Background: an optimization exercise with open tools, aiming at small area, a short achievable clock period and few clock cycles. Do not read the settings as production practice.
In this exercise RTL edits were held to simulation tests only and were not proved equivalent to the original.
The series may have gaps, and a smaller design here may also do less where the tests do not look.
The clock cells of runs 7 to 9 come from the design's own scripts or RTL, not from TritonCTS.
No driver is modelled on the clock port, so clock power and skew are understated where the tree is cut down; a real chip needs a root buffer or a tree.
With no activity given, the tool overestimates toggling in this design, so its power and IR-drop figures are unreliable.

Fig. 1: run 1, floorplan with the power grid
Pins as bars on the die edge.
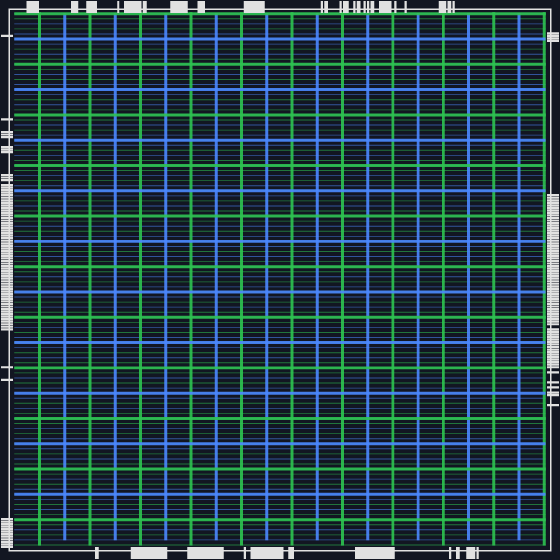
Fig. 2: run 1, cells coloured by class
Bar = 100 um. Fill, decap, tap and diode cells in grey.
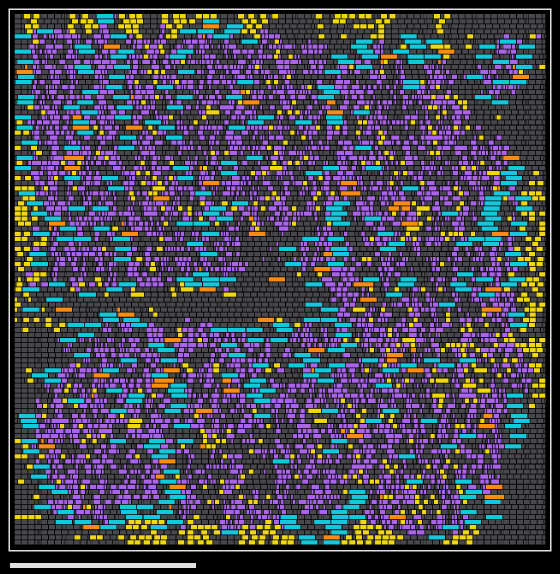
Fig. 3: run 1, clock network drawn from the DEF
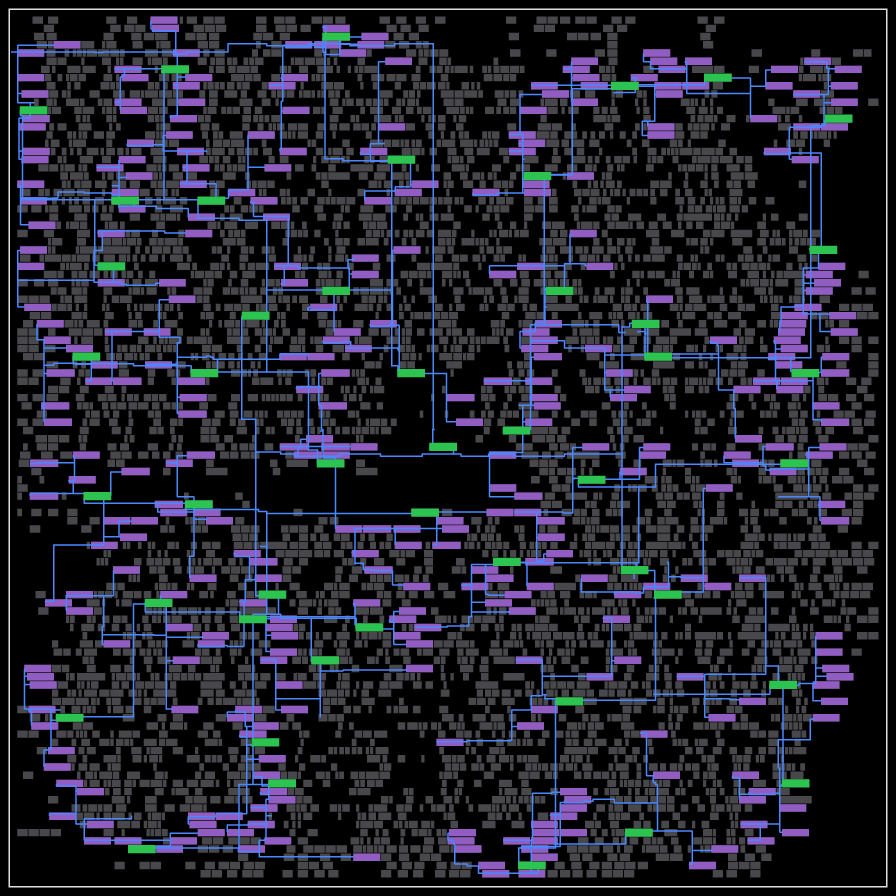
Fig. 4: run 1, signal wires by layer
Two of the layers only.
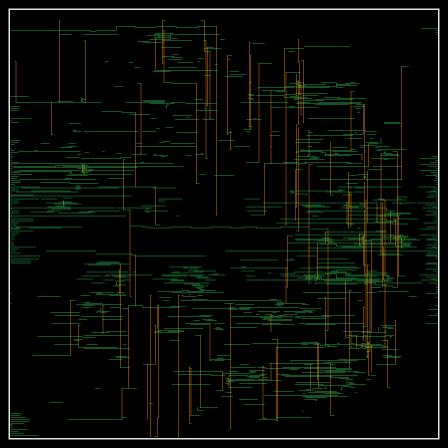
==> design/flow/design.v <==
module stream_sorter_oets #(
    parameter SYMBOLS = 16,
    parameter FREQ_WIDTH = 16,
    parameter SYMBOL_WIDTH = 5
)(
    input wire clk,
    input wire reset,
    input wire [SYMBOL_WIDTH-1:0] symbol_in,
    input wire valid_in,
    output wire ready_in,
    output reg [SYMBOLS*FREQ_WIDTH-1:0] sorted_frequencies_flat,
    output reg [SYMBOLS*SYMBOL_WIDTH-1:0] sorted_symbol_flat,
    output reg sorted_done
);
    localparam PAIR_WIDTH = FREQ_WIDTH + SYMBOL_WIDTH;
    reg [PAIR_WIDTH-1:0] buffer [0:SYMBOLS-1];
    reg [PAIR_WIDTH-1:0] buffer_next [0:SYMBOLS-1];
    reg [PAIR_WIDTH-1:0] temp;
    reg [4:0] input_count;  
    reg [5:0] pass_count;   
    reg [5:0] idle_count;   
    integer i;
    assign ready_in = 1;
    function [SYMBOL_WIDTH-1:0] lower_bits;
        input [31:0] value;
        begin
            lower_bits = value & ((1 << SYMBOL_WIDTH) - 1);
        end
    endfunction
    always @* begin
        for (i = 0; i < SYMBOLS; i = i + 1)
            buffer_next[i] = buffer[i];
        if (valid_in) begin
            for (i = 0; i < SYMBOLS; i = i + 1) begin
                if (buffer_next[i][SYMBOL_WIDTH-1:0] == symbol_in)
                    buffer_next[i][PAIR_WIDTH-1:SYMBOL_WIDTH] = 
                        buffer_next[i][PAIR_WIDTH-1:SYMBOL_WIDTH] + 1;
            end
        end
        for (i = 0; i < SYMBOLS-1; i = i + 2) begin
            if (buffer_next[i][PAIR_WIDTH-1:SYMBOL_WIDTH] > buffer_next[i+1][PAIR_WIDTH-1:SYMBOL_WIDTH]) begin
                temp = buffer_next[i];
                buffer_next[i] = buffer_next[i+1];
                buffer_next[i+1] = temp;
            end
        end
        for (i = 1; i < SYMBOLS-1; i = i + 2) begin
            if (buffer_next[i][PAIR_WIDTH-1:SYMBOL_WIDTH] > buffer_next[i+1][PAIR_WIDTH-1:SYMBOL_WIDTH]) begin
                temp = buffer_next[i];
                buffer_next[i] = buffer_next[i+1];
                buffer_next[i+1] = temp;
            end
        end
    end
    always @(posedge clk or posedge reset) begin
        if (reset) begin
            for (i = 0; i < SYMBOLS; i = i + 1)
                buffer[i] <= { {FREQ_WIDTH{1'b0}}, lower_bits(i) };
            input_count <= 0;
            pass_count <= 0;
            idle_count <= 0;
            sorted_done <= 0;
        end else begin
            for (i = 0; i < SYMBOLS; i = i + 1)
                buffer[i] <= buffer_next[i];
            if (valid_in) begin
                if (input_count != 5'd31)  
                    input_count <= input_count + 1;
                idle_count <= 0;  
            end else begin
                idle_count <= idle_count + 1;  
            end
            pass_count <= pass_count + 1;
            if (idle_count >= SYMBOLS + 4 && input_count > 0) begin
                sorted_done <= 1;
            end
        end
    end
    always @* begin
        for (i = 0; i < SYMBOLS; i = i + 1) begin
            sorted_frequencies_flat[i*FREQ_WIDTH +: FREQ_WIDTH] = 
                buffer[i][PAIR_WIDTH-1:SYMBOL_WIDTH];
            sorted_symbol_flat[i*SYMBOL_WIDTH +: SYMBOL_WIDTH] = 
                buffer[i][SYMBOL_WIDTH-1:0];
        end
    end
endmodule
module frequency_generation_stage #(
    parameter SYMBOL_WIDTH = 5,     
    parameter FREQ_WIDTH = 16,      
    parameter NUM_CELLS = 16        
) (
    input  wire clk,
    input  wire reset,
    input  wire [SYMBOL_WIDTH-1:0] symbol_in,   
    input  wire valid_in,                       
    output wire ready_in,                       
    output wire [NUM_CELLS*FREQ_WIDTH-1:0] sorted_frequencies,   
    output wire [NUM_CELLS*SYMBOL_WIDTH-1:0] sorted_symbols,     
    output wire sorted_done                     
);
    stream_sorter_oets #(
        .SYMBOLS(NUM_CELLS),
        .FREQ_WIDTH(FREQ_WIDTH),
        .SYMBOL_WIDTH(SYMBOL_WIDTH)
    ) sorter_inst (
        .clk(clk),
        .reset(reset),
        .symbol_in(symbol_in),
        .valid_in(valid_in),
        .ready_in(ready_in),
        .sorted_frequencies_flat(sorted_frequencies),
        .sorted_symbol_flat(sorted_symbols),
        .sorted_done(sorted_done)
    );
endmodule
==> design/flow/constraint.sdc <==
create_clock -name core_clock -period 8.5 [get_ports {clk}]
set_input_delay 1.7000 -clock core_clock [delete_from_list [all_inputs] [get_ports {clk}]]
set_output_delay 1.7000 -clock core_clock [all_outputs]
set_load 0.01 [all_outputs]
==> design/flow/config.mk <==
export PLATFORM = sky130hd
export DESIGN_NAME = frequency_generation_stage
export DESIGN_NICKNAME = frequency_generation_stage
export VERILOG_FILES = /design/flow/design.v
export SDC_FILE = /design/flow/constraint.sdc
export NUM_CORES = 4
export LEC_CHECK = 0
export CAP_MARGIN = 20
export CORE_MARGIN = 2
export CORE_UTILIZATION = 40
export PLACE_DENSITY = 0.6
export SLEW_MARGIN = 20
==> design/flow/run.sh <==
#!/bin/bash
# synth_recipe.tcl (not shown) runs the flow's synth.tcl, then flattens the netlist and writes it again
# the make line also repeats each setting of config.mk as NAME=value (left out here)
make -C /OpenROAD-flow-scripts/flow DESIGN_CONFIG=/design/flow/config.mk WORK_HOME=/design/flow/orfs CLKGATE_MAP_FILE= SYNTH_SCRIPT=/design/flow/synth_recipe.tcl finish
==> results.toml, run 1 <==
[critical_path]
crit_slowest_cell = "nor2_1"
end_kind = "flop"
slowest_delay_ns = 0.53
criticalPathCategory = "in -> reg"
startpoint_type = "input pin"
cp_max_fo = 14
required_ns = 8.99
crit_top_cell = "nand2_1"

[cts]
post-cts-setup-buffers = 0
root_buffer = "clkbuf_16"
clk_latency_ns = 0.63
cts_max_path_buffers = 3
clk_pin_slew_ns = 0.07
cts_hold_buf = 0
cts_resized = 0
cts_sinks = 348
cts_tree = "built"
cts_buffers = 46

[timing]
fin_crit_sh_pct = 94.7
fin_hold_ws_ns = 0.484
fmax_ghz = 0.124
maxSlewViolCount = 0
period_minus_slack_ns = 8.05
tns_ns = 0
hold_viol = 0
finalSetupViolations = 0
clock_skew_ns = 0.0384
grt_setup_unrepaired = "false"
worst_slew_pin_slew_ns = 1.28
fin_ws_ns = 0.448
max_slew_margin_pct = 14.9

[final_layout]
multi_input_area_share_pct = 53.9
mostFrequentLayoutCells = "nand2_1 (383), buf_4 (362), clkdlybuf4s50_1 (338)"
multi_input_area_sq_um = 22300
clkbuf_count = 62
fillers = 7886
seq_share_pct = 21.2
inv_count = 211
nMultiInputCombCells = 3241
diodes = 0
finish.instance_area_sq_um = 41300
regMostFlops = "sorter_inst.buffer"
signal_buffers = 727
syn_to_final_growth_pct = 26.0
drive_gt1_share_pct = 13.1
seq_cell_count = 348
regArea_sq_um = 8750
area_dominant_class = "multi-input gates"
final_util_pct = 50.6
final_nets = 4836
final_common_cell = "nand2_1"
largest_reg_flops = 336
clock_area_share_pct = 3.89

[place]
place_area_sq_um = 39700
place_inst = 5597
numPortBuffers = 344
pre_cts_slack_ns = 0.0437
place.gp.congestion = 0.986

[global_routing]
grt_pass1_vias = 32708
antenna_found_initial = 1
grt_usage_pct = 31.0
grt_pass1_wl_um = 204000
grt_overflow = 0
top_usage_layer = "met2"
met2_usage_pct = 48.9
use_met3_pct = 4.99
grt_max_degree = 145
use_met1_pct = 43.3

[run_status]
outcome = "finished clean"

[yosys]
synth_compound_area_share_pct = 24.0
synth_top_cell_by_area = "dfrtp_1"
yosysMostFrequentCell = "nand2_1"
yosys-top-cells-area = "dfrtp_1 (24%), ha_1 (9.7%), xnor2_1 (4.8%)"
yosysTopAreaCellShare_pct = 24.1
synth_xor_xnor_area_share_pct = 8.83
ys_seq_elements = 348
yosys_warnings = 3
synth_edf_count = 0
synth_common_cells = "nand2_1 (383), dfrtp_1 (316), nor2_1 (314)"
netlist_area_sq_um = 32800
muxShareOfSynthArea_pct = 5.77
synthSimpleGateAreaFrac_pct = 19.3
synth_fa_ha_area_share_pct = 9.69
synth_cell_type_count = 101
synthFlopType = "dfrtp_1"
synth_top_family_by_area = "compound AO/OA/AOI/OAI gates"
avgSynthCellArea_sq_um = 8.14

[floorplan]
core-area_sq_um = 81600
die-area_sq_um = 84300
start_util_pct = 40.2
num_tap_cells = 1070
rows = 105
die_height_um = 290
io_pins = 346

[hold_path]
holdCritPathClass = "reg -> reg"

[routing]
top_layer = "met5"
first_iter_violations = 3579
viasPerCell = 6.08
first_pass_iters = 6
drt-total-wl_um = 136000
wl_met2_um = 60000
via_count = 34529
wire_per_inst_um = 23.9
met1Wirelength_um = 59800
drcViolationCount = 0

[flow_run]
max-cap-violations = 0
Testbench counts for the RTL of run 1, summed over its fixed seeds: cycles 30,036.
Notes on Fig. 1 above:
net	colour
VDD	blue
VSS	green
met5 straps	21
signal pins	346
met4 straps	21
met1 rails	106
rows	105

Notes on Fig. 2 above:
class	colour	cells	share of their area
combinational and other logic	purple	3452	58%
flops	cyan	348	22%
other buffers and delay cells	yellow	727	16%
clock drivers and dummy loads	orange	85	4.0%

Notes on Fig. 3 above:
[clock wires] blue | length: 6460 um
[clock drivers] green | count: 46
[flip-flops] purple | count: 348
routed clock nets	47

Notes on Fig. 4 above:
layer	colour	wire length
metal 4	orange	4430 um
metal 3	green	11300 um

## run 1: final timing paths
kind / from / endpoint / slack (ns) / cells past startpoint
worst max-delay path: symbol_in[2] / sorter_inst.buffer[6][20]$_DFF_PP0_ / 0.45 / 28
worst min-delay path: sorter_inst.sorted_done$_DFFE_PP0P_ / sorter_inst.sorted_done$_DFFE_PP0P_ / 0.48 / 1
worst max register to register: sorter_inst.buffer[11][1]$_DFF_PP1_ / sorter_inst.buffer[12][20]$_DFF_PP0_ / 1.18 / 27
worst min register to register: sorter_inst.sorted_done$_DFFE_PP0P_ / sorter_inst.sorted_done$_DFFE_PP0P_ / 0.48 / 1
max in group asynchronous: reset / sorter_inst.buffer[3][17]$_DFF_PP0_ / 5.57 / 4
min in group asynchronous: reset / sorter_inst.buffer[9][14]$_DFF_PP0_ / 1.42 / 2
## run 1: critical path: cells and delay by family
family	cells	cell delay (ns)
AOI/OAI and AO/OA	10	2.37
and+or+nand+nor	9	2.25
buffers and inverters	5	0.88
xor gates and xnor gates	2	0.66
adders and majority gates	2	0.64
Fig. 5: run 1, track usage over the die
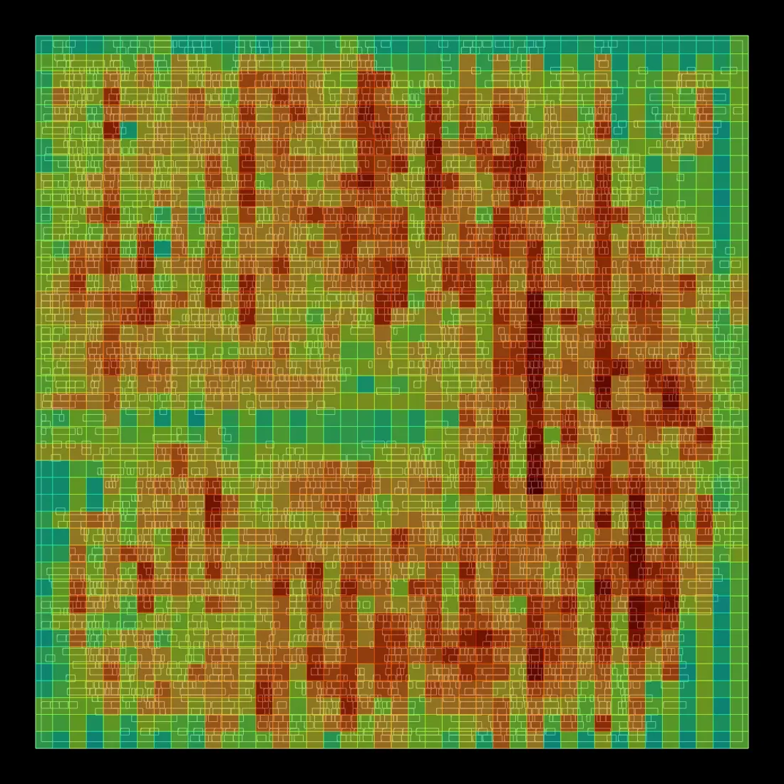

==> run 2, diff against run 1 <==
==> design/flow/design.v (replaced) <==
module stream_sorter_oets #(
    parameter SYMBOLS = 16,
    parameter FREQ_WIDTH = 16,
    parameter SYMBOL_WIDTH = 5
)(
    input wire clk,
    input wire reset,
    input wire [SYMBOL_WIDTH-1:0] symbol_in,
    input wire valid_in,
    output wire ready_in,
    output wire [SYMBOLS*FREQ_WIDTH-1:0] sorted_frequencies_flat,
    output wire [SYMBOLS*SYMBOL_WIDTH-1:0] sorted_symbol_flat,
    output reg sorted_done
);
    localparam N = 16;
    localparam W = FREQ_WIDTH;
    reg [W-1:0] cnt [0:N-1];
    reg [3:0]   tag [0:N-1];
    reg [3:0]   r;             
    reg         val_r;         
    reg [4:0]   sym_r;
    reg         any_in;        
    reg [4:0]   idle_cnt;      
    assign ready_in = 1'b1;
    wire       hit = val_r & ~sym_r[4];
    wire [3:0] last = r - 4'd1;           
    wire       rot = (r != 4'd0) & ~val_r;
    reg [N-1:0] match, eq, reach, j, inrun;
    reg [N-1:0] g, pr, g2, pr2;
    reg         wrap;
    integer p, s;
    always @* begin
        for (p = 0; p < N; p = p + 1) begin
            match[p] = hit & (tag[p] == sym_r[3:0]);
            eq[p] = (cnt[p] == cnt[(p + 1) % N]) & (last != p);
        end
        for (p = 0; p < N; p = p + 1) begin
            g[p] = match[p];
            pr[p] = eq[(p + N - 1) % N];
        end
        for (s = 1; s < N; s = s * 2) begin
            for (p = 0; p < N; p = p + 1) begin
                g2[p] = g[p] | (pr[p] & g[(p + N - s) % N]);
                pr2[p] = pr[p] & pr[(p + N - s) % N];
            end
            g = g2;
            pr = pr2;
        end
        reach = g;
        j = reach & ~eq;
        inrun = reach & eq;
        wrap = 1'b0;
        for (p = 0; p < N; p = p + 1)
            if (j[p] && (&cnt[p]))
                wrap = 1'b1;
    end
    always @(posedge clk or posedge reset) begin
        if (reset) begin
            for (p = 0; p < N; p = p + 1) begin
                cnt[p] <= {W{1'b0}};
                tag[p] <= p;
            end
            r <= 4'd0;
            val_r <= 1'b0;
            any_in <= 1'b0;
            idle_cnt <= 5'd0;
            sorted_done <= 1'b0;
        end else begin
            val_r <= valid_in;
            for (p = 0; p < N; p = p + 1) begin
                if (rot)
                    cnt[p] <= cnt[(p + 1) % N];
                else if (j[p])
                    cnt[p] <= cnt[p] + 1'b1;
                if (rot || inrun[p])
                    tag[p] <= tag[(p + 1) % N];
                else if (j[p])
                    tag[p] <= sym_r[3:0];
            end
            if (rot || wrap)
                r <= r - 4'd1;
            if (valid_in) begin
                any_in <= 1'b1;
                idle_cnt <= 5'd0;
            end else if (idle_cnt != 5'd31) begin
                idle_cnt <= idle_cnt + 5'd1;
            end
            if (!valid_in && any_in && idle_cnt >= 5'd19 && r == 4'd0)
                sorted_done <= 1'b1;
        end
    end
    always @(posedge clk)
        sym_r <= symbol_in;
    genvar k;
    generate
        for (k = 0; k < N; k = k + 1) begin : g_out
            assign sorted_frequencies_flat[k*W +: W] = cnt[k];
            assign sorted_symbol_flat[k*SYMBOL_WIDTH +: SYMBOL_WIDTH] = {1'b0, tag[k]};
        end
    endgenerate
endmodule
module frequency_generation_stage #(
    parameter SYMBOL_WIDTH = 5,     
    parameter FREQ_WIDTH = 16,      
    parameter NUM_CELLS = 16        
) (
    input  wire clk,
    input  wire reset,
    input  wire [SYMBOL_WIDTH-1:0] symbol_in,   
    input  wire valid_in,                       
    output wire ready_in,                       
    output wire [NUM_CELLS*FREQ_WIDTH-1:0] sorted_frequencies,   
    output wire [NUM_CELLS*SYMBOL_WIDTH-1:0] sorted_symbols,     
    output wire sorted_done                     
);
    stream_sorter_oets #(
        .SYMBOLS(NUM_CELLS),
        .FREQ_WIDTH(FREQ_WIDTH),
        .SYMBOL_WIDTH(SYMBOL_WIDTH)
    ) sorter_inst (
        .clk(clk),
        .reset(reset),
        .symbol_in(symbol_in),
        .valid_in(valid_in),
        .ready_in(ready_in),
        .sorted_frequencies_flat(sorted_frequencies),
        .sorted_symbol_flat(sorted_symbols),
        .sorted_done(sorted_done)
    );
endmodule
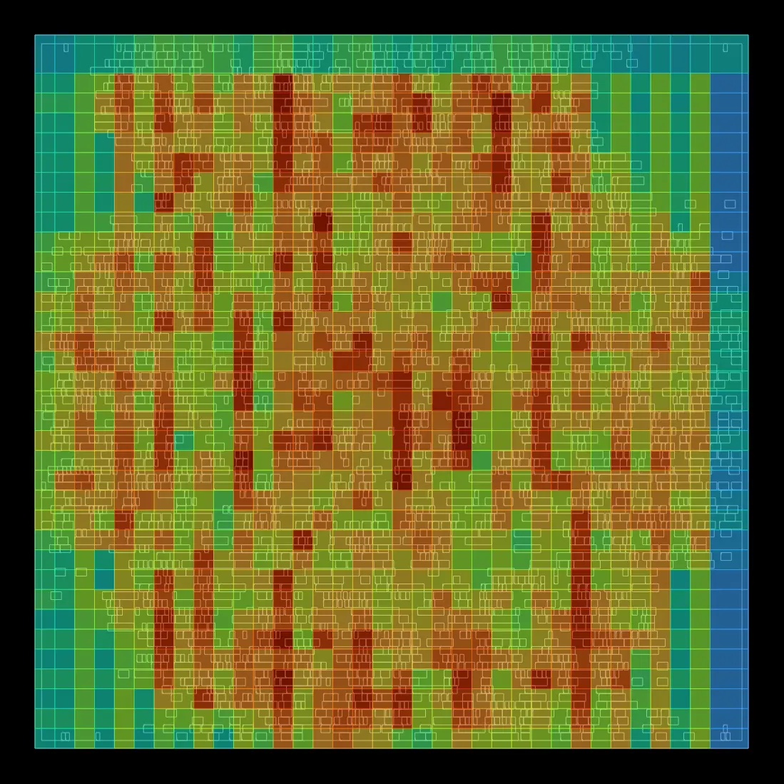
Fig. 6. Track usage over the die (run 2).
global-route usage over all layers: 27.2%
GRT Max-Usage Layer: met2

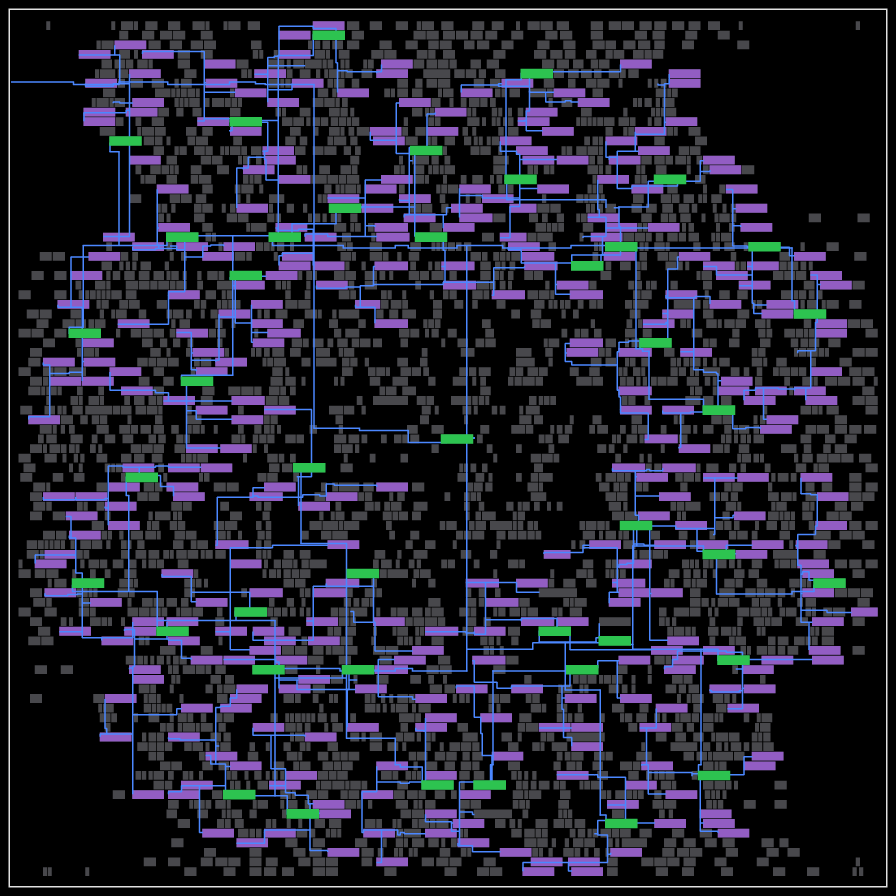
Fig. 7. Clock network drawn from the DEF (run 2).
clock skew: 0.0217 ns
clock latency on the worst-skew pair: 0.57 ns

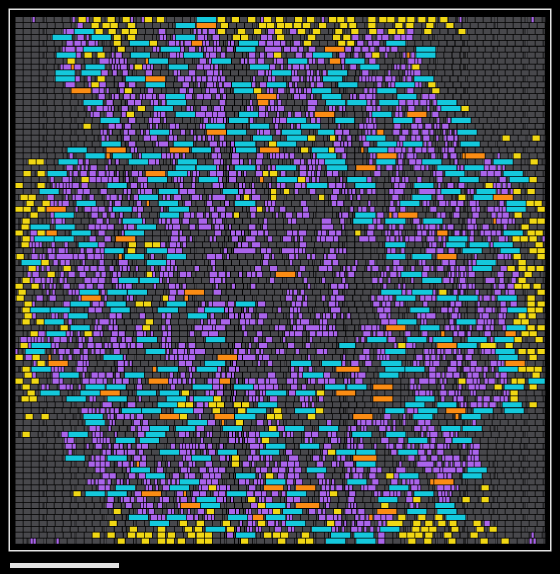
Fig. 8. Cells coloured by class (run 2).
Bar = 50 um. Fill, decap, tap and diode cells in grey.
row cnt: 89
fraction of area in registers: 30.0%
Design Area, Final: 28200 sq um
final cell utilization of the core: 47.8%

==> results.toml, run 2 <==
[critical_path]
crit_buf_inv = 1
required_ns = 8.95
r2r_slack_ns = 3.34
startpoint_type = "flop"
cp_max_fo = 9
r2r_cells = 14
rr_startpoint = "sorter_inst.r[0]$_DFFE_PP0P_"
crit_chain = "inv_1 > ha_1 > and3_4 > or4_4 > nor4_4 > nand2_1 > nor4_1 > a22o_1 > a41oi_2 > or4_1 > nand4_1 > a311o_1 > o21ai_0 > xnor2_1"
crit_slowest_cell = "or4_1"
worstPathArrival_ns = 5.61
r2r_end = "sorter_inst.r[2]$_DFFE_PP0P_"
slowest_delay_ns = 0.71
cpLargestDelayFamily = "simple AND/OR/NAND/NOR gates"
crit_end = "sorter_inst.r[2]$_DFFE_PP0P_"
criticalPathCategory = "reg -> reg"
end_kind = "flop"
crit_path_start = "sorter_inst.r[0]$_DFFE_PP0P_"
cp.depth = 14

[cts]
root_buffer = "clkbuf_16"
h-tree-depth = 2
cts_max_path_buffers = 3
cts_resized = 0
cts_sinks = 337
cts_buffers = 42
clk_pin_slew_ns = 0.06
cts_hold_buf = 0
post-cts-setup-buffers = 0
cts_tree = "built"

[timing]
finalSetupViolations = 0
fin_crit_sh_pct = 60.7
grt_setup_unrepaired = "false"
worst_slew_pin_slew_ns = 1.03
fin_ws_ns = 3.34
tns_ns = 0
period_minus_slack_ns = 5.16
fin_hold_ws_ns = 0.467
maxSlewViolCount = 0
hold_viol = 0
fmax_ghz = 0.194
max_slew_margin_pct = 30.9

[final_layout]
final_nets = 2988
diodes = 0
fin_cells = 3763
top_regs = "sorter_inst.cnt (256), sorter_inst.tag (64)"
mostFrequentLayoutCells = "nand2_1 (396), clkdlybuf4s50_1 (328), xnor2_1 (314)"
final_common_cell = "nand2_1"
drive_gt1_share_pct = 5.95
largest_reg_flops = 256
fillers = 5583
syn_to_final_growth_pct = 18.5
regMostFlops = "sorter_inst.cnt"

[floorplan]
start_util_pct = 40.4
io_pins = 346
die_height_um = 248
die_w_um = 248
core-area_sq_um = 58900
die-area_sq_um = 61400

[yosys]
netlist_area_sq_um = 23800
yosys-top-cells-area = "dfrtp_1 (32%), xnor2_1 (12%), xor2_1 (7.5%)"
ys_async_sr_fraction_pct = 98.5
synth_edf_count = 0
synth_top_cell_by_area = "dfrtp_1"
ys_seq_elements = 337
synth_cell_type_count = 104
avgSynthCellArea_sq_um = 8.26
seq_area_frac_synth_pct = 35.5
yosysTopAreaCellShare_pct = 31.6
synth_common_cells = "nand2_1 (396), xnor2_1 (314), dfrtp_1 (300)"
yosysMostFrequentCell = "nand2_1"
yosys_warnings = 3
synthFlopType = "dfrtp_1"
syn_inst = 2878

[global_routing]
grt_max_degree = 162
grt_pass1_wl_um = 130000
met2_usage_pct = 44.5
grt_overflow = 0
use_met3_pct = 4.08
grt_pass1_vias = 20652
antenna_found_initial = 0
use_met1_pct = 37.2

[routing]
wire_per_inst_um = 22.6
top_layer = "met4"
met3_wirelength_um = 5190
antenna_left = 0
via_count = 21457
viasPerCell = 5.70
first_iter_violations = 1962
met1Wirelength_um = 37300
first_pass_iters = 6
wl_met2_um = 40200
drcViolationCount = 0
drt-total-wl_um = 85000

[hold_path]
min_to = "sorter_inst.any_in$_DFFE_PP0P_"
hp-start = "sorter_inst.any_in$_DFFE_PP0P_"
holdCritPathClass = "reg -> reg"
holdPathStages = 1

[place]
place.gp.congestion = 0.915
place_area_sq_um = 26800
numPortBuffers = 328
place_inst = 3687
pre_cts_slack_ns = 3.38
dpl.hpwl_um = 61900

[flow_run]
max-cap-violations = 0

[run_status]
outcome = "finished clean"
Testbench counts for the RTL of run 2, summed over its fixed seeds: cycles 29,972.
## run 2: changes by cell type after synthesis, moves of 56 or more
cell	change
mux2i_1	-106
o22ai_1	-92
o221ai_1	-65
a21o_1	-56
nor2_1	-115
ha_1	-231
xnor2_1	+136
clkbuf_1	+135
a21oi_1	-129
xor2_1	+57
inv_1	-171
## run 2: layout make-up
class | count | area (sq um) | area share (%)
tap | 773 | 967 | 3.43
clock inverter | 13 | 144 | 0.510
sequential | 337 | 8450 | 30.0
clock buffer | 63 | 1230 | 4.37
multi-input combinational | 2193 | 13800 | 49.0
inverter | 40 | 154 | 0.546
timing repair buffer | 344 | 3430 | 12.2
## run 2: cell families after synthesis
group	synth area share, %
and+or+nand+nor	22.1
AOI/OAI and AO/OA	14.0
DFF	35.5
other	0.0316
xor gates and xnor gates	19.1
muxes	1.39
buffers and inverters	6.73
adders and majority gates	1.16
Fig. 9: run 2, floorplan with the power grid
Pins as bars on the die edge.
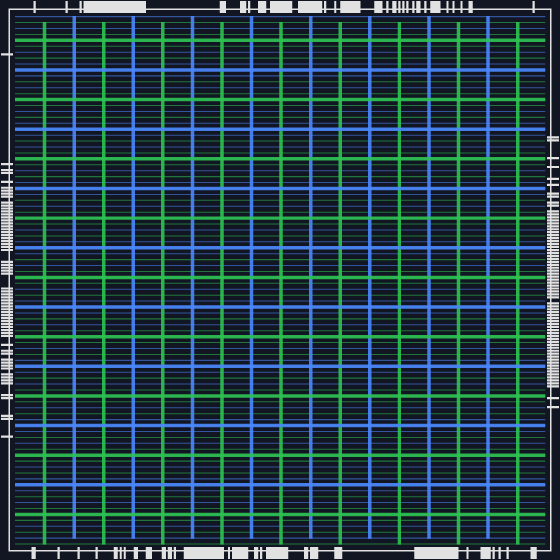

==> run 3, diff against run 2 <==
--- a/design/flow/design.v
+++ b/design/flow/design.v
@@ -18,3 +18,3 @@
     reg [3:0]   tag [0:N-1];
-    reg [3:0]   r;             
+    reg [N-1:0] lastm;         
     reg         val_r;         
@@ -25,4 +25,3 @@
     wire       hit = val_r & ~sym_r[4];
-    wire [3:0] last = r - 4'd1;           
-    wire       rot = (r != 4'd0) & ~val_r;
+    wire       rot = ~lastm[N-1] & ~val_r;   
     reg [N-1:0] match, eq, reach, j, inrun;
@@ -34,3 +33,3 @@
             match[p] = hit & (tag[p] == sym_r[3:0]);
-            eq[p] = (cnt[p] == cnt[(p + 1) % N]) & (last != p);
+            eq[p] = (cnt[p] == cnt[(p + 1) % N]) & ~lastm[p];
         end
@@ -53,3 +52,3 @@
         for (p = 0; p < N; p = p + 1)
-            if (j[p] && (&cnt[p]))
+            if (reach[p] && lastm[p] && (&cnt[p]))
                 wrap = 1'b1;
@@ -62,3 +61,3 @@
             end
-            r <= 4'd0;
+            lastm <= {1'b1, {(N-1){1'b0}}};
             val_r <= 1'b0;
@@ -80,3 +79,3 @@
             if (rot || wrap)
-                r <= r - 4'd1;
+                lastm <= {lastm[0], lastm[N-1:1]};
             if (valid_in) begin
@@ -87,3 +86,3 @@
             end
-            if (!valid_in && any_in && idle_cnt >= 5'd19 && r == 4'd0)
+            if (!valid_in && any_in && idle_cnt >= 5'd19 && lastm[N-1])
                 sorted_done <= 1'b1;
--- a/design/flow/config.mk
+++ b/design/flow/config.mk
@@ -11,2 +11,3 @@
 export PLACE_DENSITY = 0.6
+export SETUP_SLACK_MARGIN = 5
 export SLEW_MARGIN = 20
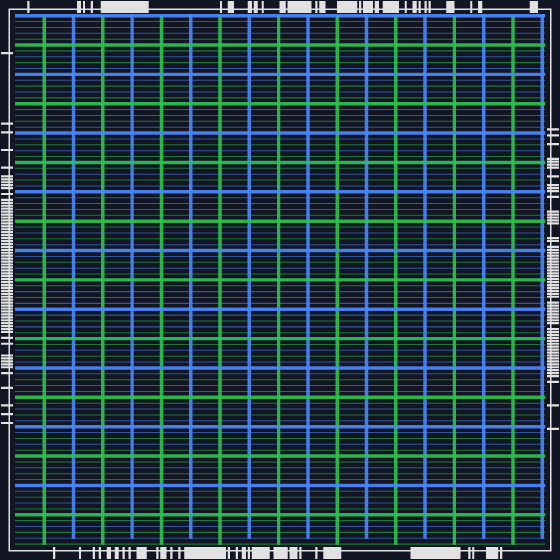
Fig. 10. Floorplan with the power grid (run 3).
Pins as bars on the die edge.
net	colour
VDD	blue
VSS	green
met5 straps	18
met4 straps	18
rows	90
met1 rails	91

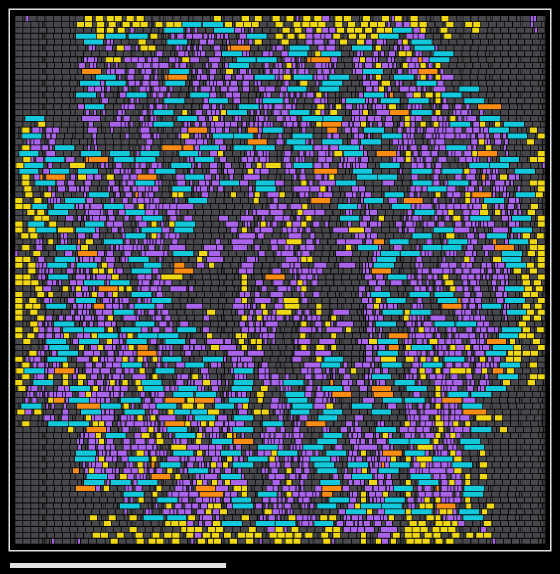
Fig. 11. Cells coloured by class (run 3).
Bar = 100 um. Fill, decap, tap and diode cells in grey.
class	colour	cells	share of their area
combinational and other logic	purple	2232	49%
other buffers and delay cells	yellow	628	18%
flops	cyan	349	28%
clock drivers and dummy loads	orange	79	4.7%

==> results.toml, run 3 <==
[timing]
finalSetupViolations = 0
period_minus_slack_ns = 3.52
worst_slew_pin_slew_ns = 1.00
fin_crit_sh_pct = 41.4
fin_ws_ns = 4.98
maxSlewViolCount = 0
grt_setup_unrepaired = "true"

[cts]
cts_max_path_buffers = 3
cts_buffers = 43
post-cts-setup-buffers = 93
cts_sinks = 349
cts_tree = "built"
clk_pin_slew_ns = 0.06

[routing]
wl_met2_um = 43300
top_layer = "met4"
antenna_left = 0
drcViolationCount = 0
viasPerCell = 5.79
wire_per_inst_um = 22.6

[final_layout]
regArea_sq_um = 9010
diodes = 0
final_nets = 3280
final_common_cell = "nand2_1"
drive_gt1_share_pct = 26.0
fin_cells = 4070
largest_reg_flops = 256
finish.instance_area_sq_um = 32800
regMostFlops = "sorter_inst.cnt"

[place]
dpl.hpwl_um = 61400
numPortBuffers = 328
place_inst = 3706
pre_cts_slack_ns = 3.80
place.gp.congestion = 0.901

[critical_path]
r2r_end = "sorter_inst.lastm[6]$_DFFE_PP0P_"
crit_slowest_cell = "clkdlybuf4s50_1"
r2r_slack_ns = 5.01
worstPathArrival_ns = 1.82
required_ns = 6.80
crit_path_start = "sorter_inst.cnt[10][9]$_DFFE_PP0P_"
cp_max_fo = 7
slowest_delay_ns = 0.52
end_kind = "output port"
r2r_cells = 13

[yosys]
seq_area_frac_synth_pct = 36.1
yosysMostFrequentCell = "nand2_1"
avgSynthCellArea_sq_um = 8.42
syn_inst = 2878
ys_async_sr_fraction_pct = 98.6

[hold_path]
min_to = "sorter_inst.any_in$_DFFE_PP0P_"

[global_routing]
antenna_found_initial = 0
grt_pass1_vias = 21989
use_met1_pct = 38.3
use_met3_pct = 3.34
grt_overflow = 0
grt_max_degree = 196
grt_usage_pct = 27.7

[run_status]
outcome = "finished clean"

[floorplan]
rows = 90
io_pins = 346
die_height_um = 250
die-area_sq_um = 62600
Testbench counts for the RTL of run 3, summed over its fixed seeds: cycles 29,972.
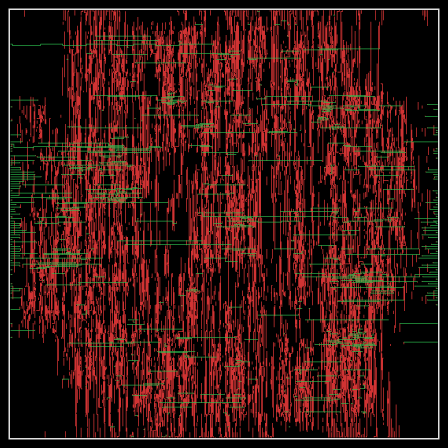
Fig. 12. Signal wires by layer (run 3).
Two of the layers only.
layer	colour	wire length
metal 2	red	43.3 mm
metal 3	green	5460 um

## run 3: cell types whose count changed after synthesis, sizes merged, moves of 23 or more
cell    before  now
xnor2      314  180
clkbuf     269  206
xor2       204  311
nor3        57  101
nor4        49   72
mux2i       33   59
buf         52  109
nand2      396  336
o21ai      242  218
nand3      107  136
nand4       91   66
o22ai       51   16
## run 3: area by class of cell
class | instances | share of cell area, %
Timing Repair Buffer | 628 | 17.7
Clock inverter | 13 | 0.591
Inverter | 42 | 0.492
Multi-Input combinational cell | 2190 | 46.7
Sequential cell | 349 | 27.5
Tap cell | 782 | 2.98
Clock buffer | 66 | 4.01
## run 3: cell families (layout without fill, tap and decap cells)
family | after synthesis | count (layout) | share of synthesized area (%)
AOI/OAI and AO/OA | 508 | 510 | 13.2
xor gates and xnor gates | 491 | 491 | 17.7
adders and majority gates | 18 | 18 | 0.929
buffers and inverters | 357 | 749 | 6.46
DFF | 349 | 349 | 36.1
muxes | 79 | 79 | 3.37
other | 2 | 17 | 0.0310
and+or+nand+nor | 1074 | 1075 | 22.1
## run 3: critical path: cells and delay by family, from the launching register on
family,cells,cell delay [ns]
buf+inv,3,0.77
flops,1,0.47
Fig. 13: run 3, IR drop over the die
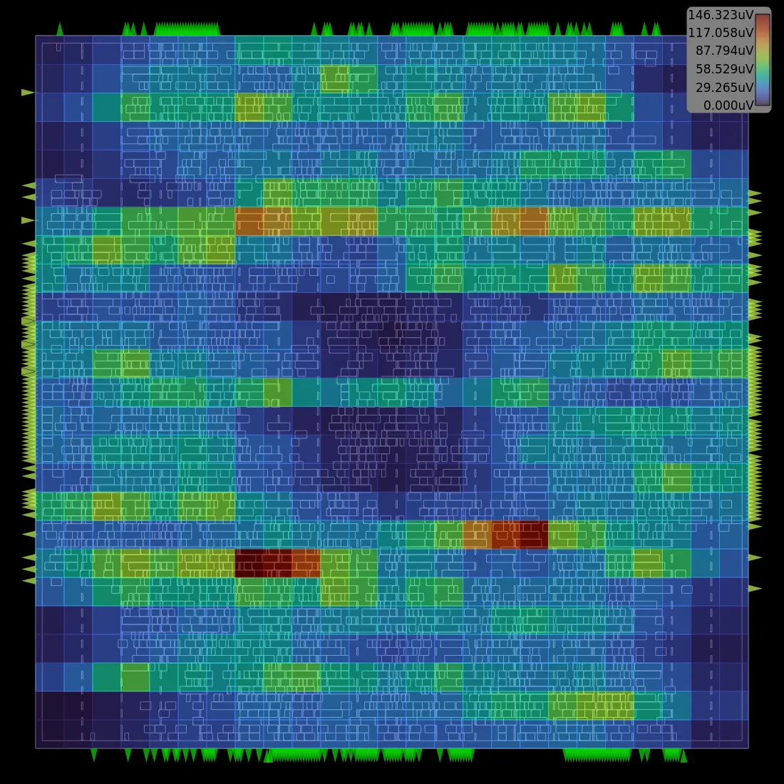

==> run 4, diff against run 3 <==
--- a/design/flow/design.v
+++ b/design/flow/design.v
@@ -19,4 +19,6 @@
     reg [N-1:0] lastm;         
+    reg [N-1:0] e_r;           
+    reg [N-1:0] m_r;           
     reg         val_r;         
-    reg [4:0]   sym_r;
+    reg [3:0]   sym_r;
     reg         any_in;        
@@ -24,15 +26,14 @@
     assign ready_in = 1'b1;
-    wire       hit = val_r & ~sym_r[4];
     wire       rot = ~lastm[N-1] & ~val_r;   
-    reg [N-1:0] match, eq, reach, j, inrun;
+    wire       hit_in = valid_in & ~symbol_in[4];
+    reg [N-1:0] eq, reach, j, inrun, mpre, g1;
     reg [N-1:0] g, pr, g2, pr2;
-    reg         wrap;
+    reg [W-1:0] inc [0:N-1];
+    reg [N-1:0] wrap;          
+    reg         same;
     integer p, s;
     always @* begin
+        eq = e_r & ~lastm;
         for (p = 0; p < N; p = p + 1) begin
-            match[p] = hit & (tag[p] == sym_r[3:0]);
-            eq[p] = (cnt[p] == cnt[(p + 1) % N]) & ~lastm[p];
-        end
-        for (p = 0; p < N; p = p + 1) begin
-            g[p] = match[p];
+            g[p] = m_r[p];
             pr[p] = eq[(p + N - 1) % N];
@@ -50,6 +51,9 @@
         inrun = reach & eq;
-        wrap = 1'b0;
-        for (p = 0; p < N; p = p + 1)
-            if (reach[p] && lastm[p] && (&cnt[p]))
-                wrap = 1'b1;
+        for (p = 0; p < N; p = p + 1) begin
+            inc[p] = cnt[p] + 1'b1;
+            g1[p] = (inc[p] == cnt[(p + 1) % N]);
+            mpre[p] = hit_in & (tag[p] == symbol_in[3:0]);
+            wrap[p] = reach[p] & lastm[p] & (&cnt[p]);
+        end
+        same = hit_in & (sym_r == symbol_in[3:0]);
     end
@@ -62,2 +66,4 @@
             lastm <= {1'b1, {(N-1){1'b0}}};
+            e_r <= {N{1'b1}};
+            m_r <= {N{1'b0}};
             val_r <= 1'b0;
@@ -72,3 +78,3 @@
                 else if (j[p])
-                    cnt[p] <= cnt[p] + 1'b1;
+                    cnt[p] <= inc[p];
                 if (rot || inrun[p])
@@ -76,6 +82,21 @@
                 else if (j[p])
-                    tag[p] <= sym_r[3:0];
+                    tag[p] <= sym_r;
+                if (rot)
+                    e_r[p] <= e_r[(p + 1) % N];
+                else if (j[p])
+                    e_r[p] <= g1[p];
+                else if (j[(p + 1) % N])
+                    e_r[p] <= 1'b0;
+                if (rot || inrun[p])
+                    m_r[p] <= mpre[(p + 1) % N];
+                else if (j[p])
+                    m_r[p] <= same;
+                else
+                    m_r[p] <= mpre[p];
             end
-            if (rot || wrap)
-                lastm <= {lastm[0], lastm[N-1:1]};
+            for (p = 0; p < N; p = p + 1)
+                if (rot)
+                    lastm[p] <= lastm[(p + 1) % N];
+                else
+                    lastm[p] <= (lastm[p] & ~wrap[p]) | wrap[(p + 1) % N];
             if (valid_in) begin
@@ -91,3 +112,3 @@
     always @(posedge clk)
-        sym_r <= symbol_in;
+        sym_r <= symbol_in[3:0];
     genvar k;
==> design/flow/flow/run.sh (new file) <==
#!/bin/bash
# The standard layout (standard.sh, unchanged synthesis), with:
#  - port buffers of a plain buffer cell (buf_2) instead of the delay buffer
#    buffer_ports picks by default;
#  - timing repair aimed at a tighter setup margin, so that the layout is
#    optimised towards a shorter achieved period (the SDC is unchanged);
#  - larger clock-tree sink clusters (fewer leaf clock buffers).
set -euo pipefail
bash standard.sh \
  "BUFFER_PORTS_ARGS=-buffer_cell sky130_fd_sc_hd__buf_2" \
  SETUP_SLACK_MARGIN=5.4 \
  CTS_CLUSTER_SIZE=30 CTS_CLUSTER_DIAMETER=100 \
  finish > standard_flow.log 2>&1
==> design/flow/standard.sh (new file) <==
#!/bin/bash
# synth_recipe.tcl (not shown) runs the flow's synth.tcl, then flattens the netlist and writes it again
# the make line also repeats each setting of config.mk as NAME=value (left out here)
make -C /OpenROAD-flow-scripts/flow DESIGN_CONFIG=/design/flow/config.mk WORK_HOME=/design/flow/orfs CLKGATE_MAP_FILE= SYNTH_SCRIPT=/design/flow/synth_recipe.tcl "${@:-finish}"
--- a/design/flow/config.mk
+++ b/design/flow/config.mk
@@ -11,3 +11,2 @@
 export PLACE_DENSITY = 0.6
-export SETUP_SLACK_MARGIN = 5
 export SLEW_MARGIN = 20
removed: design/flow/run.sh
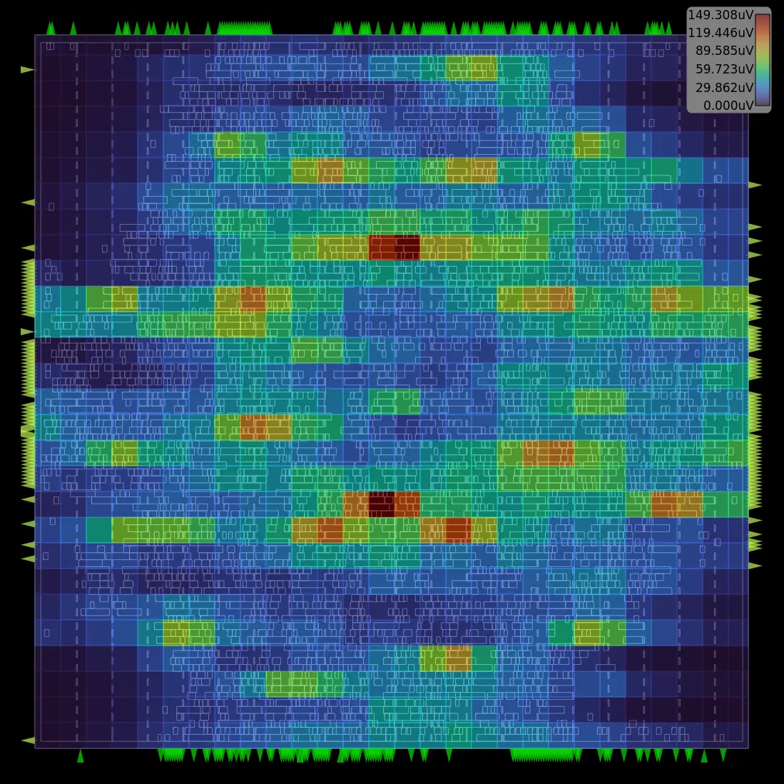
Fig. 14. IR drop over the die (run 4).

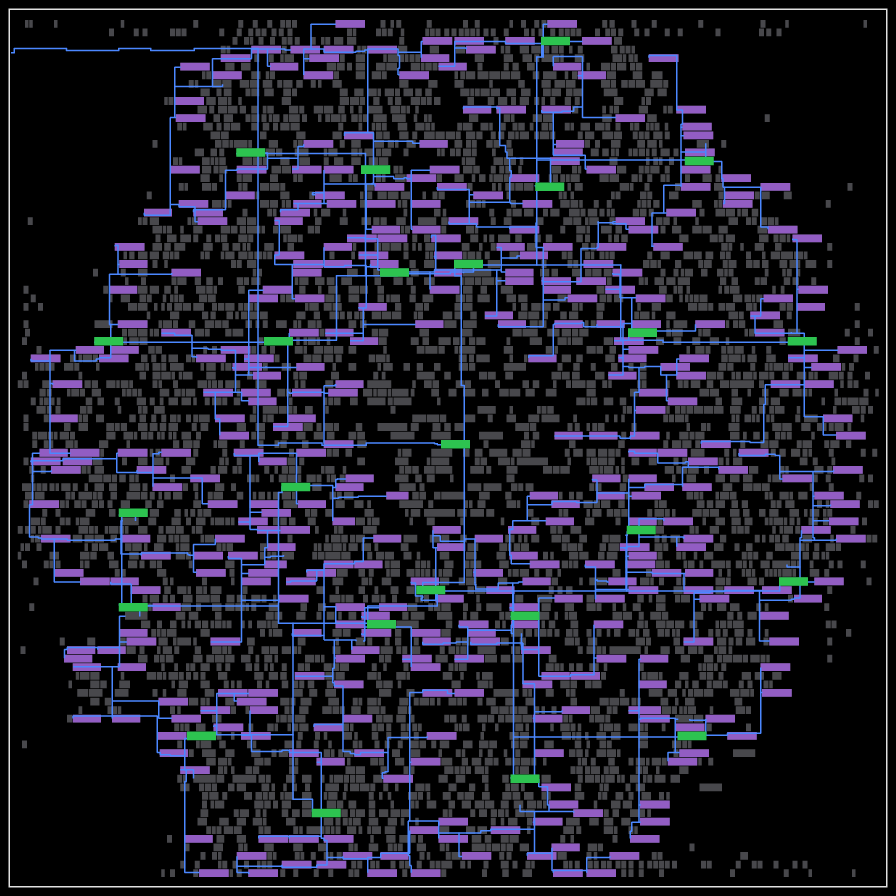
Fig. 15. Clock network drawn from the DEF (run 4).
clock latency on the worst-skew pair: 0.61 ns
clock skew: 0.0397 ns

==> results.toml, run 4 <==
[run_status]
outcome = "finished clean"

[yosys]
yosys-top-cells-area = "dfrtp_1 (27%), xnor2_1 (9.5%), xor2_1 (8.5%)"
yosysMostFrequentCell = "nand2_1"
synth_edf_count = 0
synth_common_cells = "nand2_1 (419), dfrtp_1 (327), xnor2_1 (325)"
ys_seq_elements = 380
syn_inst = 3722
avgSynthCellArea_sq_um = 8.05
ys_async_sr_fraction_pct = 98.9
synth_fa_ha_area_share_pct = 0.751
synthSimpleGateAreaFrac_pct = 23.4
yosysTopAreaCellShare_pct = 27.3
muxShareOfSynthArea_pct = 1.42
netlist_area_sq_um = 30000
synth_xor_xnor_area_share_pct = 18.1

[final_layout]
regMostFlops = "sorter_inst.cnt"
final_common_cell = "nand2_1"
final_util_pct = 44.6
top_regs = "sorter_inst.cnt (256), sorter_inst.tag (64)"
fillers = 7522
diodes = 0
regArea_sq_um = 9830
largest_reg_flops = 256
drive_gt1_share_pct = 21.7
multi_input_area_sq_um = 18800

[critical_path]
crit_buf_inv = 1
crit_path_start = "sorter_inst.tag[7][2]$_DFFE_PP1P_"
r2r_slack_ns = 5.44
crit_chain = "clkbuf_4"
r2r_end = "sorter_inst.cnt[8][3]$_DFFE_PP0P_"
r2r_cells = 7
cp.depth = 1
required_ns = 6.80
cp_max_fo = 4
crit_slowest_cell = "dfstp_2"
rr_startpoint = "sorter_inst.m_r[15]$_DFF_PP0_"
end_kind = "output port"

[timing]
grt_setup_unrepaired = "true"
maxSlewViolCount = 0
worst_slew_pin_slew_ns = 1.10
fin_hold_ws_ns = 0.481
max_slew_margin_pct = 26.3
hold_viol = 0
period_minus_slack_ns = 3.08
fin_crit_sh_pct = 36.2
tns_ns = 0

[cts]
clk_pin_slew_ns = 0.11
cts_buffers = 24
cts_max_path_buffers = 3
h-tree-depth = 1
root_buffer = "clkbuf_16"

[hold_path]
holdCritPathClass = "reg -> reg"
min_to = "sorter_inst.any_in$_DFFE_PP0P_"
hp-start = "sorter_inst.any_in$_DFFE_PP0P_"

[routing]
viasPerCell = 5.86
first_iter_violations = 2412
via_count = 27802
drcViolationCount = 0
first_pass_iters = 6
top_layer = "met5"
antenna_left = 0
met1Wirelength_um = 46200

[global_routing]
antenna_found_initial = 4
use_met3_pct = 4.18
use_met1_pct = 36.0
grt_max_degree = 178
grt_pass1_vias = 26103
grt_overflow = 0
grt_usage_pct = 26.4
top_usage_layer = "met2"

[flow_run]
max-cap-violations = 0

[floorplan]
die_height_um = 278
die-area_sq_um = 77100
io_pins = 346

[place]
numPortBuffers = 328
dpl.hpwl_um = 74500
Testbench counts for the RTL of run 4, summed over its fixed seeds: cycles 29,972.
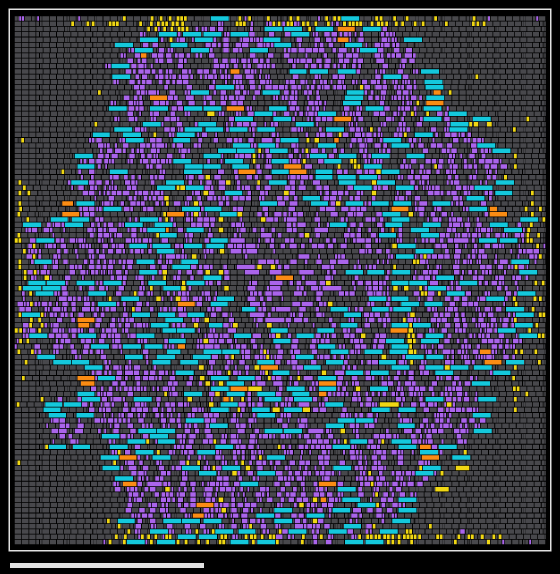
Fig. 16. Cells coloured by class (run 4).
Bar = 100 um. Fill, decap, tap and diode cells in grey.
total core area: 74300 sq um
row cnt: 100
fraction of area in registers: 29.6%
Design Area, Final: 33200 sq um

## run 4: cell types whose count changed after synthesis, moves of 22 or more
cell      change
nand3_1      +38
o22ai_1      +29
xnor2_1     +145
o21ai_1      +34
clkbuf_1     +60
inv_1        +22
nand2_1      +86
a31oi_1      +32
nor2b_1      +36
nand2b_1     +25
o21ai_0      +97
nand4_1      +34
## run 4: final cells by class
type                    instances  share of cell area [%]
clock buffers                  26                    1.93
inverters                      64                   0.747
multi-input cells            2894                    56.7
flip-flops and latches        380                    29.6
clock inverters                18                   0.683
well taps                     969                    3.66
repair buffers                390                    6.68
## run 4: stage by stage
stage          area (sq um)  setup slack [ns]  cells
5_1_grt               33200              5.39   4741
3_5_place_dp          31400              4.46   4660
3_3_place_gp          31400              4.50   4660
2_1_floorplan         30000              1.79   3737
4_1_cts               32800              5.37   4715
6_report              33200              5.42   4741
Fig. 17: run 4, signal wires by layer
Two of the layers only.
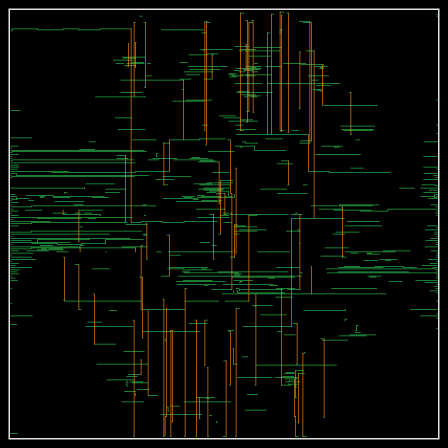

==> run 5, diff against run 4 <==
==> design/flow/design.v (replaced) <==
module stream_sorter_oets #(
    parameter SYMBOLS = 16,
    parameter FREQ_WIDTH = 16,
    parameter SYMBOL_WIDTH = 5
)(
    input wire clk,
    input wire reset,
    input wire [SYMBOL_WIDTH-1:0] symbol_in,
    input wire valid_in,
    output wire ready_in,
    output wire [SYMBOLS*FREQ_WIDTH-1:0] sorted_frequencies_flat,
    output wire [SYMBOLS*SYMBOL_WIDTH-1:0] sorted_symbol_flat,
    output reg sorted_done
);
    localparam N = 16;
    localparam W = FREQ_WIDTH;
    reg [W-1:0] cnt [0:N-1];
    reg [3:0]   tag [0:N-1];
    reg         val_r;         
    reg [4:0]   sym_r;
    reg [3:0]   ph;            
    reg [4:0]   nph;           
    reg         any_in;        
    reg [4:0]   idle_cnt;      
    assign ready_in = 1'b1;
    wire sorted = nph[4] & (ph == 4'd0);
    wire sort = ~val_r & ~sorted;       
    wire hit = val_r & ~sym_r[4];
    reg [N/2-1:0] sw;          
    reg [N-1:0]   match;
    integer p, k;
    always @* begin
        for (k = 0; k < N/2; k = k + 1)
            sw[k] = sort & (cnt[2*k] > cnt[2*k+1]) & ~(ph[0] && ph[3:1] == k);
        for (p = 0; p < N; p = p + 1)
            match[p] = hit & (tag[p] == sym_r[3:0]);
    end
    always @(posedge clk or posedge reset) begin
        if (reset) begin
            for (p = 0; p < N; p = p + 1) begin
                cnt[p] <= {W{1'b0}};
                tag[p] <= p;
            end
            val_r <= 1'b0;
            ph <= 4'd0;
            nph <= 5'd16;
            any_in <= 1'b0;
            idle_cnt <= 5'd0;
            sorted_done <= 1'b0;
        end else begin
            val_r <= valid_in;
            for (k = 0; k < N/2; k = k + 1) begin
                if (sort) begin
                    if (!sw[k]) begin
                        cnt[2*k+1] <= cnt[2*k];
                        tag[2*k+1] <= tag[2*k];
                    end
                end else if (match[2*k+1]) begin
                    cnt[2*k+1] <= cnt[2*k+1] + 1'b1;
                end
                if (sort) begin
                    cnt[(2*k+2)%N] <= sw[k] ? cnt[2*k] : cnt[2*k+1];
                    tag[(2*k+2)%N] <= sw[k] ? tag[2*k] : tag[2*k+1];
                end else if (match[(2*k+2)%N]) begin
                    cnt[(2*k+2)%N] <= cnt[(2*k+2)%N] + 1'b1;
                end
            end
            if (sort)
                ph <= ph + 4'd1;
            if (hit)
                nph <= 5'd0;
            else if (sort && !nph[4])
                nph <= nph + 5'd1;
            if (valid_in) begin
                any_in <= 1'b1;
                idle_cnt <= 5'd0;
            end else if (idle_cnt != 5'd31) begin
                idle_cnt <= idle_cnt + 5'd1;
            end
            if (!valid_in && any_in && idle_cnt >= 5'd19 && sorted)
                sorted_done <= 1'b1;
        end
    end
    always @(posedge clk)
        sym_r <= symbol_in;
    genvar q;
    generate
        for (q = 0; q < N; q = q + 1) begin : g_out
            assign sorted_frequencies_flat[q*W +: W] = cnt[q];
            assign sorted_symbol_flat[q*SYMBOL_WIDTH +: SYMBOL_WIDTH] = {1'b0, tag[q]};
        end
    endgenerate
endmodule
module frequency_generation_stage #(
    parameter SYMBOL_WIDTH = 5,     
    parameter FREQ_WIDTH = 16,      
    parameter NUM_CELLS = 16        
) (
    input  wire clk,
    input  wire reset,
    input  wire [SYMBOL_WIDTH-1:0] symbol_in,   
    input  wire valid_in,                       
    output wire ready_in,                       
    output wire [NUM_CELLS*FREQ_WIDTH-1:0] sorted_frequencies,   
    output wire [NUM_CELLS*SYMBOL_WIDTH-1:0] sorted_symbols,     
    output wire sorted_done                     
);
    stream_sorter_oets #(
        .SYMBOLS(NUM_CELLS),
        .FREQ_WIDTH(FREQ_WIDTH),
        .SYMBOL_WIDTH(SYMBOL_WIDTH)
    ) sorter_inst (
        .clk(clk),
        .reset(reset),
        .symbol_in(symbol_in),
        .valid_in(valid_in),
        .ready_in(ready_in),
        .sorted_frequencies_flat(sorted_frequencies),
        .sorted_symbol_flat(sorted_symbols),
        .sorted_done(sorted_done)
    );
endmodule
--- a/design/flow/flow/run.sh
+++ b/design/flow/flow/run.sh
@@ -10,3 +10,3 @@
   "BUFFER_PORTS_ARGS=-buffer_cell sky130_fd_sc_hd__buf_2" \
-  SETUP_SLACK_MARGIN=5.4 \
+  SETUP_SLACK_MARGIN=5.5 \
   CTS_CLUSTER_SIZE=30 CTS_CLUSTER_DIAMETER=100 \
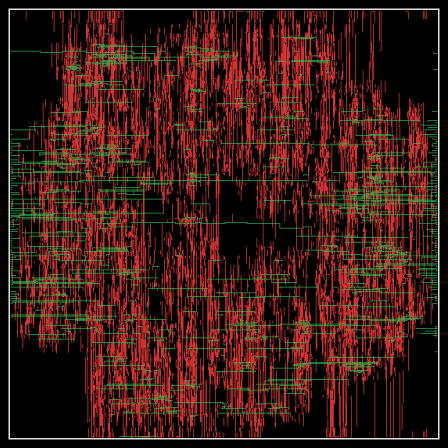
Fig. 18. Signal wires by layer (run 5).
Two of the layers only.
layer	colour	wire length
metal 2	red	45.0 mm
metal 3	green	7980 um

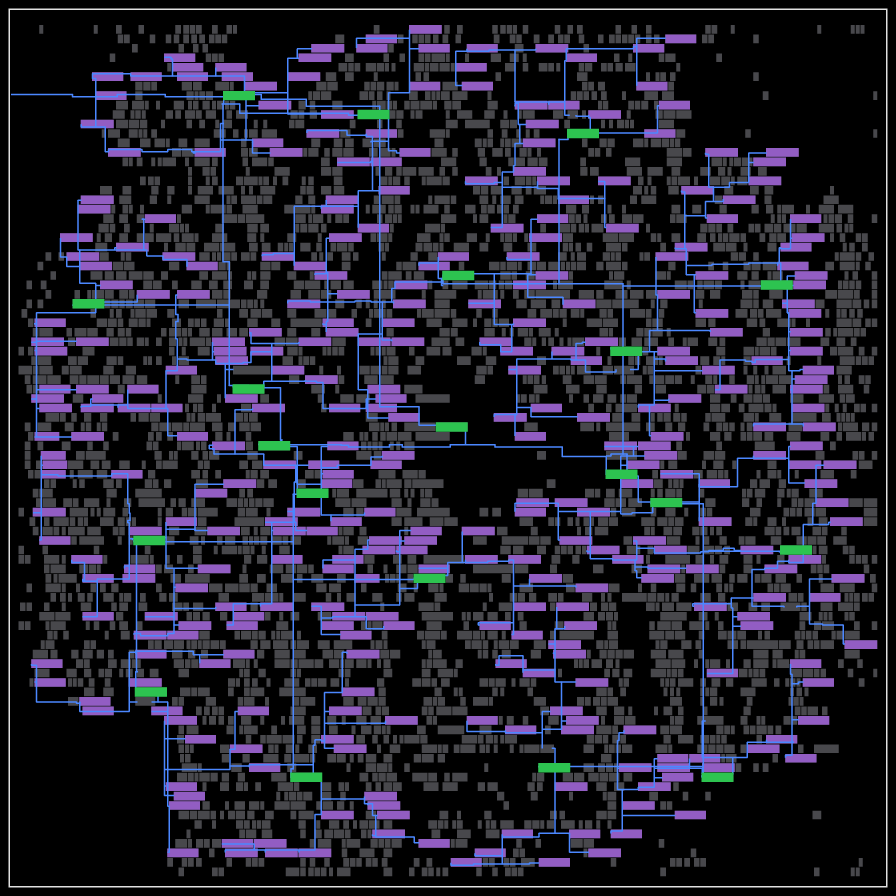
Fig. 19. Clock network drawn from the DEF (run 5).
[flip-flops] purple | count: 342
[clock drivers] green | count: 20
[clock wires] blue | length: 4900 um
flops lie	all over the die
routed clock nets	21

==> results.toml, run 5 <==
[run_status]
outcome = "finished clean"

[routing]
drt-total-wl_um = 97900
first_pass_iters = 5
wl_met2_um = 45000
first_iter_violations = 2610
top_layer = "met4"
antenna_left = 0
viasPerCell = 6.32
drcViolationCount = 0
met1Wirelength_um = 41300
via_count = 24745
met3_wirelength_um = 7980

[final_layout]
regArea_sq_um = 8800
fin_cells = 3915
fillers = 5854
largest_reg_flops = 256
multi_input_area_sq_um = 14600
multi_input_area_share_pct = 50.5
top_regs = "sorter_inst.cnt (256), sorter_inst.tag (64)"
finish.instance_area_sq_um = 29000
seq_cell_count = 342
non_clock_buffer_area_share_pct = 11.3
clock_area_share_pct = 2.37
syn_to_final_growth_pct = 18.1
diodes = 1
final_common_cell = "buf_2"
inv_count = 163
seq_share_pct = 30.3
nMultiInputCombCells = 2104
clkbuf_count = 23
regMostFlops = "sorter_inst.cnt"
final_nets = 3275
drive_gt1_share_pct = 27.8
mostFrequentLayoutCells = "buf_2 (306), nand2_1 (211), a21oi_1 (200)"
area_dominant_class = "multi-input gates"
signal_buffers = 487

[global_routing]
grt_max_degree = 160
grt_pass1_wl_um = 145000
grt_overflow = 0
use_met3_pct = 4.54
grt_pass1_vias = 23356
top_usage_layer = "met2"
antenna_found_initial = 1
met2_usage_pct = 46.7

[critical_path]
crit_chain = "buf_6"
worstPathArrival_ns = 1.32
cp.depth = 1
criticalPathCategory = "reg -> out"
crit_slowest_cell = "dfstp_2"
r2r_slack_ns = 5.52
cp_max_fo = 5
cpLargestDelayFamily = "flip-flops"
startpoint_type = "flop"
crit_buf_inv = 1
required_ns = 6.80
crit_path_start = "sorter_inst.tag[4][2]$_DFFE_PP1P_"
r2r_end = "sorter_inst.tag[13][1]$_DFFE_PP0P_"
slowest_delay_ns = 0.64
end_kind = "output port"
crit_end = "sorted_symbols[22]"
r2r_cells = 8
rr_startpoint = "sorter_inst.cnt[12][13]$_DFFE_PP0P_"

[yosys]
synthFlopType = "dfrtp_1"
yosys-top-cells-area = "dfrtp_1 (31%), ha_1 (7.6%), a21oi_1 (4.2%)"
synth_common_cells = "dfrtp_1 (304), nand2_1 (213), a21oi_1 (205)"
synth_top_cell_by_area = "dfrtp_1"
syn_inst = 2785
yosys_warnings = 3
synth_edf_count = 0
synth_cell_type_count = 104
seq_area_frac_synth_pct = 34.9
yosysTopAreaCellShare_pct = 31.0
ys_seq_elements = 342
netlist_area_sq_um = 24500
ys_async_sr_fraction_pct = 98.5
avgSynthCellArea_sq_um = 8.81
yosysMostFrequentCell = "dfrtp_1"

[timing]
period_minus_slack_ns = 3.02
maxSlewViolCount = 0
max_slew_margin_pct = 38.7
worst_slew_pin_slew_ns = 0.907
hold_viol = 0
finalSetupViolations = 0
fin_crit_sh_pct = 35.5
tns_ns = 0
clock_skew_ns = 0.0226
fmax_ghz = 0.331
grt_setup_unrepaired = "true"

[cts]
cts_hold_buf = 0
h-tree-depth = 1
root_buffer = "clkbuf_16"
cts_sinks = 342
clk_pin_slew_ns = 0.09
clk_latency_ns = 0.57
cts_tree = "built"
cts_buffers = 20
cts_max_path_buffers = 3

[floorplan]
die_w_um = 252
rows = 90
num_tap_cells = 782
die_height_um = 252
start_util_pct = 40.6
core-area_sq_um = 60500
die-area_sq_um = 63400
io_pins = 346

[place]
place.gp.congestion = 0.948
place_area_sq_um = 26500
dpl.hpwl_um = 65900
place_inst = 3751
numPortBuffers = 328

[hold_path]
holdCritPathClass = "reg -> reg"
hp-start = "sorter_inst.any_in$_DFFE_PP0P_"
holdPathStages = 1
min_to = "sorter_inst.any_in$_DFFE_PP0P_"

[flow_run]
max-cap-violations = 0
Testbench counts for the RTL of run 5, summed over its fixed seeds: cycles 29,972.
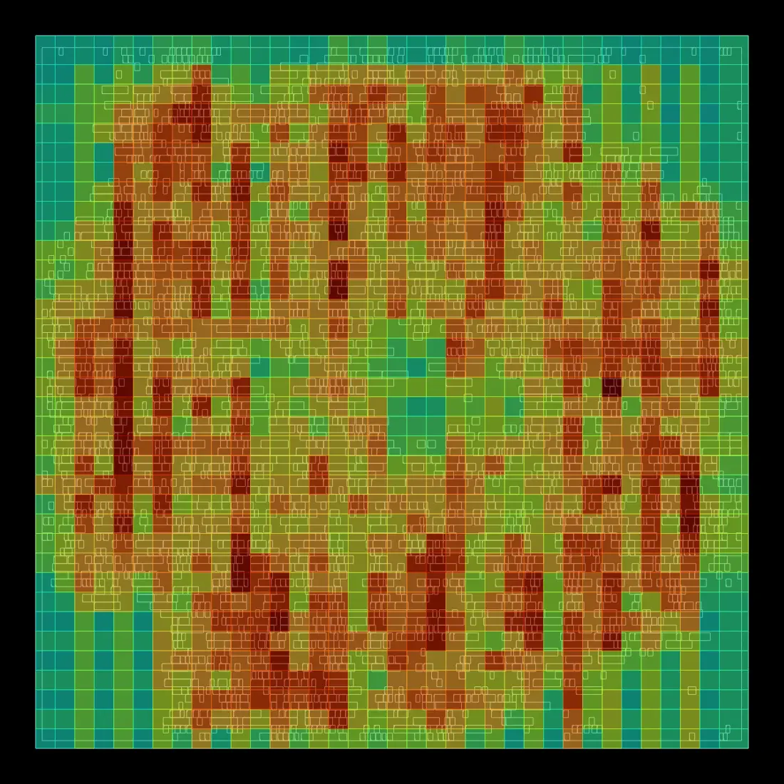
Fig. 20. Track usage over the die (run 5).
global-route usage over all layers: 29.3%
final cell utilization of the core: 48.0%
met1 Use GR: 40.3%
routed len/inst: 25.0 um

-- run 5: changes by cell type in the layout (fill, tap and decap cells not counted), moves of 26 or more --
cell     change
nor2b_1     -26
nand3_1     -43
buf_4       +75
nor3_1      -38
o21ai_1     -68
ha_1       +131
nand2_1    -206
inv_1      +100
a31oi_1     +35
o21ai_0    -147
a21oi_1    +107
xnor2_1    -223
xor2_1     -214
dfrtp_2     -43
-- run 5: what timing repair did --
item                                    in CTS  in global routing
buffers inserted                            55                 66
endpoints found under the setup margin     419                320
cloned                                       2                  4
pin swaps                                    3                  8
hold endpoints to repair                     0                  0
gates resized for setup                    204                 76
-- run 5: cells by family after synthesis --
family          synth area share [%]
buf+inv                         6.63
simple gates                    17.9
xor+xnor                        6.57
mux                             2.87
compound gates                  23.5
flops                           34.9
other cells                   0.0306
fa+ha+maj                       7.60
-- run 5: per-stage QoR --
step                      worst slack, ns  hold slack, ns
final                                5.48           0.483
after global routing                 5.45           0.532
after CTS                            5.45           0.487
after detailed placement             4.43           0.466
after global placement               4.52           0.466
after floorplan                      2.32           0.440
Fig. 21: run 5, cells coloured by class
Bar = 100 um. Fill, decap, tap and diode cells in grey.
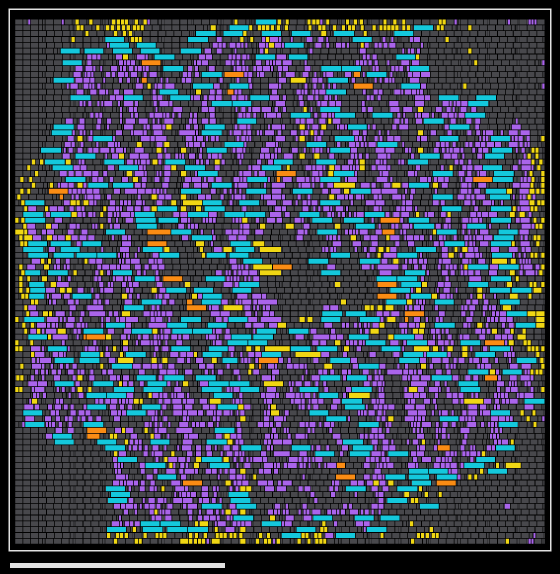

==> run 6, diff against run 5 <==
--- a/design/flow/design.v
+++ b/design/flow/design.v
@@ -39,6 +39,2 @@
         if (reset) begin
-            for (p = 0; p < N; p = p + 1) begin
-                cnt[p] <= {W{1'b0}};
-                tag[p] <= p;
-            end
             val_r <= 1'b0;
@@ -51,2 +47,25 @@
             val_r <= valid_in;
+            if (sort)
+                ph <= ph + 4'd1;
+            if (hit)
+                nph <= 5'd0;
+            else if (sort && !nph[4])
+                nph <= nph + 5'd1;
+            if (valid_in) begin
+                any_in <= 1'b1;
+                idle_cnt <= 5'd0;
+            end else if (idle_cnt != 5'd31) begin
+                idle_cnt <= idle_cnt + 5'd1;
+            end
+            if (!valid_in && any_in && idle_cnt >= 5'd19 && sorted)
+                sorted_done <= 1'b1;
+        end
+    end
+    always @(posedge clk) begin
+        if (reset) begin
+            for (p = 0; p < N; p = p + 1) begin
+                cnt[p] <= {W{1'b0}};
+                tag[p] <= p;
+            end
+        end else begin
             for (k = 0; k < N/2; k = k + 1) begin
@@ -67,16 +86,2 @@
             end
-            if (sort)
-                ph <= ph + 4'd1;
-            if (hit)
-                nph <= 5'd0;
-            else if (sort && !nph[4])
-                nph <= nph + 5'd1;
-            if (valid_in) begin
-                any_in <= 1'b1;
-                idle_cnt <= 5'd0;
-            end else if (idle_cnt != 5'd31) begin
-                idle_cnt <= idle_cnt + 5'd1;
-            end
-            if (!valid_in && any_in && idle_cnt >= 5'd19 && sorted)
-                sorted_done <= 1'b1;
         end
--- a/design/flow/flow/run.sh
+++ b/design/flow/flow/run.sh
@@ -10,3 +10,3 @@
   "BUFFER_PORTS_ARGS=-buffer_cell sky130_fd_sc_hd__buf_2" \
-  SETUP_SLACK_MARGIN=5.5 \
+  SETUP_SLACK_MARGIN=5.7 \
   CTS_CLUSTER_SIZE=30 CTS_CLUSTER_DIAMETER=100 \
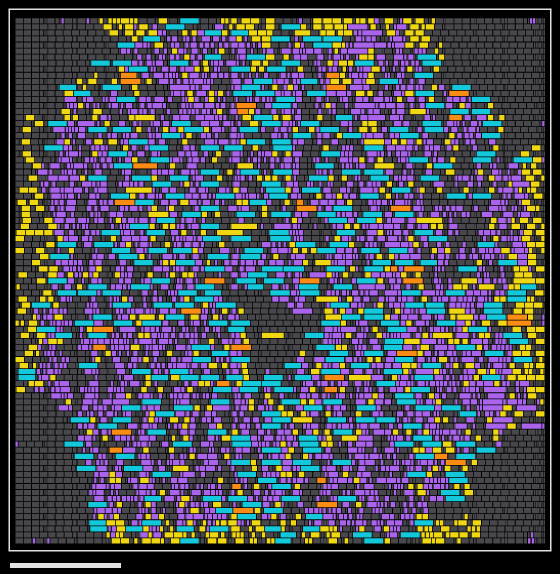
Fig. 22. Cells coloured by class (run 6).
Bar = 50 um. Fill, decap, tap and diode cells in grey.
class	colour	cells	share of their area
flops	cyan	342	26%
other buffers and delay cells	yellow	755	21%
combinational and other logic	purple	2425	51%
clock drivers and dummy loads	orange	36	2.5%

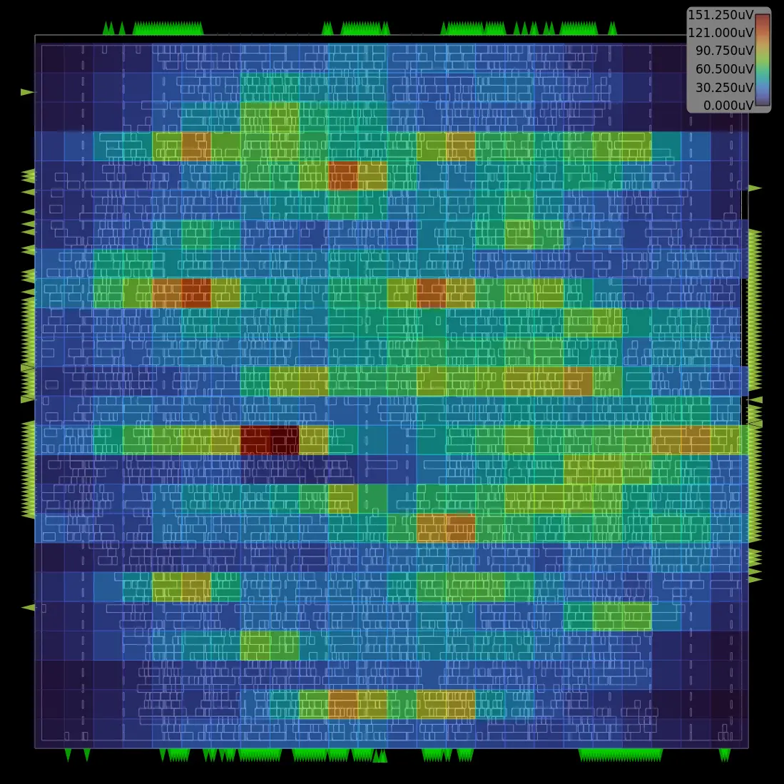
Fig. 23. IR drop over the die (run 6).

==> results.toml, run 6 <==
[run_status]
outcome = "finished clean"

[yosys]
netlist_area_sq_um = 22800
yosys-top-cells-area = "dfxtp_1 (29%), ha_1 (8.2%), xnor2_1 (6.4%)"
ys_seq_elements = 342
avgSynthCellArea_sq_um = 7.79
synth_xor_xnor_area_share_pct = 8.48
yosysTopAreaCellShare_pct = 28.5
synth_common_cells = "nand2_1 (346), dfxtp_1 (325), a21oi_1 (236)"
synth_edf_count = 0
synth_cell_type_count = 93
ys_async_sr_fraction_pct = 4.97
muxShareOfSynthArea_pct = 3.85
synthFlopType = "dfxtp_1"
yosysMostFrequentCell = "nand2_1"
synth_top_family_by_area = "simple AND/OR/NAND/NOR gates"
synth_fa_ha_area_share_pct = 8.17
synth_top_cell_by_area = "dfxtp_1"
syn_inst = 2931
yosys_warnings = 3
synthSimpleGateAreaFrac_pct = 22.8
seq_area_frac_synth_pct = 30.4
synth_compound_area_share_pct = 19.9

[final_layout]
fillers = 5094
regMostFlops = "sorter_inst.cnt"
mostFrequentLayoutCells = "buf_4 (402), nand2_1 (326), dfxtp_4 (289)"
final_common_cell = "buf_4"
syn_to_final_growth_pct = 42.2
finish.instance_area_sq_um = 32500
regArea_sq_um = 8060
top_regs = "sorter_inst.cnt (256), sorter_inst.tag (64)"
multi_input_area_sq_um = 15400
largest_reg_flops = 256
final_nets = 3701
final_util_pct = 57.6
drive_gt1_share_pct = 36.2
fin_cells = 4314
diodes = 0

[critical_path]
r2r_slack_ns = 5.65
r2r_end = "sorter_inst.cnt[8][12]$_SDFFE_PP0P_"
criticalPathCategory = "reg -> out"
cpLargestDelayFamily = "flip-flops"
crit_slowest_cell = "dfxtp_4"
crit_chain = "buf_4 > buf_6"
rr_startpoint = "sorter_inst.cnt[7][4]$_SDFFE_PP0P_"
slowest_delay_ns = 0.36
crit_end = "sorted_frequencies[120]"
r2r_cells = 13
crit_buf_inv = 2
cp_max_fo = 2
required_ns = 6.80
worstPathArrival_ns = 1.21
startpoint_type = "flop"
cp.depth = 2
end_kind = "output port"
crit_path_start = "sorter_inst.cnt[7][8]$_SDFFE_PP0P_"

[global_routing]
use_met3_pct = 6.92
grt_overflow = 0
antenna_found_initial = 1
met2_usage_pct = 55.5
use_met1_pct = 44.3
grt_max_degree = 97
grt_pass1_vias = 25130
top_usage_layer = "met2"
grt_usage_pct = 34.2
grt_pass1_wl_um = 157000

[timing]
grt_setup_unrepaired = "true"
clock_skew_ns = 0.0357
fin_crit_sh_pct = 34.3
fin_ws_ns = 5.59
hold_viol = 0
finalSetupViolations = 0
period_minus_slack_ns = 2.91
fin_hold_ws_ns = 0.481
fmax_ghz = 0.343
max_slew_margin_pct = 43.6
maxSlewViolCount = 0
tns_ns = 0
worst_slew_pin_slew_ns = 0.838

[routing]
met1Wirelength_um = 41900
antenna_left = 0
via_count = 27072
first_iter_violations = 3362
top_layer = "met5"
first_pass_iters = 8
drcViolationCount = 0
drt-total-wl_um = 108000
viasPerCell = 6.28
wl_met2_um = 49100
wire_per_inst_um = 25.1
met3_wirelength_um = 11800

[hold_path]
hp-start = "sorter_inst.any_in$_DFFE_PP0P_"
holdCritPathClass = "reg -> reg"
min_to = "sorter_inst.any_in$_DFFE_PP0P_"
holdPathStages = 1

[cts]
cts_tree = "built"
h-tree-depth = 1
cts_max_path_buffers = 3
cts_sinks = 342
clk_latency_ns = 0.59
cts_buffers = 20
clk_pin_slew_ns = 0.12
root_buffer = "clkbuf_16"

[place]
dpl.hpwl_um = 63600
place_inst = 3862
numPortBuffers = 328
place.gp.congestion = 0.926
pre_cts_slack_ns = 3.70
place_area_sq_um = 24800

[floorplan]
die-area_sq_um = 59000
io_pins = 346
start_util_pct = 40.5
rows = 87

[flow_run]
max-cap-violations = 0
Testbench counts for the RTL of run 6, summed over its fixed seeds: cycles 29,972.
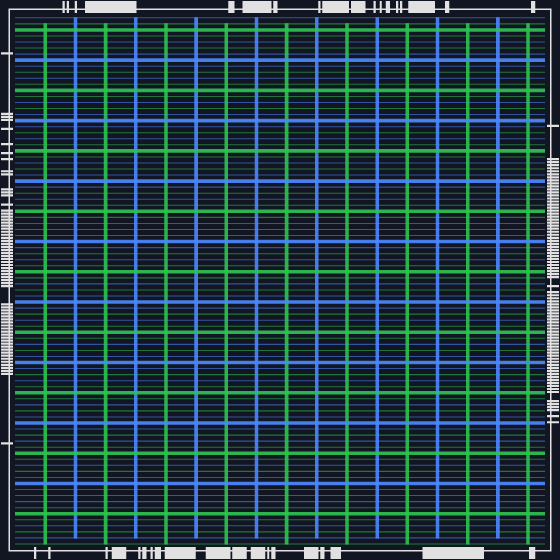
Fig. 24. Floorplan with the power grid (run 6).
Pins as bars on the die edge.
die height: 243 um
total core area: 56400 sq um
die width: 243 um

run 6: changes by cell type in the layout (fill, tap and decap cells not counted), sizes merged, moves of 23 or more:
cell,previous run,this run
a21oi,205,237
a221o,26,3
a22oi,40,11
buf,480,745
dfrtp,304,16
dfstp,33,1
dfxtp,5,325
mux2i,30,72
nand2,215,348
nor2,201,224
nor3,58,85
o221ai,30,7
o22a,25,1
xnor2,104,166
run 6: final cells by class:
cell class | count | share of cell area [%]
inverters | 147 | 1.75
well taps | 756 | 2.91
clock buffers | 22 | 1.66
clock inverters | 14 | 0.721
repair buffers | 755 | 20.7
flip-flops and latches | 342 | 24.8
multi-input cells | 2278 | 47.4
run 6: cell families after synthesis:
| group | count (synthesis) |
|---|---|
| buffers and inverters | 336 |
| xor gates and xnor gates | 221 |
| other | 2 |
| DFF | 342 |
| adders and majority gates | 149 |
| AOI/OAI and AO/OA | 712 |
| muxes | 86 |
| and+or+nand+nor | 1083 |
run 6: what timing repair did:
item | CTS | global route
pin swaps | 12 | 49
gates resized for setup | 914 | 168
hold endpoints to repair | 0 | 0
gates cloned | 9 | 11
hold buffers | 0 | 0
setup endpoints to repair | 623 | 399
buffers inserted | 355 | 41
Fig. 25: run 6, signal wires by layer
Two of the layers only.
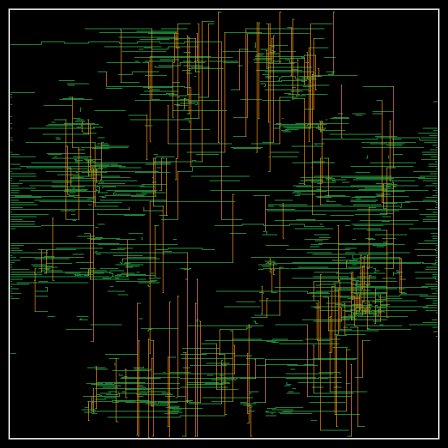

## Run 7: files that changed since run 6, shown whole
==> design/flow/design.v <==
module stream_sorter_oets #(
    parameter SYMBOLS = 16,
    parameter FREQ_WIDTH = 16,
    parameter SYMBOL_WIDTH = 5
)(
    input wire clk,
    input wire reset,
    input wire [SYMBOL_WIDTH-1:0] symbol_in,
    input wire valid_in,
    output wire ready_in,
    output wire [SYMBOLS*FREQ_WIDTH-1:0] sorted_frequencies_flat,
    output wire [SYMBOLS*SYMBOL_WIDTH-1:0] sorted_symbol_flat,
    output reg sorted_done
);
    localparam N = 16;
    localparam W = FREQ_WIDTH;
    reg [W-1:0] cnt [0:N-1];
    reg [3:0]   tag [0:N-1];
    reg         val_r;         
    reg [4:0]   sym_r;
    reg [3:0]   ph;            
    reg [4:0]   nph;           
    reg         any_in;        
    reg [4:0]   idle_cnt;      
    assign ready_in = 1'b1;
    wire sorted = nph[4] & (ph == 4'd0);
    wire sort = ~val_r & ~sorted;       
    wire hit = val_r & ~sym_r[4];
    reg [N/2-1:0] sw;          
    reg [N-1:0]   match;
    reg [N-1:0]   s_keep, s_l1, s_l2;
    reg [W-1:0]   cnt_d [0:N-1];
    reg [3:0]     tag_d [0:N-1];
    reg [W-1:0]   own;
    integer p, k;
    always @* begin
        for (k = 0; k < N/2; k = k + 1)
            sw[k] = (cnt[2*k] > cnt[2*k+1]) & ~(ph[0] && ph[3:1] == k);
        for (p = 0; p < N; p = p + 1)
            match[p] = hit & (tag[p] == sym_r[3:0]);
        for (k = 0; k < N/2; k = k + 1) begin
            s_keep[2*k+1] = ~reset & ~(sort & ~sw[k]);
            s_l1[2*k+1]   = ~reset & sort & ~sw[k];
            s_l2[2*k+1]   = 1'b0;
            s_keep[(2*k+2)%N] = ~reset & ~sort;
            s_l1[(2*k+2)%N]   = ~reset & sort & ~sw[k];
            s_l2[(2*k+2)%N]   = ~reset & sort & sw[k];
        end
        for (p = 0; p < N; p = p + 1) begin
            own = cnt[p];
            if (match[p])
                own = cnt[p] + 1'b1;
            cnt_d[p] = ({W{s_keep[p]}} & own)
                     | ({W{s_l1[p]}} & cnt[(p + N - 1) % N])
                     | ({W{s_l2[p]}} & cnt[(p + N - 2) % N]);
            tag_d[p] = ({4{s_keep[p]}} & tag[p])
                     | ({4{s_l1[p]}} & tag[(p + N - 1) % N])
                     | ({4{s_l2[p]}} & tag[(p + N - 2) % N])
                     | ({4{reset}} & p);
        end
    end
    always @(posedge clk) begin
        for (p = 0; p < N; p = p + 1) begin
            cnt[p] <= cnt_d[p];
            tag[p] <= tag_d[p];
        end
        sym_r <= symbol_in;
    end
    always @(posedge clk or posedge reset) begin
        if (reset) begin
            val_r <= 1'b0;
            ph <= 4'd0;
            nph <= 5'd16;
            any_in <= 1'b0;
            idle_cnt <= 5'd0;
            sorted_done <= 1'b0;
        end else begin
            val_r <= valid_in;
            if (sort)
                ph <= ph + 4'd1;
            if (hit)
                nph <= 5'd0;
            else if (sort && !nph[4])
                nph <= nph + 5'd1;
            if (valid_in) begin
                any_in <= 1'b1;
                idle_cnt <= 5'd0;
            end else if (idle_cnt != 5'd31) begin
                idle_cnt <= idle_cnt + 5'd1;
            end
            if (!valid_in && any_in && idle_cnt >= 5'd19 && sorted)
                sorted_done <= 1'b1;
        end
    end
    genvar q;
    generate
        for (q = 0; q < N; q = q + 1) begin : g_out
            assign sorted_frequencies_flat[q*W +: W] = cnt[q];
            assign sorted_symbol_flat[q*SYMBOL_WIDTH +: SYMBOL_WIDTH] = {1'b0, tag[q]};
        end
    endgenerate
endmodule
module frequency_generation_stage #(
    parameter SYMBOL_WIDTH = 5,     
    parameter FREQ_WIDTH = 16,      
    parameter NUM_CELLS = 16        
) (
    input  wire clk,
    input  wire reset,
    input  wire [SYMBOL_WIDTH-1:0] symbol_in,   
    input  wire valid_in,                       
    output wire ready_in,                       
    output wire [NUM_CELLS*FREQ_WIDTH-1:0] sorted_frequencies,   
    output wire [NUM_CELLS*SYMBOL_WIDTH-1:0] sorted_symbols,     
    output wire sorted_done                     
);
    stream_sorter_oets #(
        .SYMBOLS(NUM_CELLS),
        .FREQ_WIDTH(FREQ_WIDTH),
        .SYMBOL_WIDTH(SYMBOL_WIDTH)
    ) sorter_inst (
        .clk(clk),
        .reset(reset),
        .symbol_in(symbol_in),
        .valid_in(valid_in),
        .ready_in(ready_in),
        .sorted_frequencies_flat(sorted_frequencies),
        .sorted_symbol_flat(sorted_symbols),
        .sorted_done(sorted_done)
    );
endmodule
==> design/flow/flow/run.sh <==
#!/bin/bash
# The standard layout (standard.sh, unchanged synthesis), with:
#  - port buffers of a plain buffer cell (buf_2) instead of the delay buffer
#    buffer_ports picks by default;
#  - a two-level clock tree built by flow/cts_tree.tcl (run as the PRE_CTS
#    hook of the standard CTS step) in place of clock_tree_synthesis;
#  - timing repair aimed at a tighter setup margin, so that the layout is
#    optimised towards a shorter achieved period (the SDC is unchanged).
set -euo pipefail
bash standard.sh \
  "BUFFER_PORTS_ARGS=-buffer_cell sky130_fd_sc_hd__buf_2" \
  "PRE_CTS_TCL=$PWD/flow/cts_tree.tcl" \
  SETUP_SLACK_MARGIN=5.7 \
  finish > standard_flow.log 2>&1
==> design/flow/flow/cts_tree.tcl <==
set tree_block [ord::get_db_block]
set tree_db [ord::get_db]
set tree_buf [$tree_db findMaster sky130_fd_sc_hd__clkbuf_16]
set tree_clk [$tree_block findNet clk]

set tree_sinks {}
foreach it [$tree_clk getITerms] {
  set inst [$it getInst]
  set loc [$inst getLocation]
  lappend tree_sinks [list $it [lindex $loc 0] [lindex $loc 1]]
}
puts "cts_tree: [llength $tree_sinks] clock sinks"

proc tree_split { items n idx } {
  set items [lsort -integer -index $idx $items]
  set total [llength $items]
  set out {}
  for { set g 0 } { $g < $n } { incr g } {
    set lo [expr { ($g * $total) / $n }]
    set hi [expr { (($g + 1) * $total) / $n - 1 }]
    lappend out [lrange $items $lo $hi]
  }
  return $out
}

proc tree_center { items } {
  set sx 0
  set sy 0
  foreach s $items {
    set sx [expr { $sx + [lindex $s 1] }]
    set sy [expr { $sy + [lindex $s 2] }]
  }
  set n [llength $items]
  return [list [expr { $sx / $n }] [expr { $sy / $n }]]
}

set li 0
set si 0
foreach strip [tree_split $tree_sinks 4 1] {
  set l1 [odb::dbInst_create $tree_block $tree_buf "cts_l1_$si"]
  set l1net [odb::dbNet_create $tree_block "cts_l1net_$si"]
  $l1net setSigType CLOCK
  [$l1 findITerm A] connect $tree_clk
  [$l1 findITerm X] connect $l1net
  set xs {}
  set ys {}
  foreach grp [tree_split $strip 4 2] {
    set leaf [odb::dbInst_create $tree_block $tree_buf "cts_leaf_$li"]
    set lnet [odb::dbNet_create $tree_block "cts_leafnet_$li"]
    $lnet setSigType CLOCK
    [$leaf findITerm A] connect $l1net
    [$leaf findITerm X] connect $lnet
    foreach s $grp {
      set it [lindex $s 0]
      $it disconnect
      $it connect $lnet
    }
    set c [tree_center $grp]
    $leaf setLocation [lindex $c 0] [lindex $c 1]
    $leaf setPlacementStatus PLACED
    lappend xs [lindex $c 0]
    lappend ys [lindex $c 1]
    incr li
  }
  set cx 0
  set cy 0
  foreach x $xs y $ys {
    set cx [expr { $cx + $x }]
    set cy [expr { $cy + $y }]
  }
  $l1 setLocation [expr { $cx / [llength $xs] }] [expr { $cy / [llength $ys] }]
  $l1 setPlacementStatus PLACED
  incr si
}
puts "cts_tree: $si first-level and $li leaf buffers"

# The tree is built: clock_tree_synthesis only has to mark the clock
# propagated.
rename clock_tree_synthesis cts_tree_unused
proc clock_tree_synthesis { args } {
  set_propagated_clock [all_clocks]
}
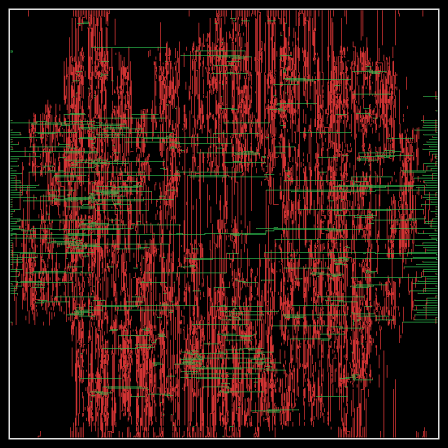
Fig. 26. Signal wires by layer (run 7).
Two of the layers only.
total wire length: 87000 um
detailed-route via count: 22533
global-route usage over all layers: 27.7%
routed len/inst: 23.7 um

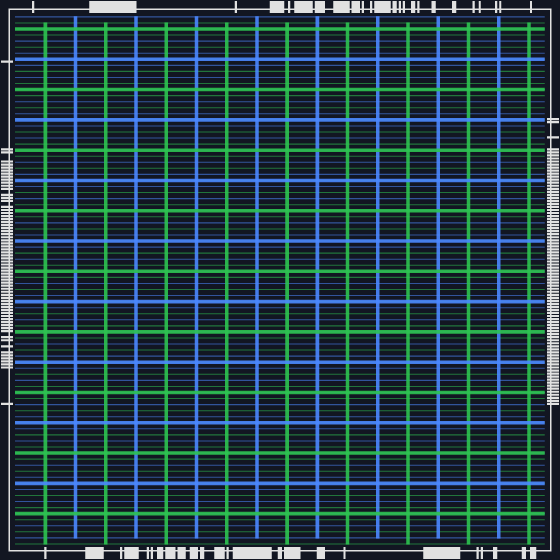
Fig. 27. Floorplan with the power grid (run 7).
Pins as bars on the die edge.
net	colour
VDD	blue
VSS	green
met5 straps	17
signal pins	346
met1 rails	88
rows	87
met4 straps	17

==> results.toml, run 7 <==
[yosys]
yosys_warnings = 5
netlist_area_sq_um = 22700
synth_cell_type_count = 94
syn_inst = 2642
synth_common_cells = "dfxtp_1 (325), xnor2_1 (203), nand3_1 (165)"
synthFlopType = "dfxtp_1"
yosysMostFrequentCell = "dfxtp_1"
yosys-top-cells-area = "dfxtp_1 (29%), ha_1 (8.2%), xnor2_1 (7.8%)"
seq_area_frac_synth_pct = 30.5
synth_edf_count = 0
avgSynthCellArea_sq_um = 8.61
synth_top_cell_by_area = "dfxtp_1"
ys_seq_elements = 342
ys_async_sr_fraction_pct = 4.97

[place]
place_inst = 3594
pre_cts_slack_ns = 4.12
dpl.hpwl_um = 59900
numPortBuffers = 328
place.gp.congestion = 0.923
place_area_sq_um = 24800

[final_layout]
fin_cells = 3667
regArea_sq_um = 7080
regMostFlops = "sorter_inst.cnt"
finish.instance_area_sq_um = 26500
fillers = 5484
largest_reg_flops = 256
diodes = 0
syn_to_final_growth_pct = 16.7
mostFrequentLayoutCells = "buf_2 (327), dfxtp_1 (213), xnor2_1 (203)"
drive_gt1_share_pct = 23.5
final_common_cell = "buf_2"
final_util_pct = 47.2
final_nets = 3070

[timing]
fmax_ghz = 0.358
hold_viol = 0
fin_crit_sh_pct = 32.9
max_slew_margin_pct = 44.6
period_minus_slack_ns = 2.80
grt_setup_unrepaired = "true"
maxSlewViolCount = 0
worst_slew_pin_slew_ns = 0.823
finalSetupViolations = 0
fin_hold_ws_ns = 0.472

[floorplan]
die-area_sq_um = 58800
rows = 87
die_w_um = 242
io_pins = 346
start_util_pct = 40.4
die_height_um = 242
core-area_sq_um = 56300

[routing]
viasPerCell = 6.14
antenna_left = 0
first_iter_violations = 2005
drcViolationCount = 0
first_pass_iters = 5
met3_wirelength_um = 6700
wl_met2_um = 40300
top_layer = "met4"
met1Wirelength_um = 36800

[global_routing]
top_usage_layer = "met2"
met2_usage_pct = 46.2
use_met1_pct = 37.1
grt_max_degree = 94
use_met3_pct = 3.28
antenna_found_initial = 0
grt_overflow = 0

[critical_path]
worstPathArrival_ns = 1.10
rr_startpoint = "sorter_inst.cnt[3][14]$_DFF_P_"
crit_path_start = "sorter_inst.tag[8][2]$_DFF_P_"
r2r_slack_ns = 5.71
cp_max_fo = 5
required_ns = 6.80
end_kind = "output port"
crit_buf_inv = 1
crit_slowest_cell = "dfxtp_1"
r2r_end = "sorter_inst.cnt[4][14]$_DFF_P_"
crit_chain = "buf_2"
criticalPathCategory = "reg -> out"
startpoint_type = "flop"
cpLargestDelayFamily = "flip-flops"

[hold_path]
min_to = "sorter_inst.any_in$_DFFE_PP0P_"
hp-start = "sorter_inst.any_in$_DFFE_PP0P_"
holdCritPathClass = "reg -> reg"
holdPathStages = 1

[run_status]
outcome = "finished clean"

[cts]
clk_pin_slew_ns = 0.09
cts_hold_buf = 0

[flow_run]
max-cap-violations = 0
Testbench counts for the RTL of run 7, summed over its fixed seeds: cycles 29,972.
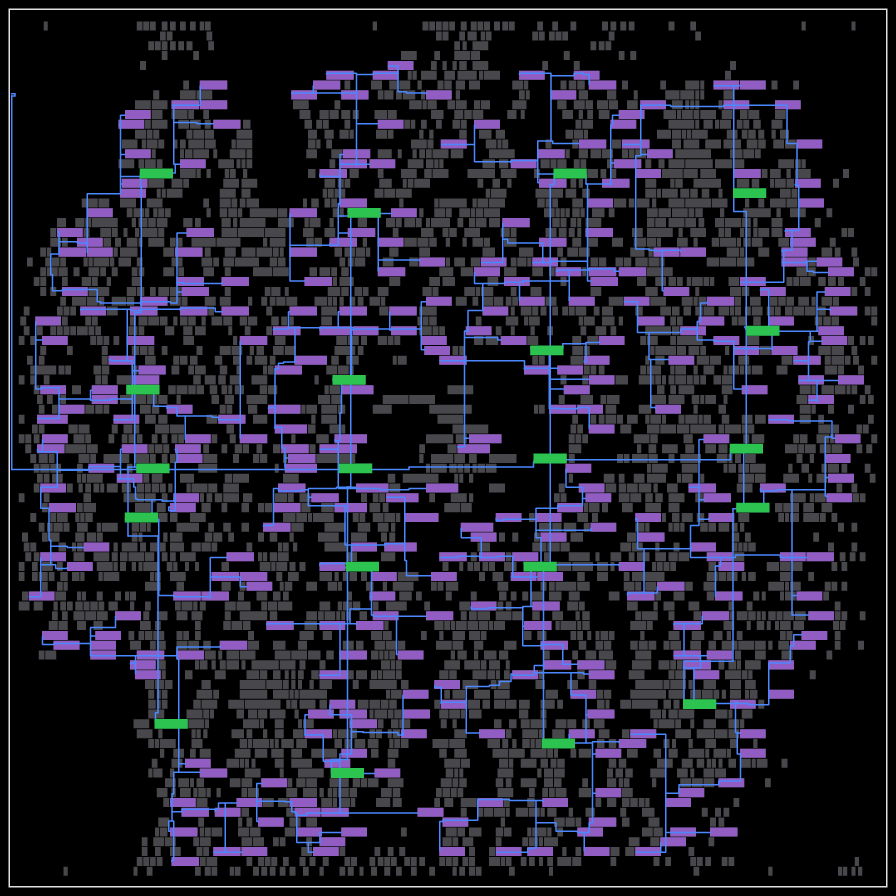
Fig. 28. Clock network drawn from the DEF (run 7).
clock latency on the worst-skew pair: 0.34 ns
clock skew: 0.0148 ns

run 7: changes by cell type after synthesis, moves of 16 or more:
cell | previous run | this run
a21oi_1 | 236 | 123
a22o_1 | 3 | 19
a31oi_1 | 63 | 33
clkbuf_1 | 102 | 80
mux2i_1 | 72 | 93
nand2_1 | 346 | 153
nand3_1 | 149 | 165
nor2_1 | 221 | 98
o22ai_1 | 35 | 52
o2bb2ai_1 | 2 | 54
xnor2_1 | 166 | 203
xor2_1 | 55 | 72
run 7: cell families after synthesis:
logic type,synth area share (%)
and+or+nand+nor,19.4
AOI/OAI and AO/OA,19.3
DFF,30.5
buffers and inverters,6.56
xor gates and xnor gates,11.5
adders and majority gates,8.20
muxes,4.59
other,0.0330
run 7: cell type report:
| type | count | share of cell area [%] |
|---|---|---|
| Timing Repair Buffer | 391 | 9.20 |
| Tap cell | 756 | 3.56 |
| Buffer | 20 | 1.89 |
| Multi-Input combinational cell | 1998 | 56.3 |
| Inverter | 159 | 2.36 |
| Timing Repair inverter | 1 | 0.0424 |
| Sequential cell | 342 | 26.7 |
run 7: repair_timing:
action                     CTS  global route
pin swaps                   14            13
setup endpoints to repair  390           261
gates resized for setup    133            88
cloned                       8             7
setup buffers               22            16
Fig. 29: run 7, track usage over the die
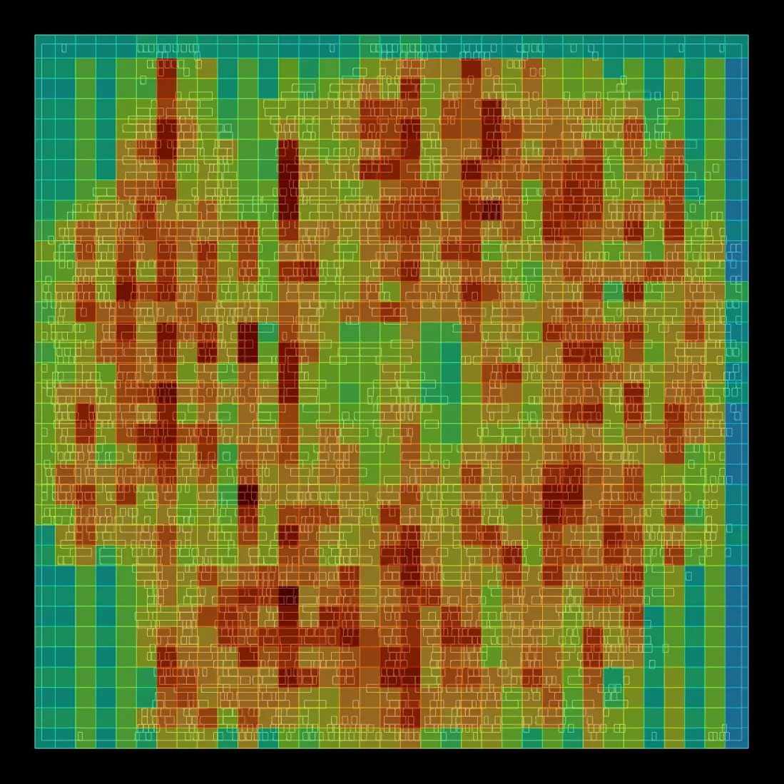

==> run 8, diff against run 7 <==
--- a/design/flow/design.v
+++ b/design/flow/design.v
@@ -28,2 +28,18 @@
     wire hit = val_r & ~sym_r[4];
+    function gt16;
+        input [W-1:0] a;
+        input [W-1:0] b;
+        reg [W-1:0] g, e;
+        integer i, span;
+        begin
+            g = a & ~b;
+            e = ~(a ^ b);
+            for (span = 1; span < W; span = span * 2)
+                for (i = 0; i < W; i = i + 2 * span) begin
+                    g[i] = g[i + span] | (e[i + span] & g[i]);
+                    e[i] = e[i + span] & e[i];
+                end
+            gt16 = g[0];
+        end
+    endfunction
     reg [N/2-1:0] sw;          
@@ -37,3 +53,3 @@
         for (k = 0; k < N/2; k = k + 1)
-            sw[k] = (cnt[2*k] > cnt[2*k+1]) & ~(ph[0] && ph[3:1] == k);
+            sw[k] = gt16(cnt[2*k], cnt[2*k+1]) & ~(ph[0] && ph[3:1] == k);
         for (p = 0; p < N; p = p + 1)
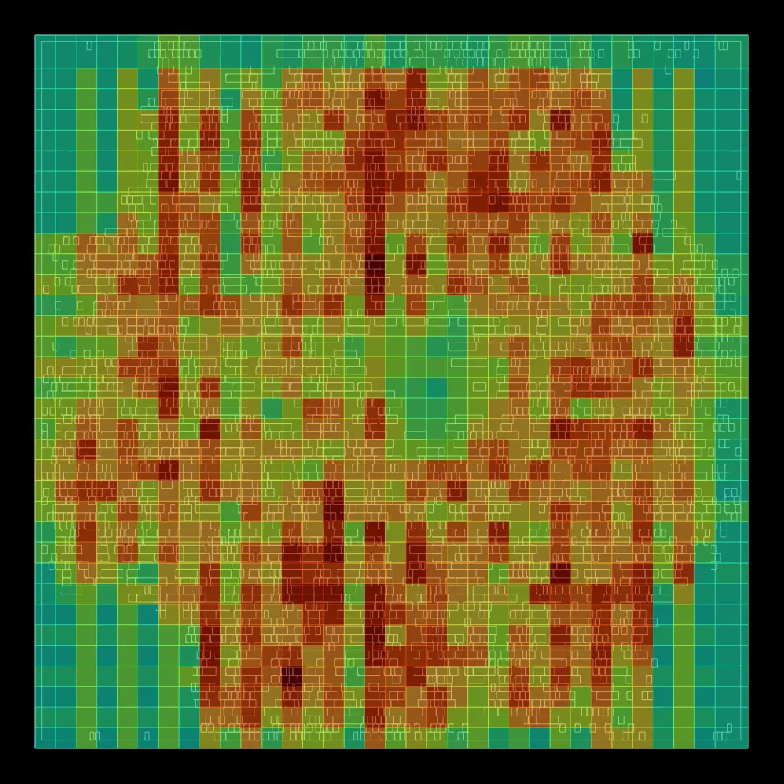
Fig. 30. Track usage over the die (run 8).
routed len/inst: 23.2 um
global-route usage over all layers: 27.4%

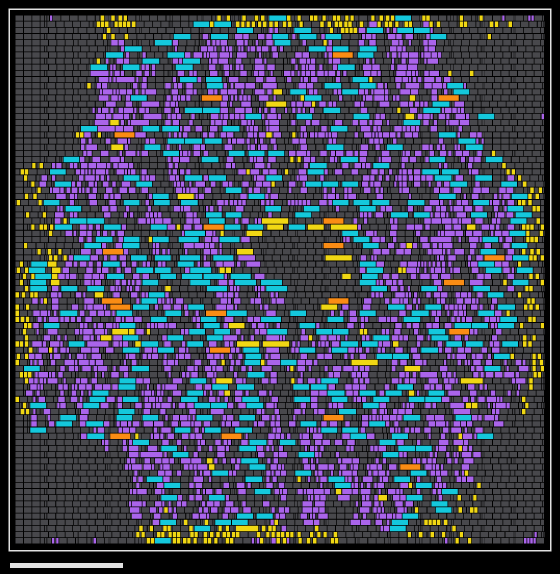
Fig. 31. Cells coloured by class (run 8).
Bar = 50 um. Fill, decap, tap and diode cells in grey.
class	colour	cells	share of their area
clock drivers	orange	20	2.0%
combinational and other logic	purple	2112	60%
flops	cyan	342	29%
other buffers and delay cells	yellow	375	9.6%

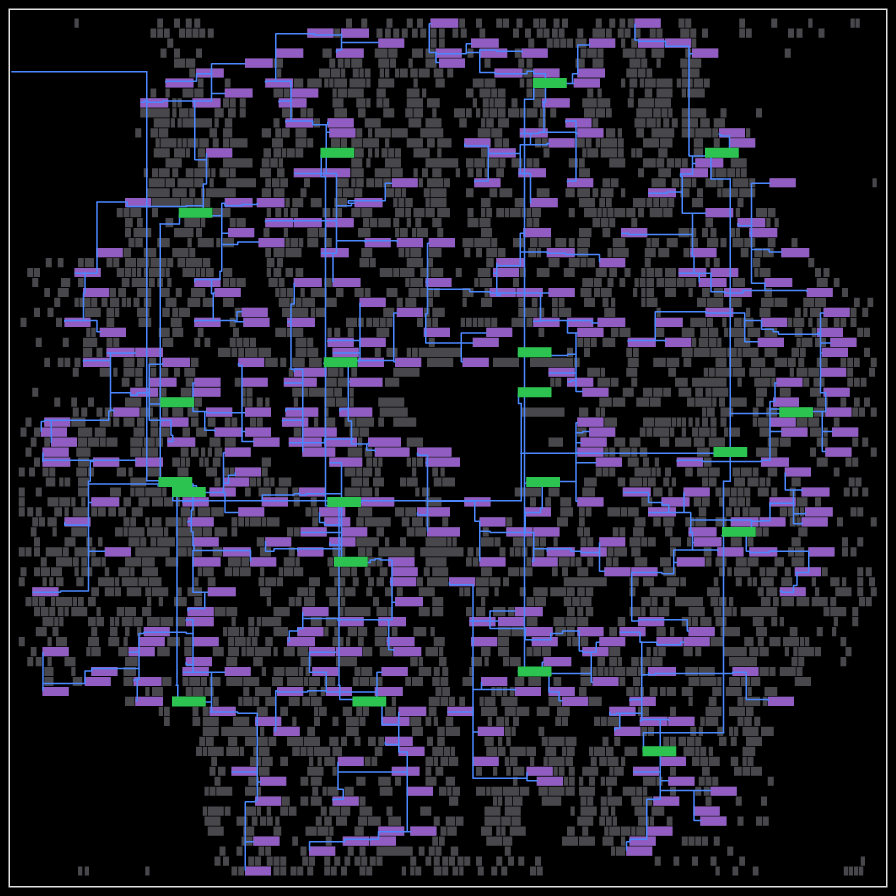
Fig. 32. Clock network drawn from the DEF (run 8).
clock skew: 0.0267 ns

==> results.toml, run 8 <==
[hold_path]
holdCritPathClass = "reg -> reg"
hp-start = "sorter_inst.any_in$_DFFE_PP0P_"
min_to = "sorter_inst.any_in$_DFFE_PP0P_"

[timing]
max_slew_margin_pct = 26.8
fin_crit_sh_pct = 33.0
maxSlewViolCount = 0
period_minus_slack_ns = 2.81
finalSetupViolations = 0
fmax_ghz = 0.356
tns_ns = 0
hold_viol = 0
worst_slew_pin_slew_ns = 1.09
fin_hold_ws_ns = 0.489
grt_setup_unrepaired = "true"

[critical_path]
r2r_end = "sorter_inst.cnt[0][1]$_DFF_P_"
cp_max_fo = 6
cpLargestDelayFamily = "flip-flops"
crit_slowest_cell = "dfxtp_1"
crit_buf_inv = 1
slowest_delay_ns = 0.57
criticalPathCategory = "reg -> out"
r2r_cells = 10
required_ns = 6.80
end_kind = "output port"
rr_startpoint = "sorter_inst.cnt[15][11]$_DFF_P_"
worstPathArrival_ns = 1.11
r2r_slack_ns = 5.74
startpoint_type = "flop"
crit_chain = "buf_2"

[final_layout]
seq_share_pct = 27.6
syn_to_final_growth_pct = 15.9
top_regs = "sorter_inst.cnt (256), sorter_inst.tag (64)"
largest_reg_flops = 256
fin_cells = 3554
final_util_pct = 46.7
multi_input_area_sq_um = 14200
mostFrequentLayoutCells = "buf_2 (327), dfxtp_1 (225), xnor2_1 (199)"
nMultiInputCombCells = 1959
diodes = 1
regArea_sq_um = 7060
area_dominant_class = "multi-input gates"
regMostFlops = "sorter_inst.cnt"
multi_input_area_share_pct = 55.4
drive_gt1_share_pct = 19.9
final_nets = 3000
inv_count = 153
finish.instance_area_sq_um = 25600
fillers = 5367
final_common_cell = "buf_2"

[global_routing]
top_usage_layer = "met2"
grt_pass1_wl_um = 124000
met2_usage_pct = 45.6
antenna_found_initial = 0
grt_pass1_vias = 20627
grt_max_degree = 88
use_met1_pct = 36.7
grt_overflow = 0
use_met3_pct = 3.04

[routing]
met1Wirelength_um = 35400
via_count = 21649
wl_met2_um = 37700
antenna_left = 0
drcViolationCount = 0
first_iter_violations = 1898
met3_wirelength_um = 5790
top_layer = "met4"
viasPerCell = 6.09
drt-total-wl_um = 82300
first_pass_iters = 5

[yosys]
yosysTopAreaCellShare_pct = 29.5
synth_top_cell_by_area = "dfxtp_1"
synthFlopType = "dfxtp_1"
ys_seq_elements = 342
netlist_area_sq_um = 22100
synth_edf_count = 0
synth_fa_ha_area_share_pct = 8.00
synthSimpleGateAreaFrac_pct = 18.9
syn_inst = 2615
seq_area_frac_synth_pct = 31.4
yosys_warnings = 5
yosysMostFrequentCell = "dfxtp_1"
synth_compound_area_share_pct = 17.4
synth_xor_xnor_area_share_pct = 11.0
synth_top_family_by_area = "simple AND/OR/NAND/NOR gates"
avgSynthCellArea_sq_um = 8.44
yosys-top-cells-area = "dfxtp_1 (29%), ha_1 (8.0%), xnor2_1 (7.9%)"
synth_cell_type_count = 78
muxShareOfSynthArea_pct = 6.98
synth_common_cells = "dfxtp_1 (325), xnor2_1 (199), inv_1 (153)"
ys_async_sr_fraction_pct = 4.97

[cts]
clk_latency_ns = 0.34
clk_pin_slew_ns = 0.09

[floorplan]
rows = 86
io_pins = 346
core-area_sq_um = 54800
num_tap_cells = 704
die_w_um = 239
die-area_sq_um = 57100
die_height_um = 239

[place]
numPortBuffers = 328
place.gp.congestion = 0.952
pre_cts_slack_ns = 4.00
place_area_sq_um = 24100
place_inst = 3511
dpl.hpwl_um = 57100

[run_status]
outcome = "finished clean"

[flow_run]
max-cap-violations = 0
Testbench counts for the RTL of run 8, summed over its fixed seeds: cycles 29,972.
## run 8: changes by cell type in the layout (fill, tap and decap cells not counted), moves of 18 or more
cell / delta
nand3_1: -25
o22ai_1: +18
nand2_1: -37
o2bb2ai_1: -19
mux2i_1: +48
nor2_1: +38
a21oi_1: +24
buf_4: -20
a211oi_1: +25
## run 8: worst max-delay path by stage
stage | startpoint | to | slack (ns) | cells past startpoint
finish | sorter_inst.cnt[0][14]$_DFF_P_ | sorted_frequencies[14] | 5.69 | 1
global route | sorter_inst.cnt[15][14]$_DFF_P_ | sorter_inst.cnt[0][9]$_DFF_P_ | 5.68 | 9
CTS | sorter_inst.cnt[7][2]$_DFF_P_ | sorter_inst.tag[7][0]$_DFF_P_ | 5.68 | 8
detailed placement | reset | sorter_inst.tag[7][0]$_DFF_P_ | 4.00 | 6
global placement | reset | sorter_inst.tag[7][0]$_DFF_P_ | 4.09 | 6
floorplan | reset | sorter_inst.tag[11][1]$_DFF_P_ | 5.76 | 5
## run 8: timing repair
item / 4_1_cts / 5_1_grt
gates cloned: 8 / 2
gates resized for setup: 116 / 82
pin swaps: 3 / 2
buffers inserted: 7 / 5
endpoints found under the setup margin: 367 / 206
hold buffers: 0 / 0
Fig. 33: run 8, IR drop over the die
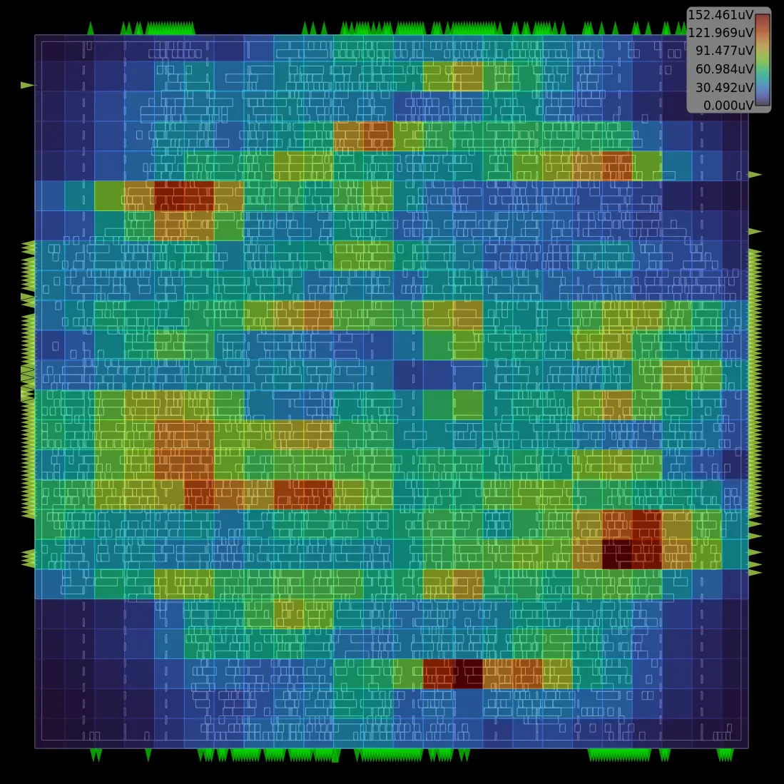

==> run 9, diff against run 8 <==
--- a/design/flow/design.v
+++ b/design/flow/design.v
@@ -44,2 +44,17 @@
     endfunction
+    function [W-1:0] incr;
+        input [W-1:0] a;
+        input en;
+        reg c;
+        integer b;
+        begin
+            c = en;
+            for (b = 0; b < W; b = b + 1) begin
+                if (b % 4 == 0)
+                    c = en & (&(a | ~((1 << b) - 1)));
+                incr[b] = a[b] ^ c;
+                c = c & a[b];
+            end
+        end
+    endfunction
     reg [N/2-1:0] sw;          
@@ -65,5 +80,3 @@
         for (p = 0; p < N; p = p + 1) begin
-            own = cnt[p];
-            if (match[p])
-                own = cnt[p] + 1'b1;
+            own = incr(cnt[p], match[p]);
             cnt_d[p] = ({W{s_keep[p]}} & own)
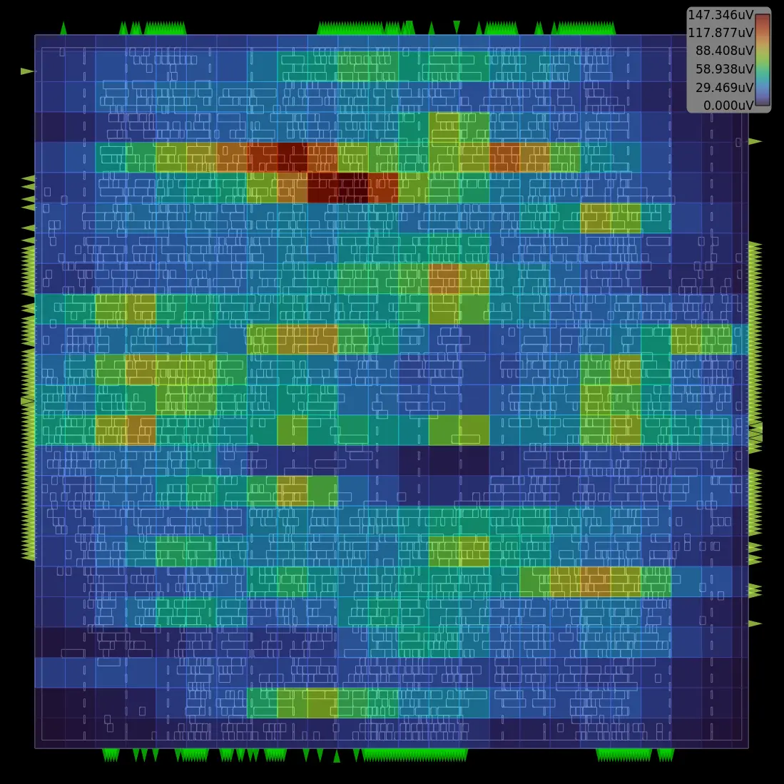
Fig. 34. IR drop over the die (run 9).

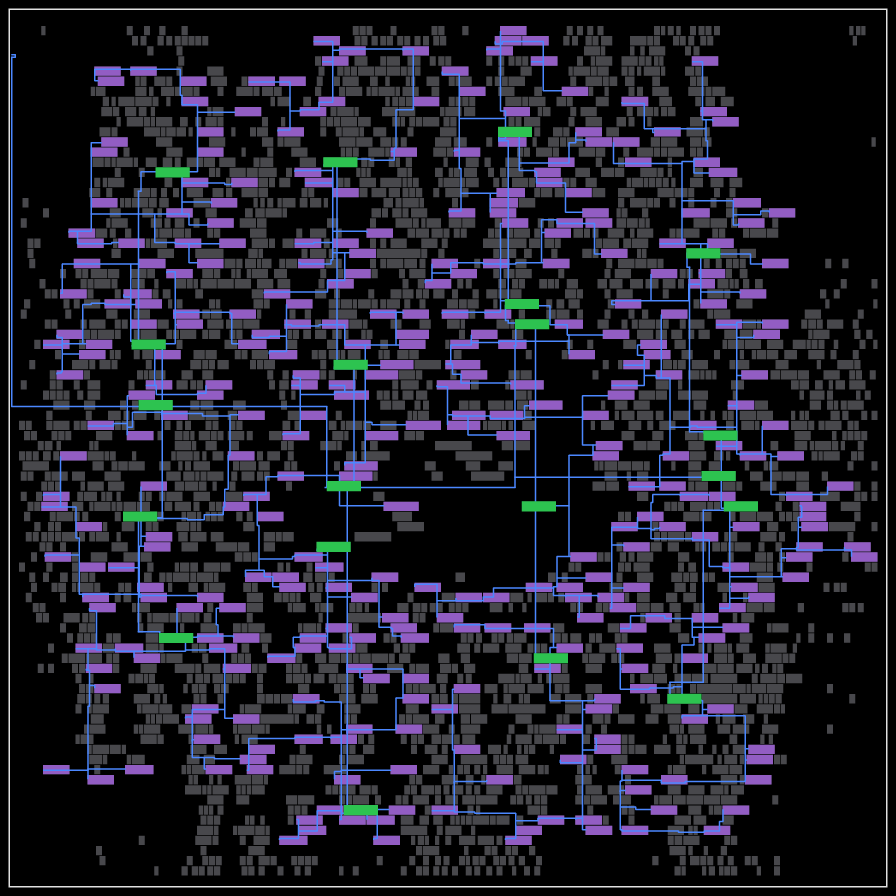
Fig. 35. Clock network drawn from the DEF (run 9).
clock skew: 0.0175 ns

==> results.toml, run 9 <==
[timing]
fin_ws_ns = 5.70
max_slew_margin_pct = 39.5
maxSlewViolCount = 0
finalSetupViolations = 0
fin_crit_sh_pct = 32.9
tns_ns = 0
hold_viol = 0
worst_slew_pin_slew_ns = 0.907
period_minus_slack_ns = 2.80
grt_setup_unrepaired = "true"
fin_hold_ws_ns = 0.481
fmax_ghz = 0.358

[routing]
antenna_left = 0
drcViolationCount = 0
viasPerCell = 5.78
drt-total-wl_um = 74300
first_pass_iters = 5
via_count = 19402
first_iter_violations = 1578

[place]
dpl.hpwl_um = 50300
place.gp.congestion = 0.896
pre_cts_slack_ns = 4.26
numPortBuffers = 328
place_area_sq_um = 23300
place_inst = 3312

[global_routing]
grt_overflow = 0
antenna_found_initial = 1
grt_usage_pct = 25.0
grt_pass1_wl_um = 111000
grt_max_degree = 123
grt_pass1_vias = 18490

[critical_path]
startpoint_type = "flop"
crit_buf_inv = 1
rr_startpoint = "sorter_inst.cnt[13][15]$_DFF_P_"
criticalPathCategory = "reg -> out"
crit_slowest_cell = "dfxtp_1"
cpLargestDelayFamily = "flip-flops"
cp_max_fo = 6
r2r_slack_ns = 5.80
required_ns = 6.80
worstPathArrival_ns = 1.10
r2r_cells = 9
end_kind = "output port"
r2r_end = "sorter_inst.cnt[14][12]$_DFF_P_"
slowest_delay_ns = 0.56
crit_chain = "buf_2"

[final_layout]
regArea_sq_um = 6970
fin_cells = 3354
final_nets = 2992
multi_input_area_sq_um = 13400
final_common_cell = "buf_2"
drive_gt1_share_pct = 18.1
syn_to_final_growth_pct = 14.5
mostFrequentLayoutCells = "buf_2 (327), ha_1 (317), dfxtp_1 (298)"
fillers = 5112
regMostFlops = "sorter_inst.cnt"
finish.instance_area_sq_um = 24500
top_regs = "sorter_inst.cnt (256), sorter_inst.tag (64)"
largest_reg_flops = 256
final_util_pct = 46.5

[hold_path]
holdPathStages = 1
min_to = "sorter_inst.any_in$_DFFE_PP0P_"
holdCritPathClass = "reg -> reg"
hp-start = "sorter_inst.any_in$_DFFE_PP0P_"

[yosys]
netlist_area_sq_um = 21400
yosysTopAreaCellShare_pct = 30.4
synth_compound_area_share_pct = 16.6
seq_area_frac_synth_pct = 32.4
ys_seq_elements = 342
synthFlopType = "dfxtp_1"
synth_common_cells = "dfxtp_1 (325), ha_1 (317), a21oi_1 (247)"
synth_xor_xnor_area_share_pct = 5.60
syn_inst = 2438
synth_fa_ha_area_share_pct = 18.5
synth_edf_count = 0
yosysMostFrequentCell = "dfxtp_1"
synthSimpleGateAreaFrac_pct = 11.9
synth_cell_type_count = 69
ys_async_sr_fraction_pct = 4.97
muxShareOfSynthArea_pct = 8.27
synth_top_cell_by_area = "dfxtp_1"
yosys-top-cells-area = "dfxtp_1 (30%), ha_1 (19%), mux2i_1 (8.3%)"
yosys_warnings = 5
synth_top_family_by_area = "adder cells"
avgSynthCellArea_sq_um = 8.78

[floorplan]
io_pins = 346
die_height_um = 235
die_w_um = 235
core-area_sq_um = 52800
start_util_pct = 40.6
rows = 84
die-area_sq_um = 55400

[cts]
post-cts-setup-buffers = 0
clk_latency_ns = 0.34
cts_resized = 52
clk_pin_slew_ns = 0.09
cts_hold_buf = 0

[flow_run]
max-cap-violations = 0

[run_status]
outcome = "finished clean"
Testbench counts for the RTL of run 9, summed over its fixed seeds: cycles 29,972.
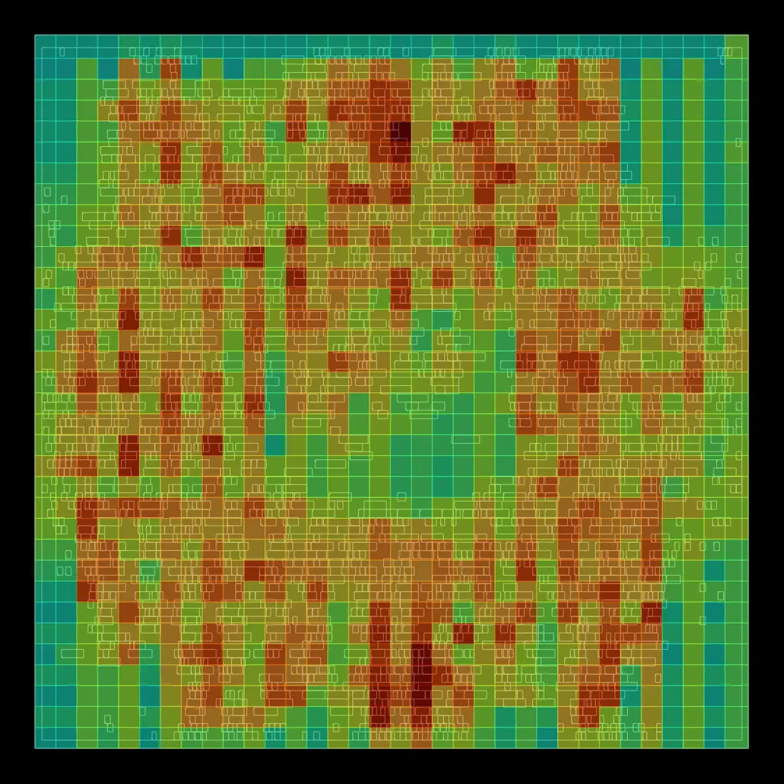
Fig. 36. Track usage over the die (run 9).
met1 Use GR: 34.2%
routed len/inst: 22.2 um
met2 usage: 41.7%

[run 9: routing by layer]
metal | GRT usage [%] | up-vias | share of wire [%]
li1 | - | 9213 | -
met2 | 41.7 | 659 | 46
met1 | 34.2 | 9422 | 44
met4 | 7.01 | 0 | 3.2
met5 | 0 | - | 0
met3 | 2.56 | 108 | 6.0
[run 9: worst max-delay path by stage]
stage / start / endpoint / slack, ns / cells after the start
floorplan: reset / sorter_inst.cnt[0][14]$_DFF_P_ / 5.71 / 6
global placement: reset / sorter_inst.cnt[6][12]$_DFF_P_ / 4.39 / 5
detailed placement: reset / sorter_inst.cnt[6][9]$_DFF_P_ / 4.26 / 5
CTS: sorter_inst.tag[14][2]$_DFF_P_ / sorted_symbols[72] / 5.70 / 1
global route: sorter_inst.cnt[13][15]$_DFF_P_ / sorter_inst.cnt[14][12]$_DFF_P_ / 5.69 / 9
finish: sorter_inst.cnt[4][5]$_DFF_P_ / sorted_frequencies[69] / 5.70 / 1
[run 9: cell type report]
cell class,instances,area share [%]
diodes,1,0.0102
flip-flops and latches,342,28.4
well taps,688,3.51
inverters,154,2.42
multi-input cells,1781,54.5
repair buffers,367,9.08
plain buffers,20,2.04
repair inverters,1,0.0357

## separate check: timing with driven ports
How much do the figures lean on ideal ports? The routed layouts below were timed once more, with nothing changed but the port constraints. Step 1, drivers: a clkbuf_16 drives clk and a buf_2 each remaining input, both assumed. Step 2, shift: input delay + t, output delay - t, t = (earliest + latest rising clock arrival at the registers) / 2. This alone moves slack from input paths to output paths. a / b / c = ideal / step 1 / step 2; a / b = the first two.
run | t (ns) | slack for setup (ns) | worst setup path after step 2 | latest minus earliest clock arrival (ns) | pins driven straight from the clock port
run 1 | 0.679 | 0.448 / 0.499 / -0.180 | input to register | 0.045 / 0.045 | 1
run 2 | 0.627 | 3.337 / 3.337 / 3.337 | register to register | 0.022 / 0.021 | 1
run 3 | 0.636 | 4.982 / 4.917 / 4.917 | input, reset recovery | 0.012 / 0.012 | 1
run 4 | 0.660 | 5.423 / 5.357 / 4.900 | input to register | 0.040 / 0.040 | 1
run 5 | 0.617 | 5.481 / 5.419 / 5.346 | input, reset recovery | 0.023 / 0.023 | 1
run 6 | 0.638 | 5.587 / 5.524 / 5.050 | input to register | 0.036 / 0.036 | 1
run 7 | 0.431 | 5.703 / 5.600 / 5.404 | input to register | 0.018 / 0.018 | 4
run 8 | 0.438 | 5.693 / 5.561 / 5.123 | input to register | 0.029 / 0.028 | 4
run 9 | 0.435 | 5.704 / 5.597 / 5.493 | input to register | 0.019 / 0.020 | 4
Met with ideal ports but missed after step 2: setup timing in run 1. For run 1, which loses most, drivers alone change the setup slack by +0.051 ns; drivers and shift together by -0.628 ns. The worst setup slack also covers recovery checks on asynchronous resets.
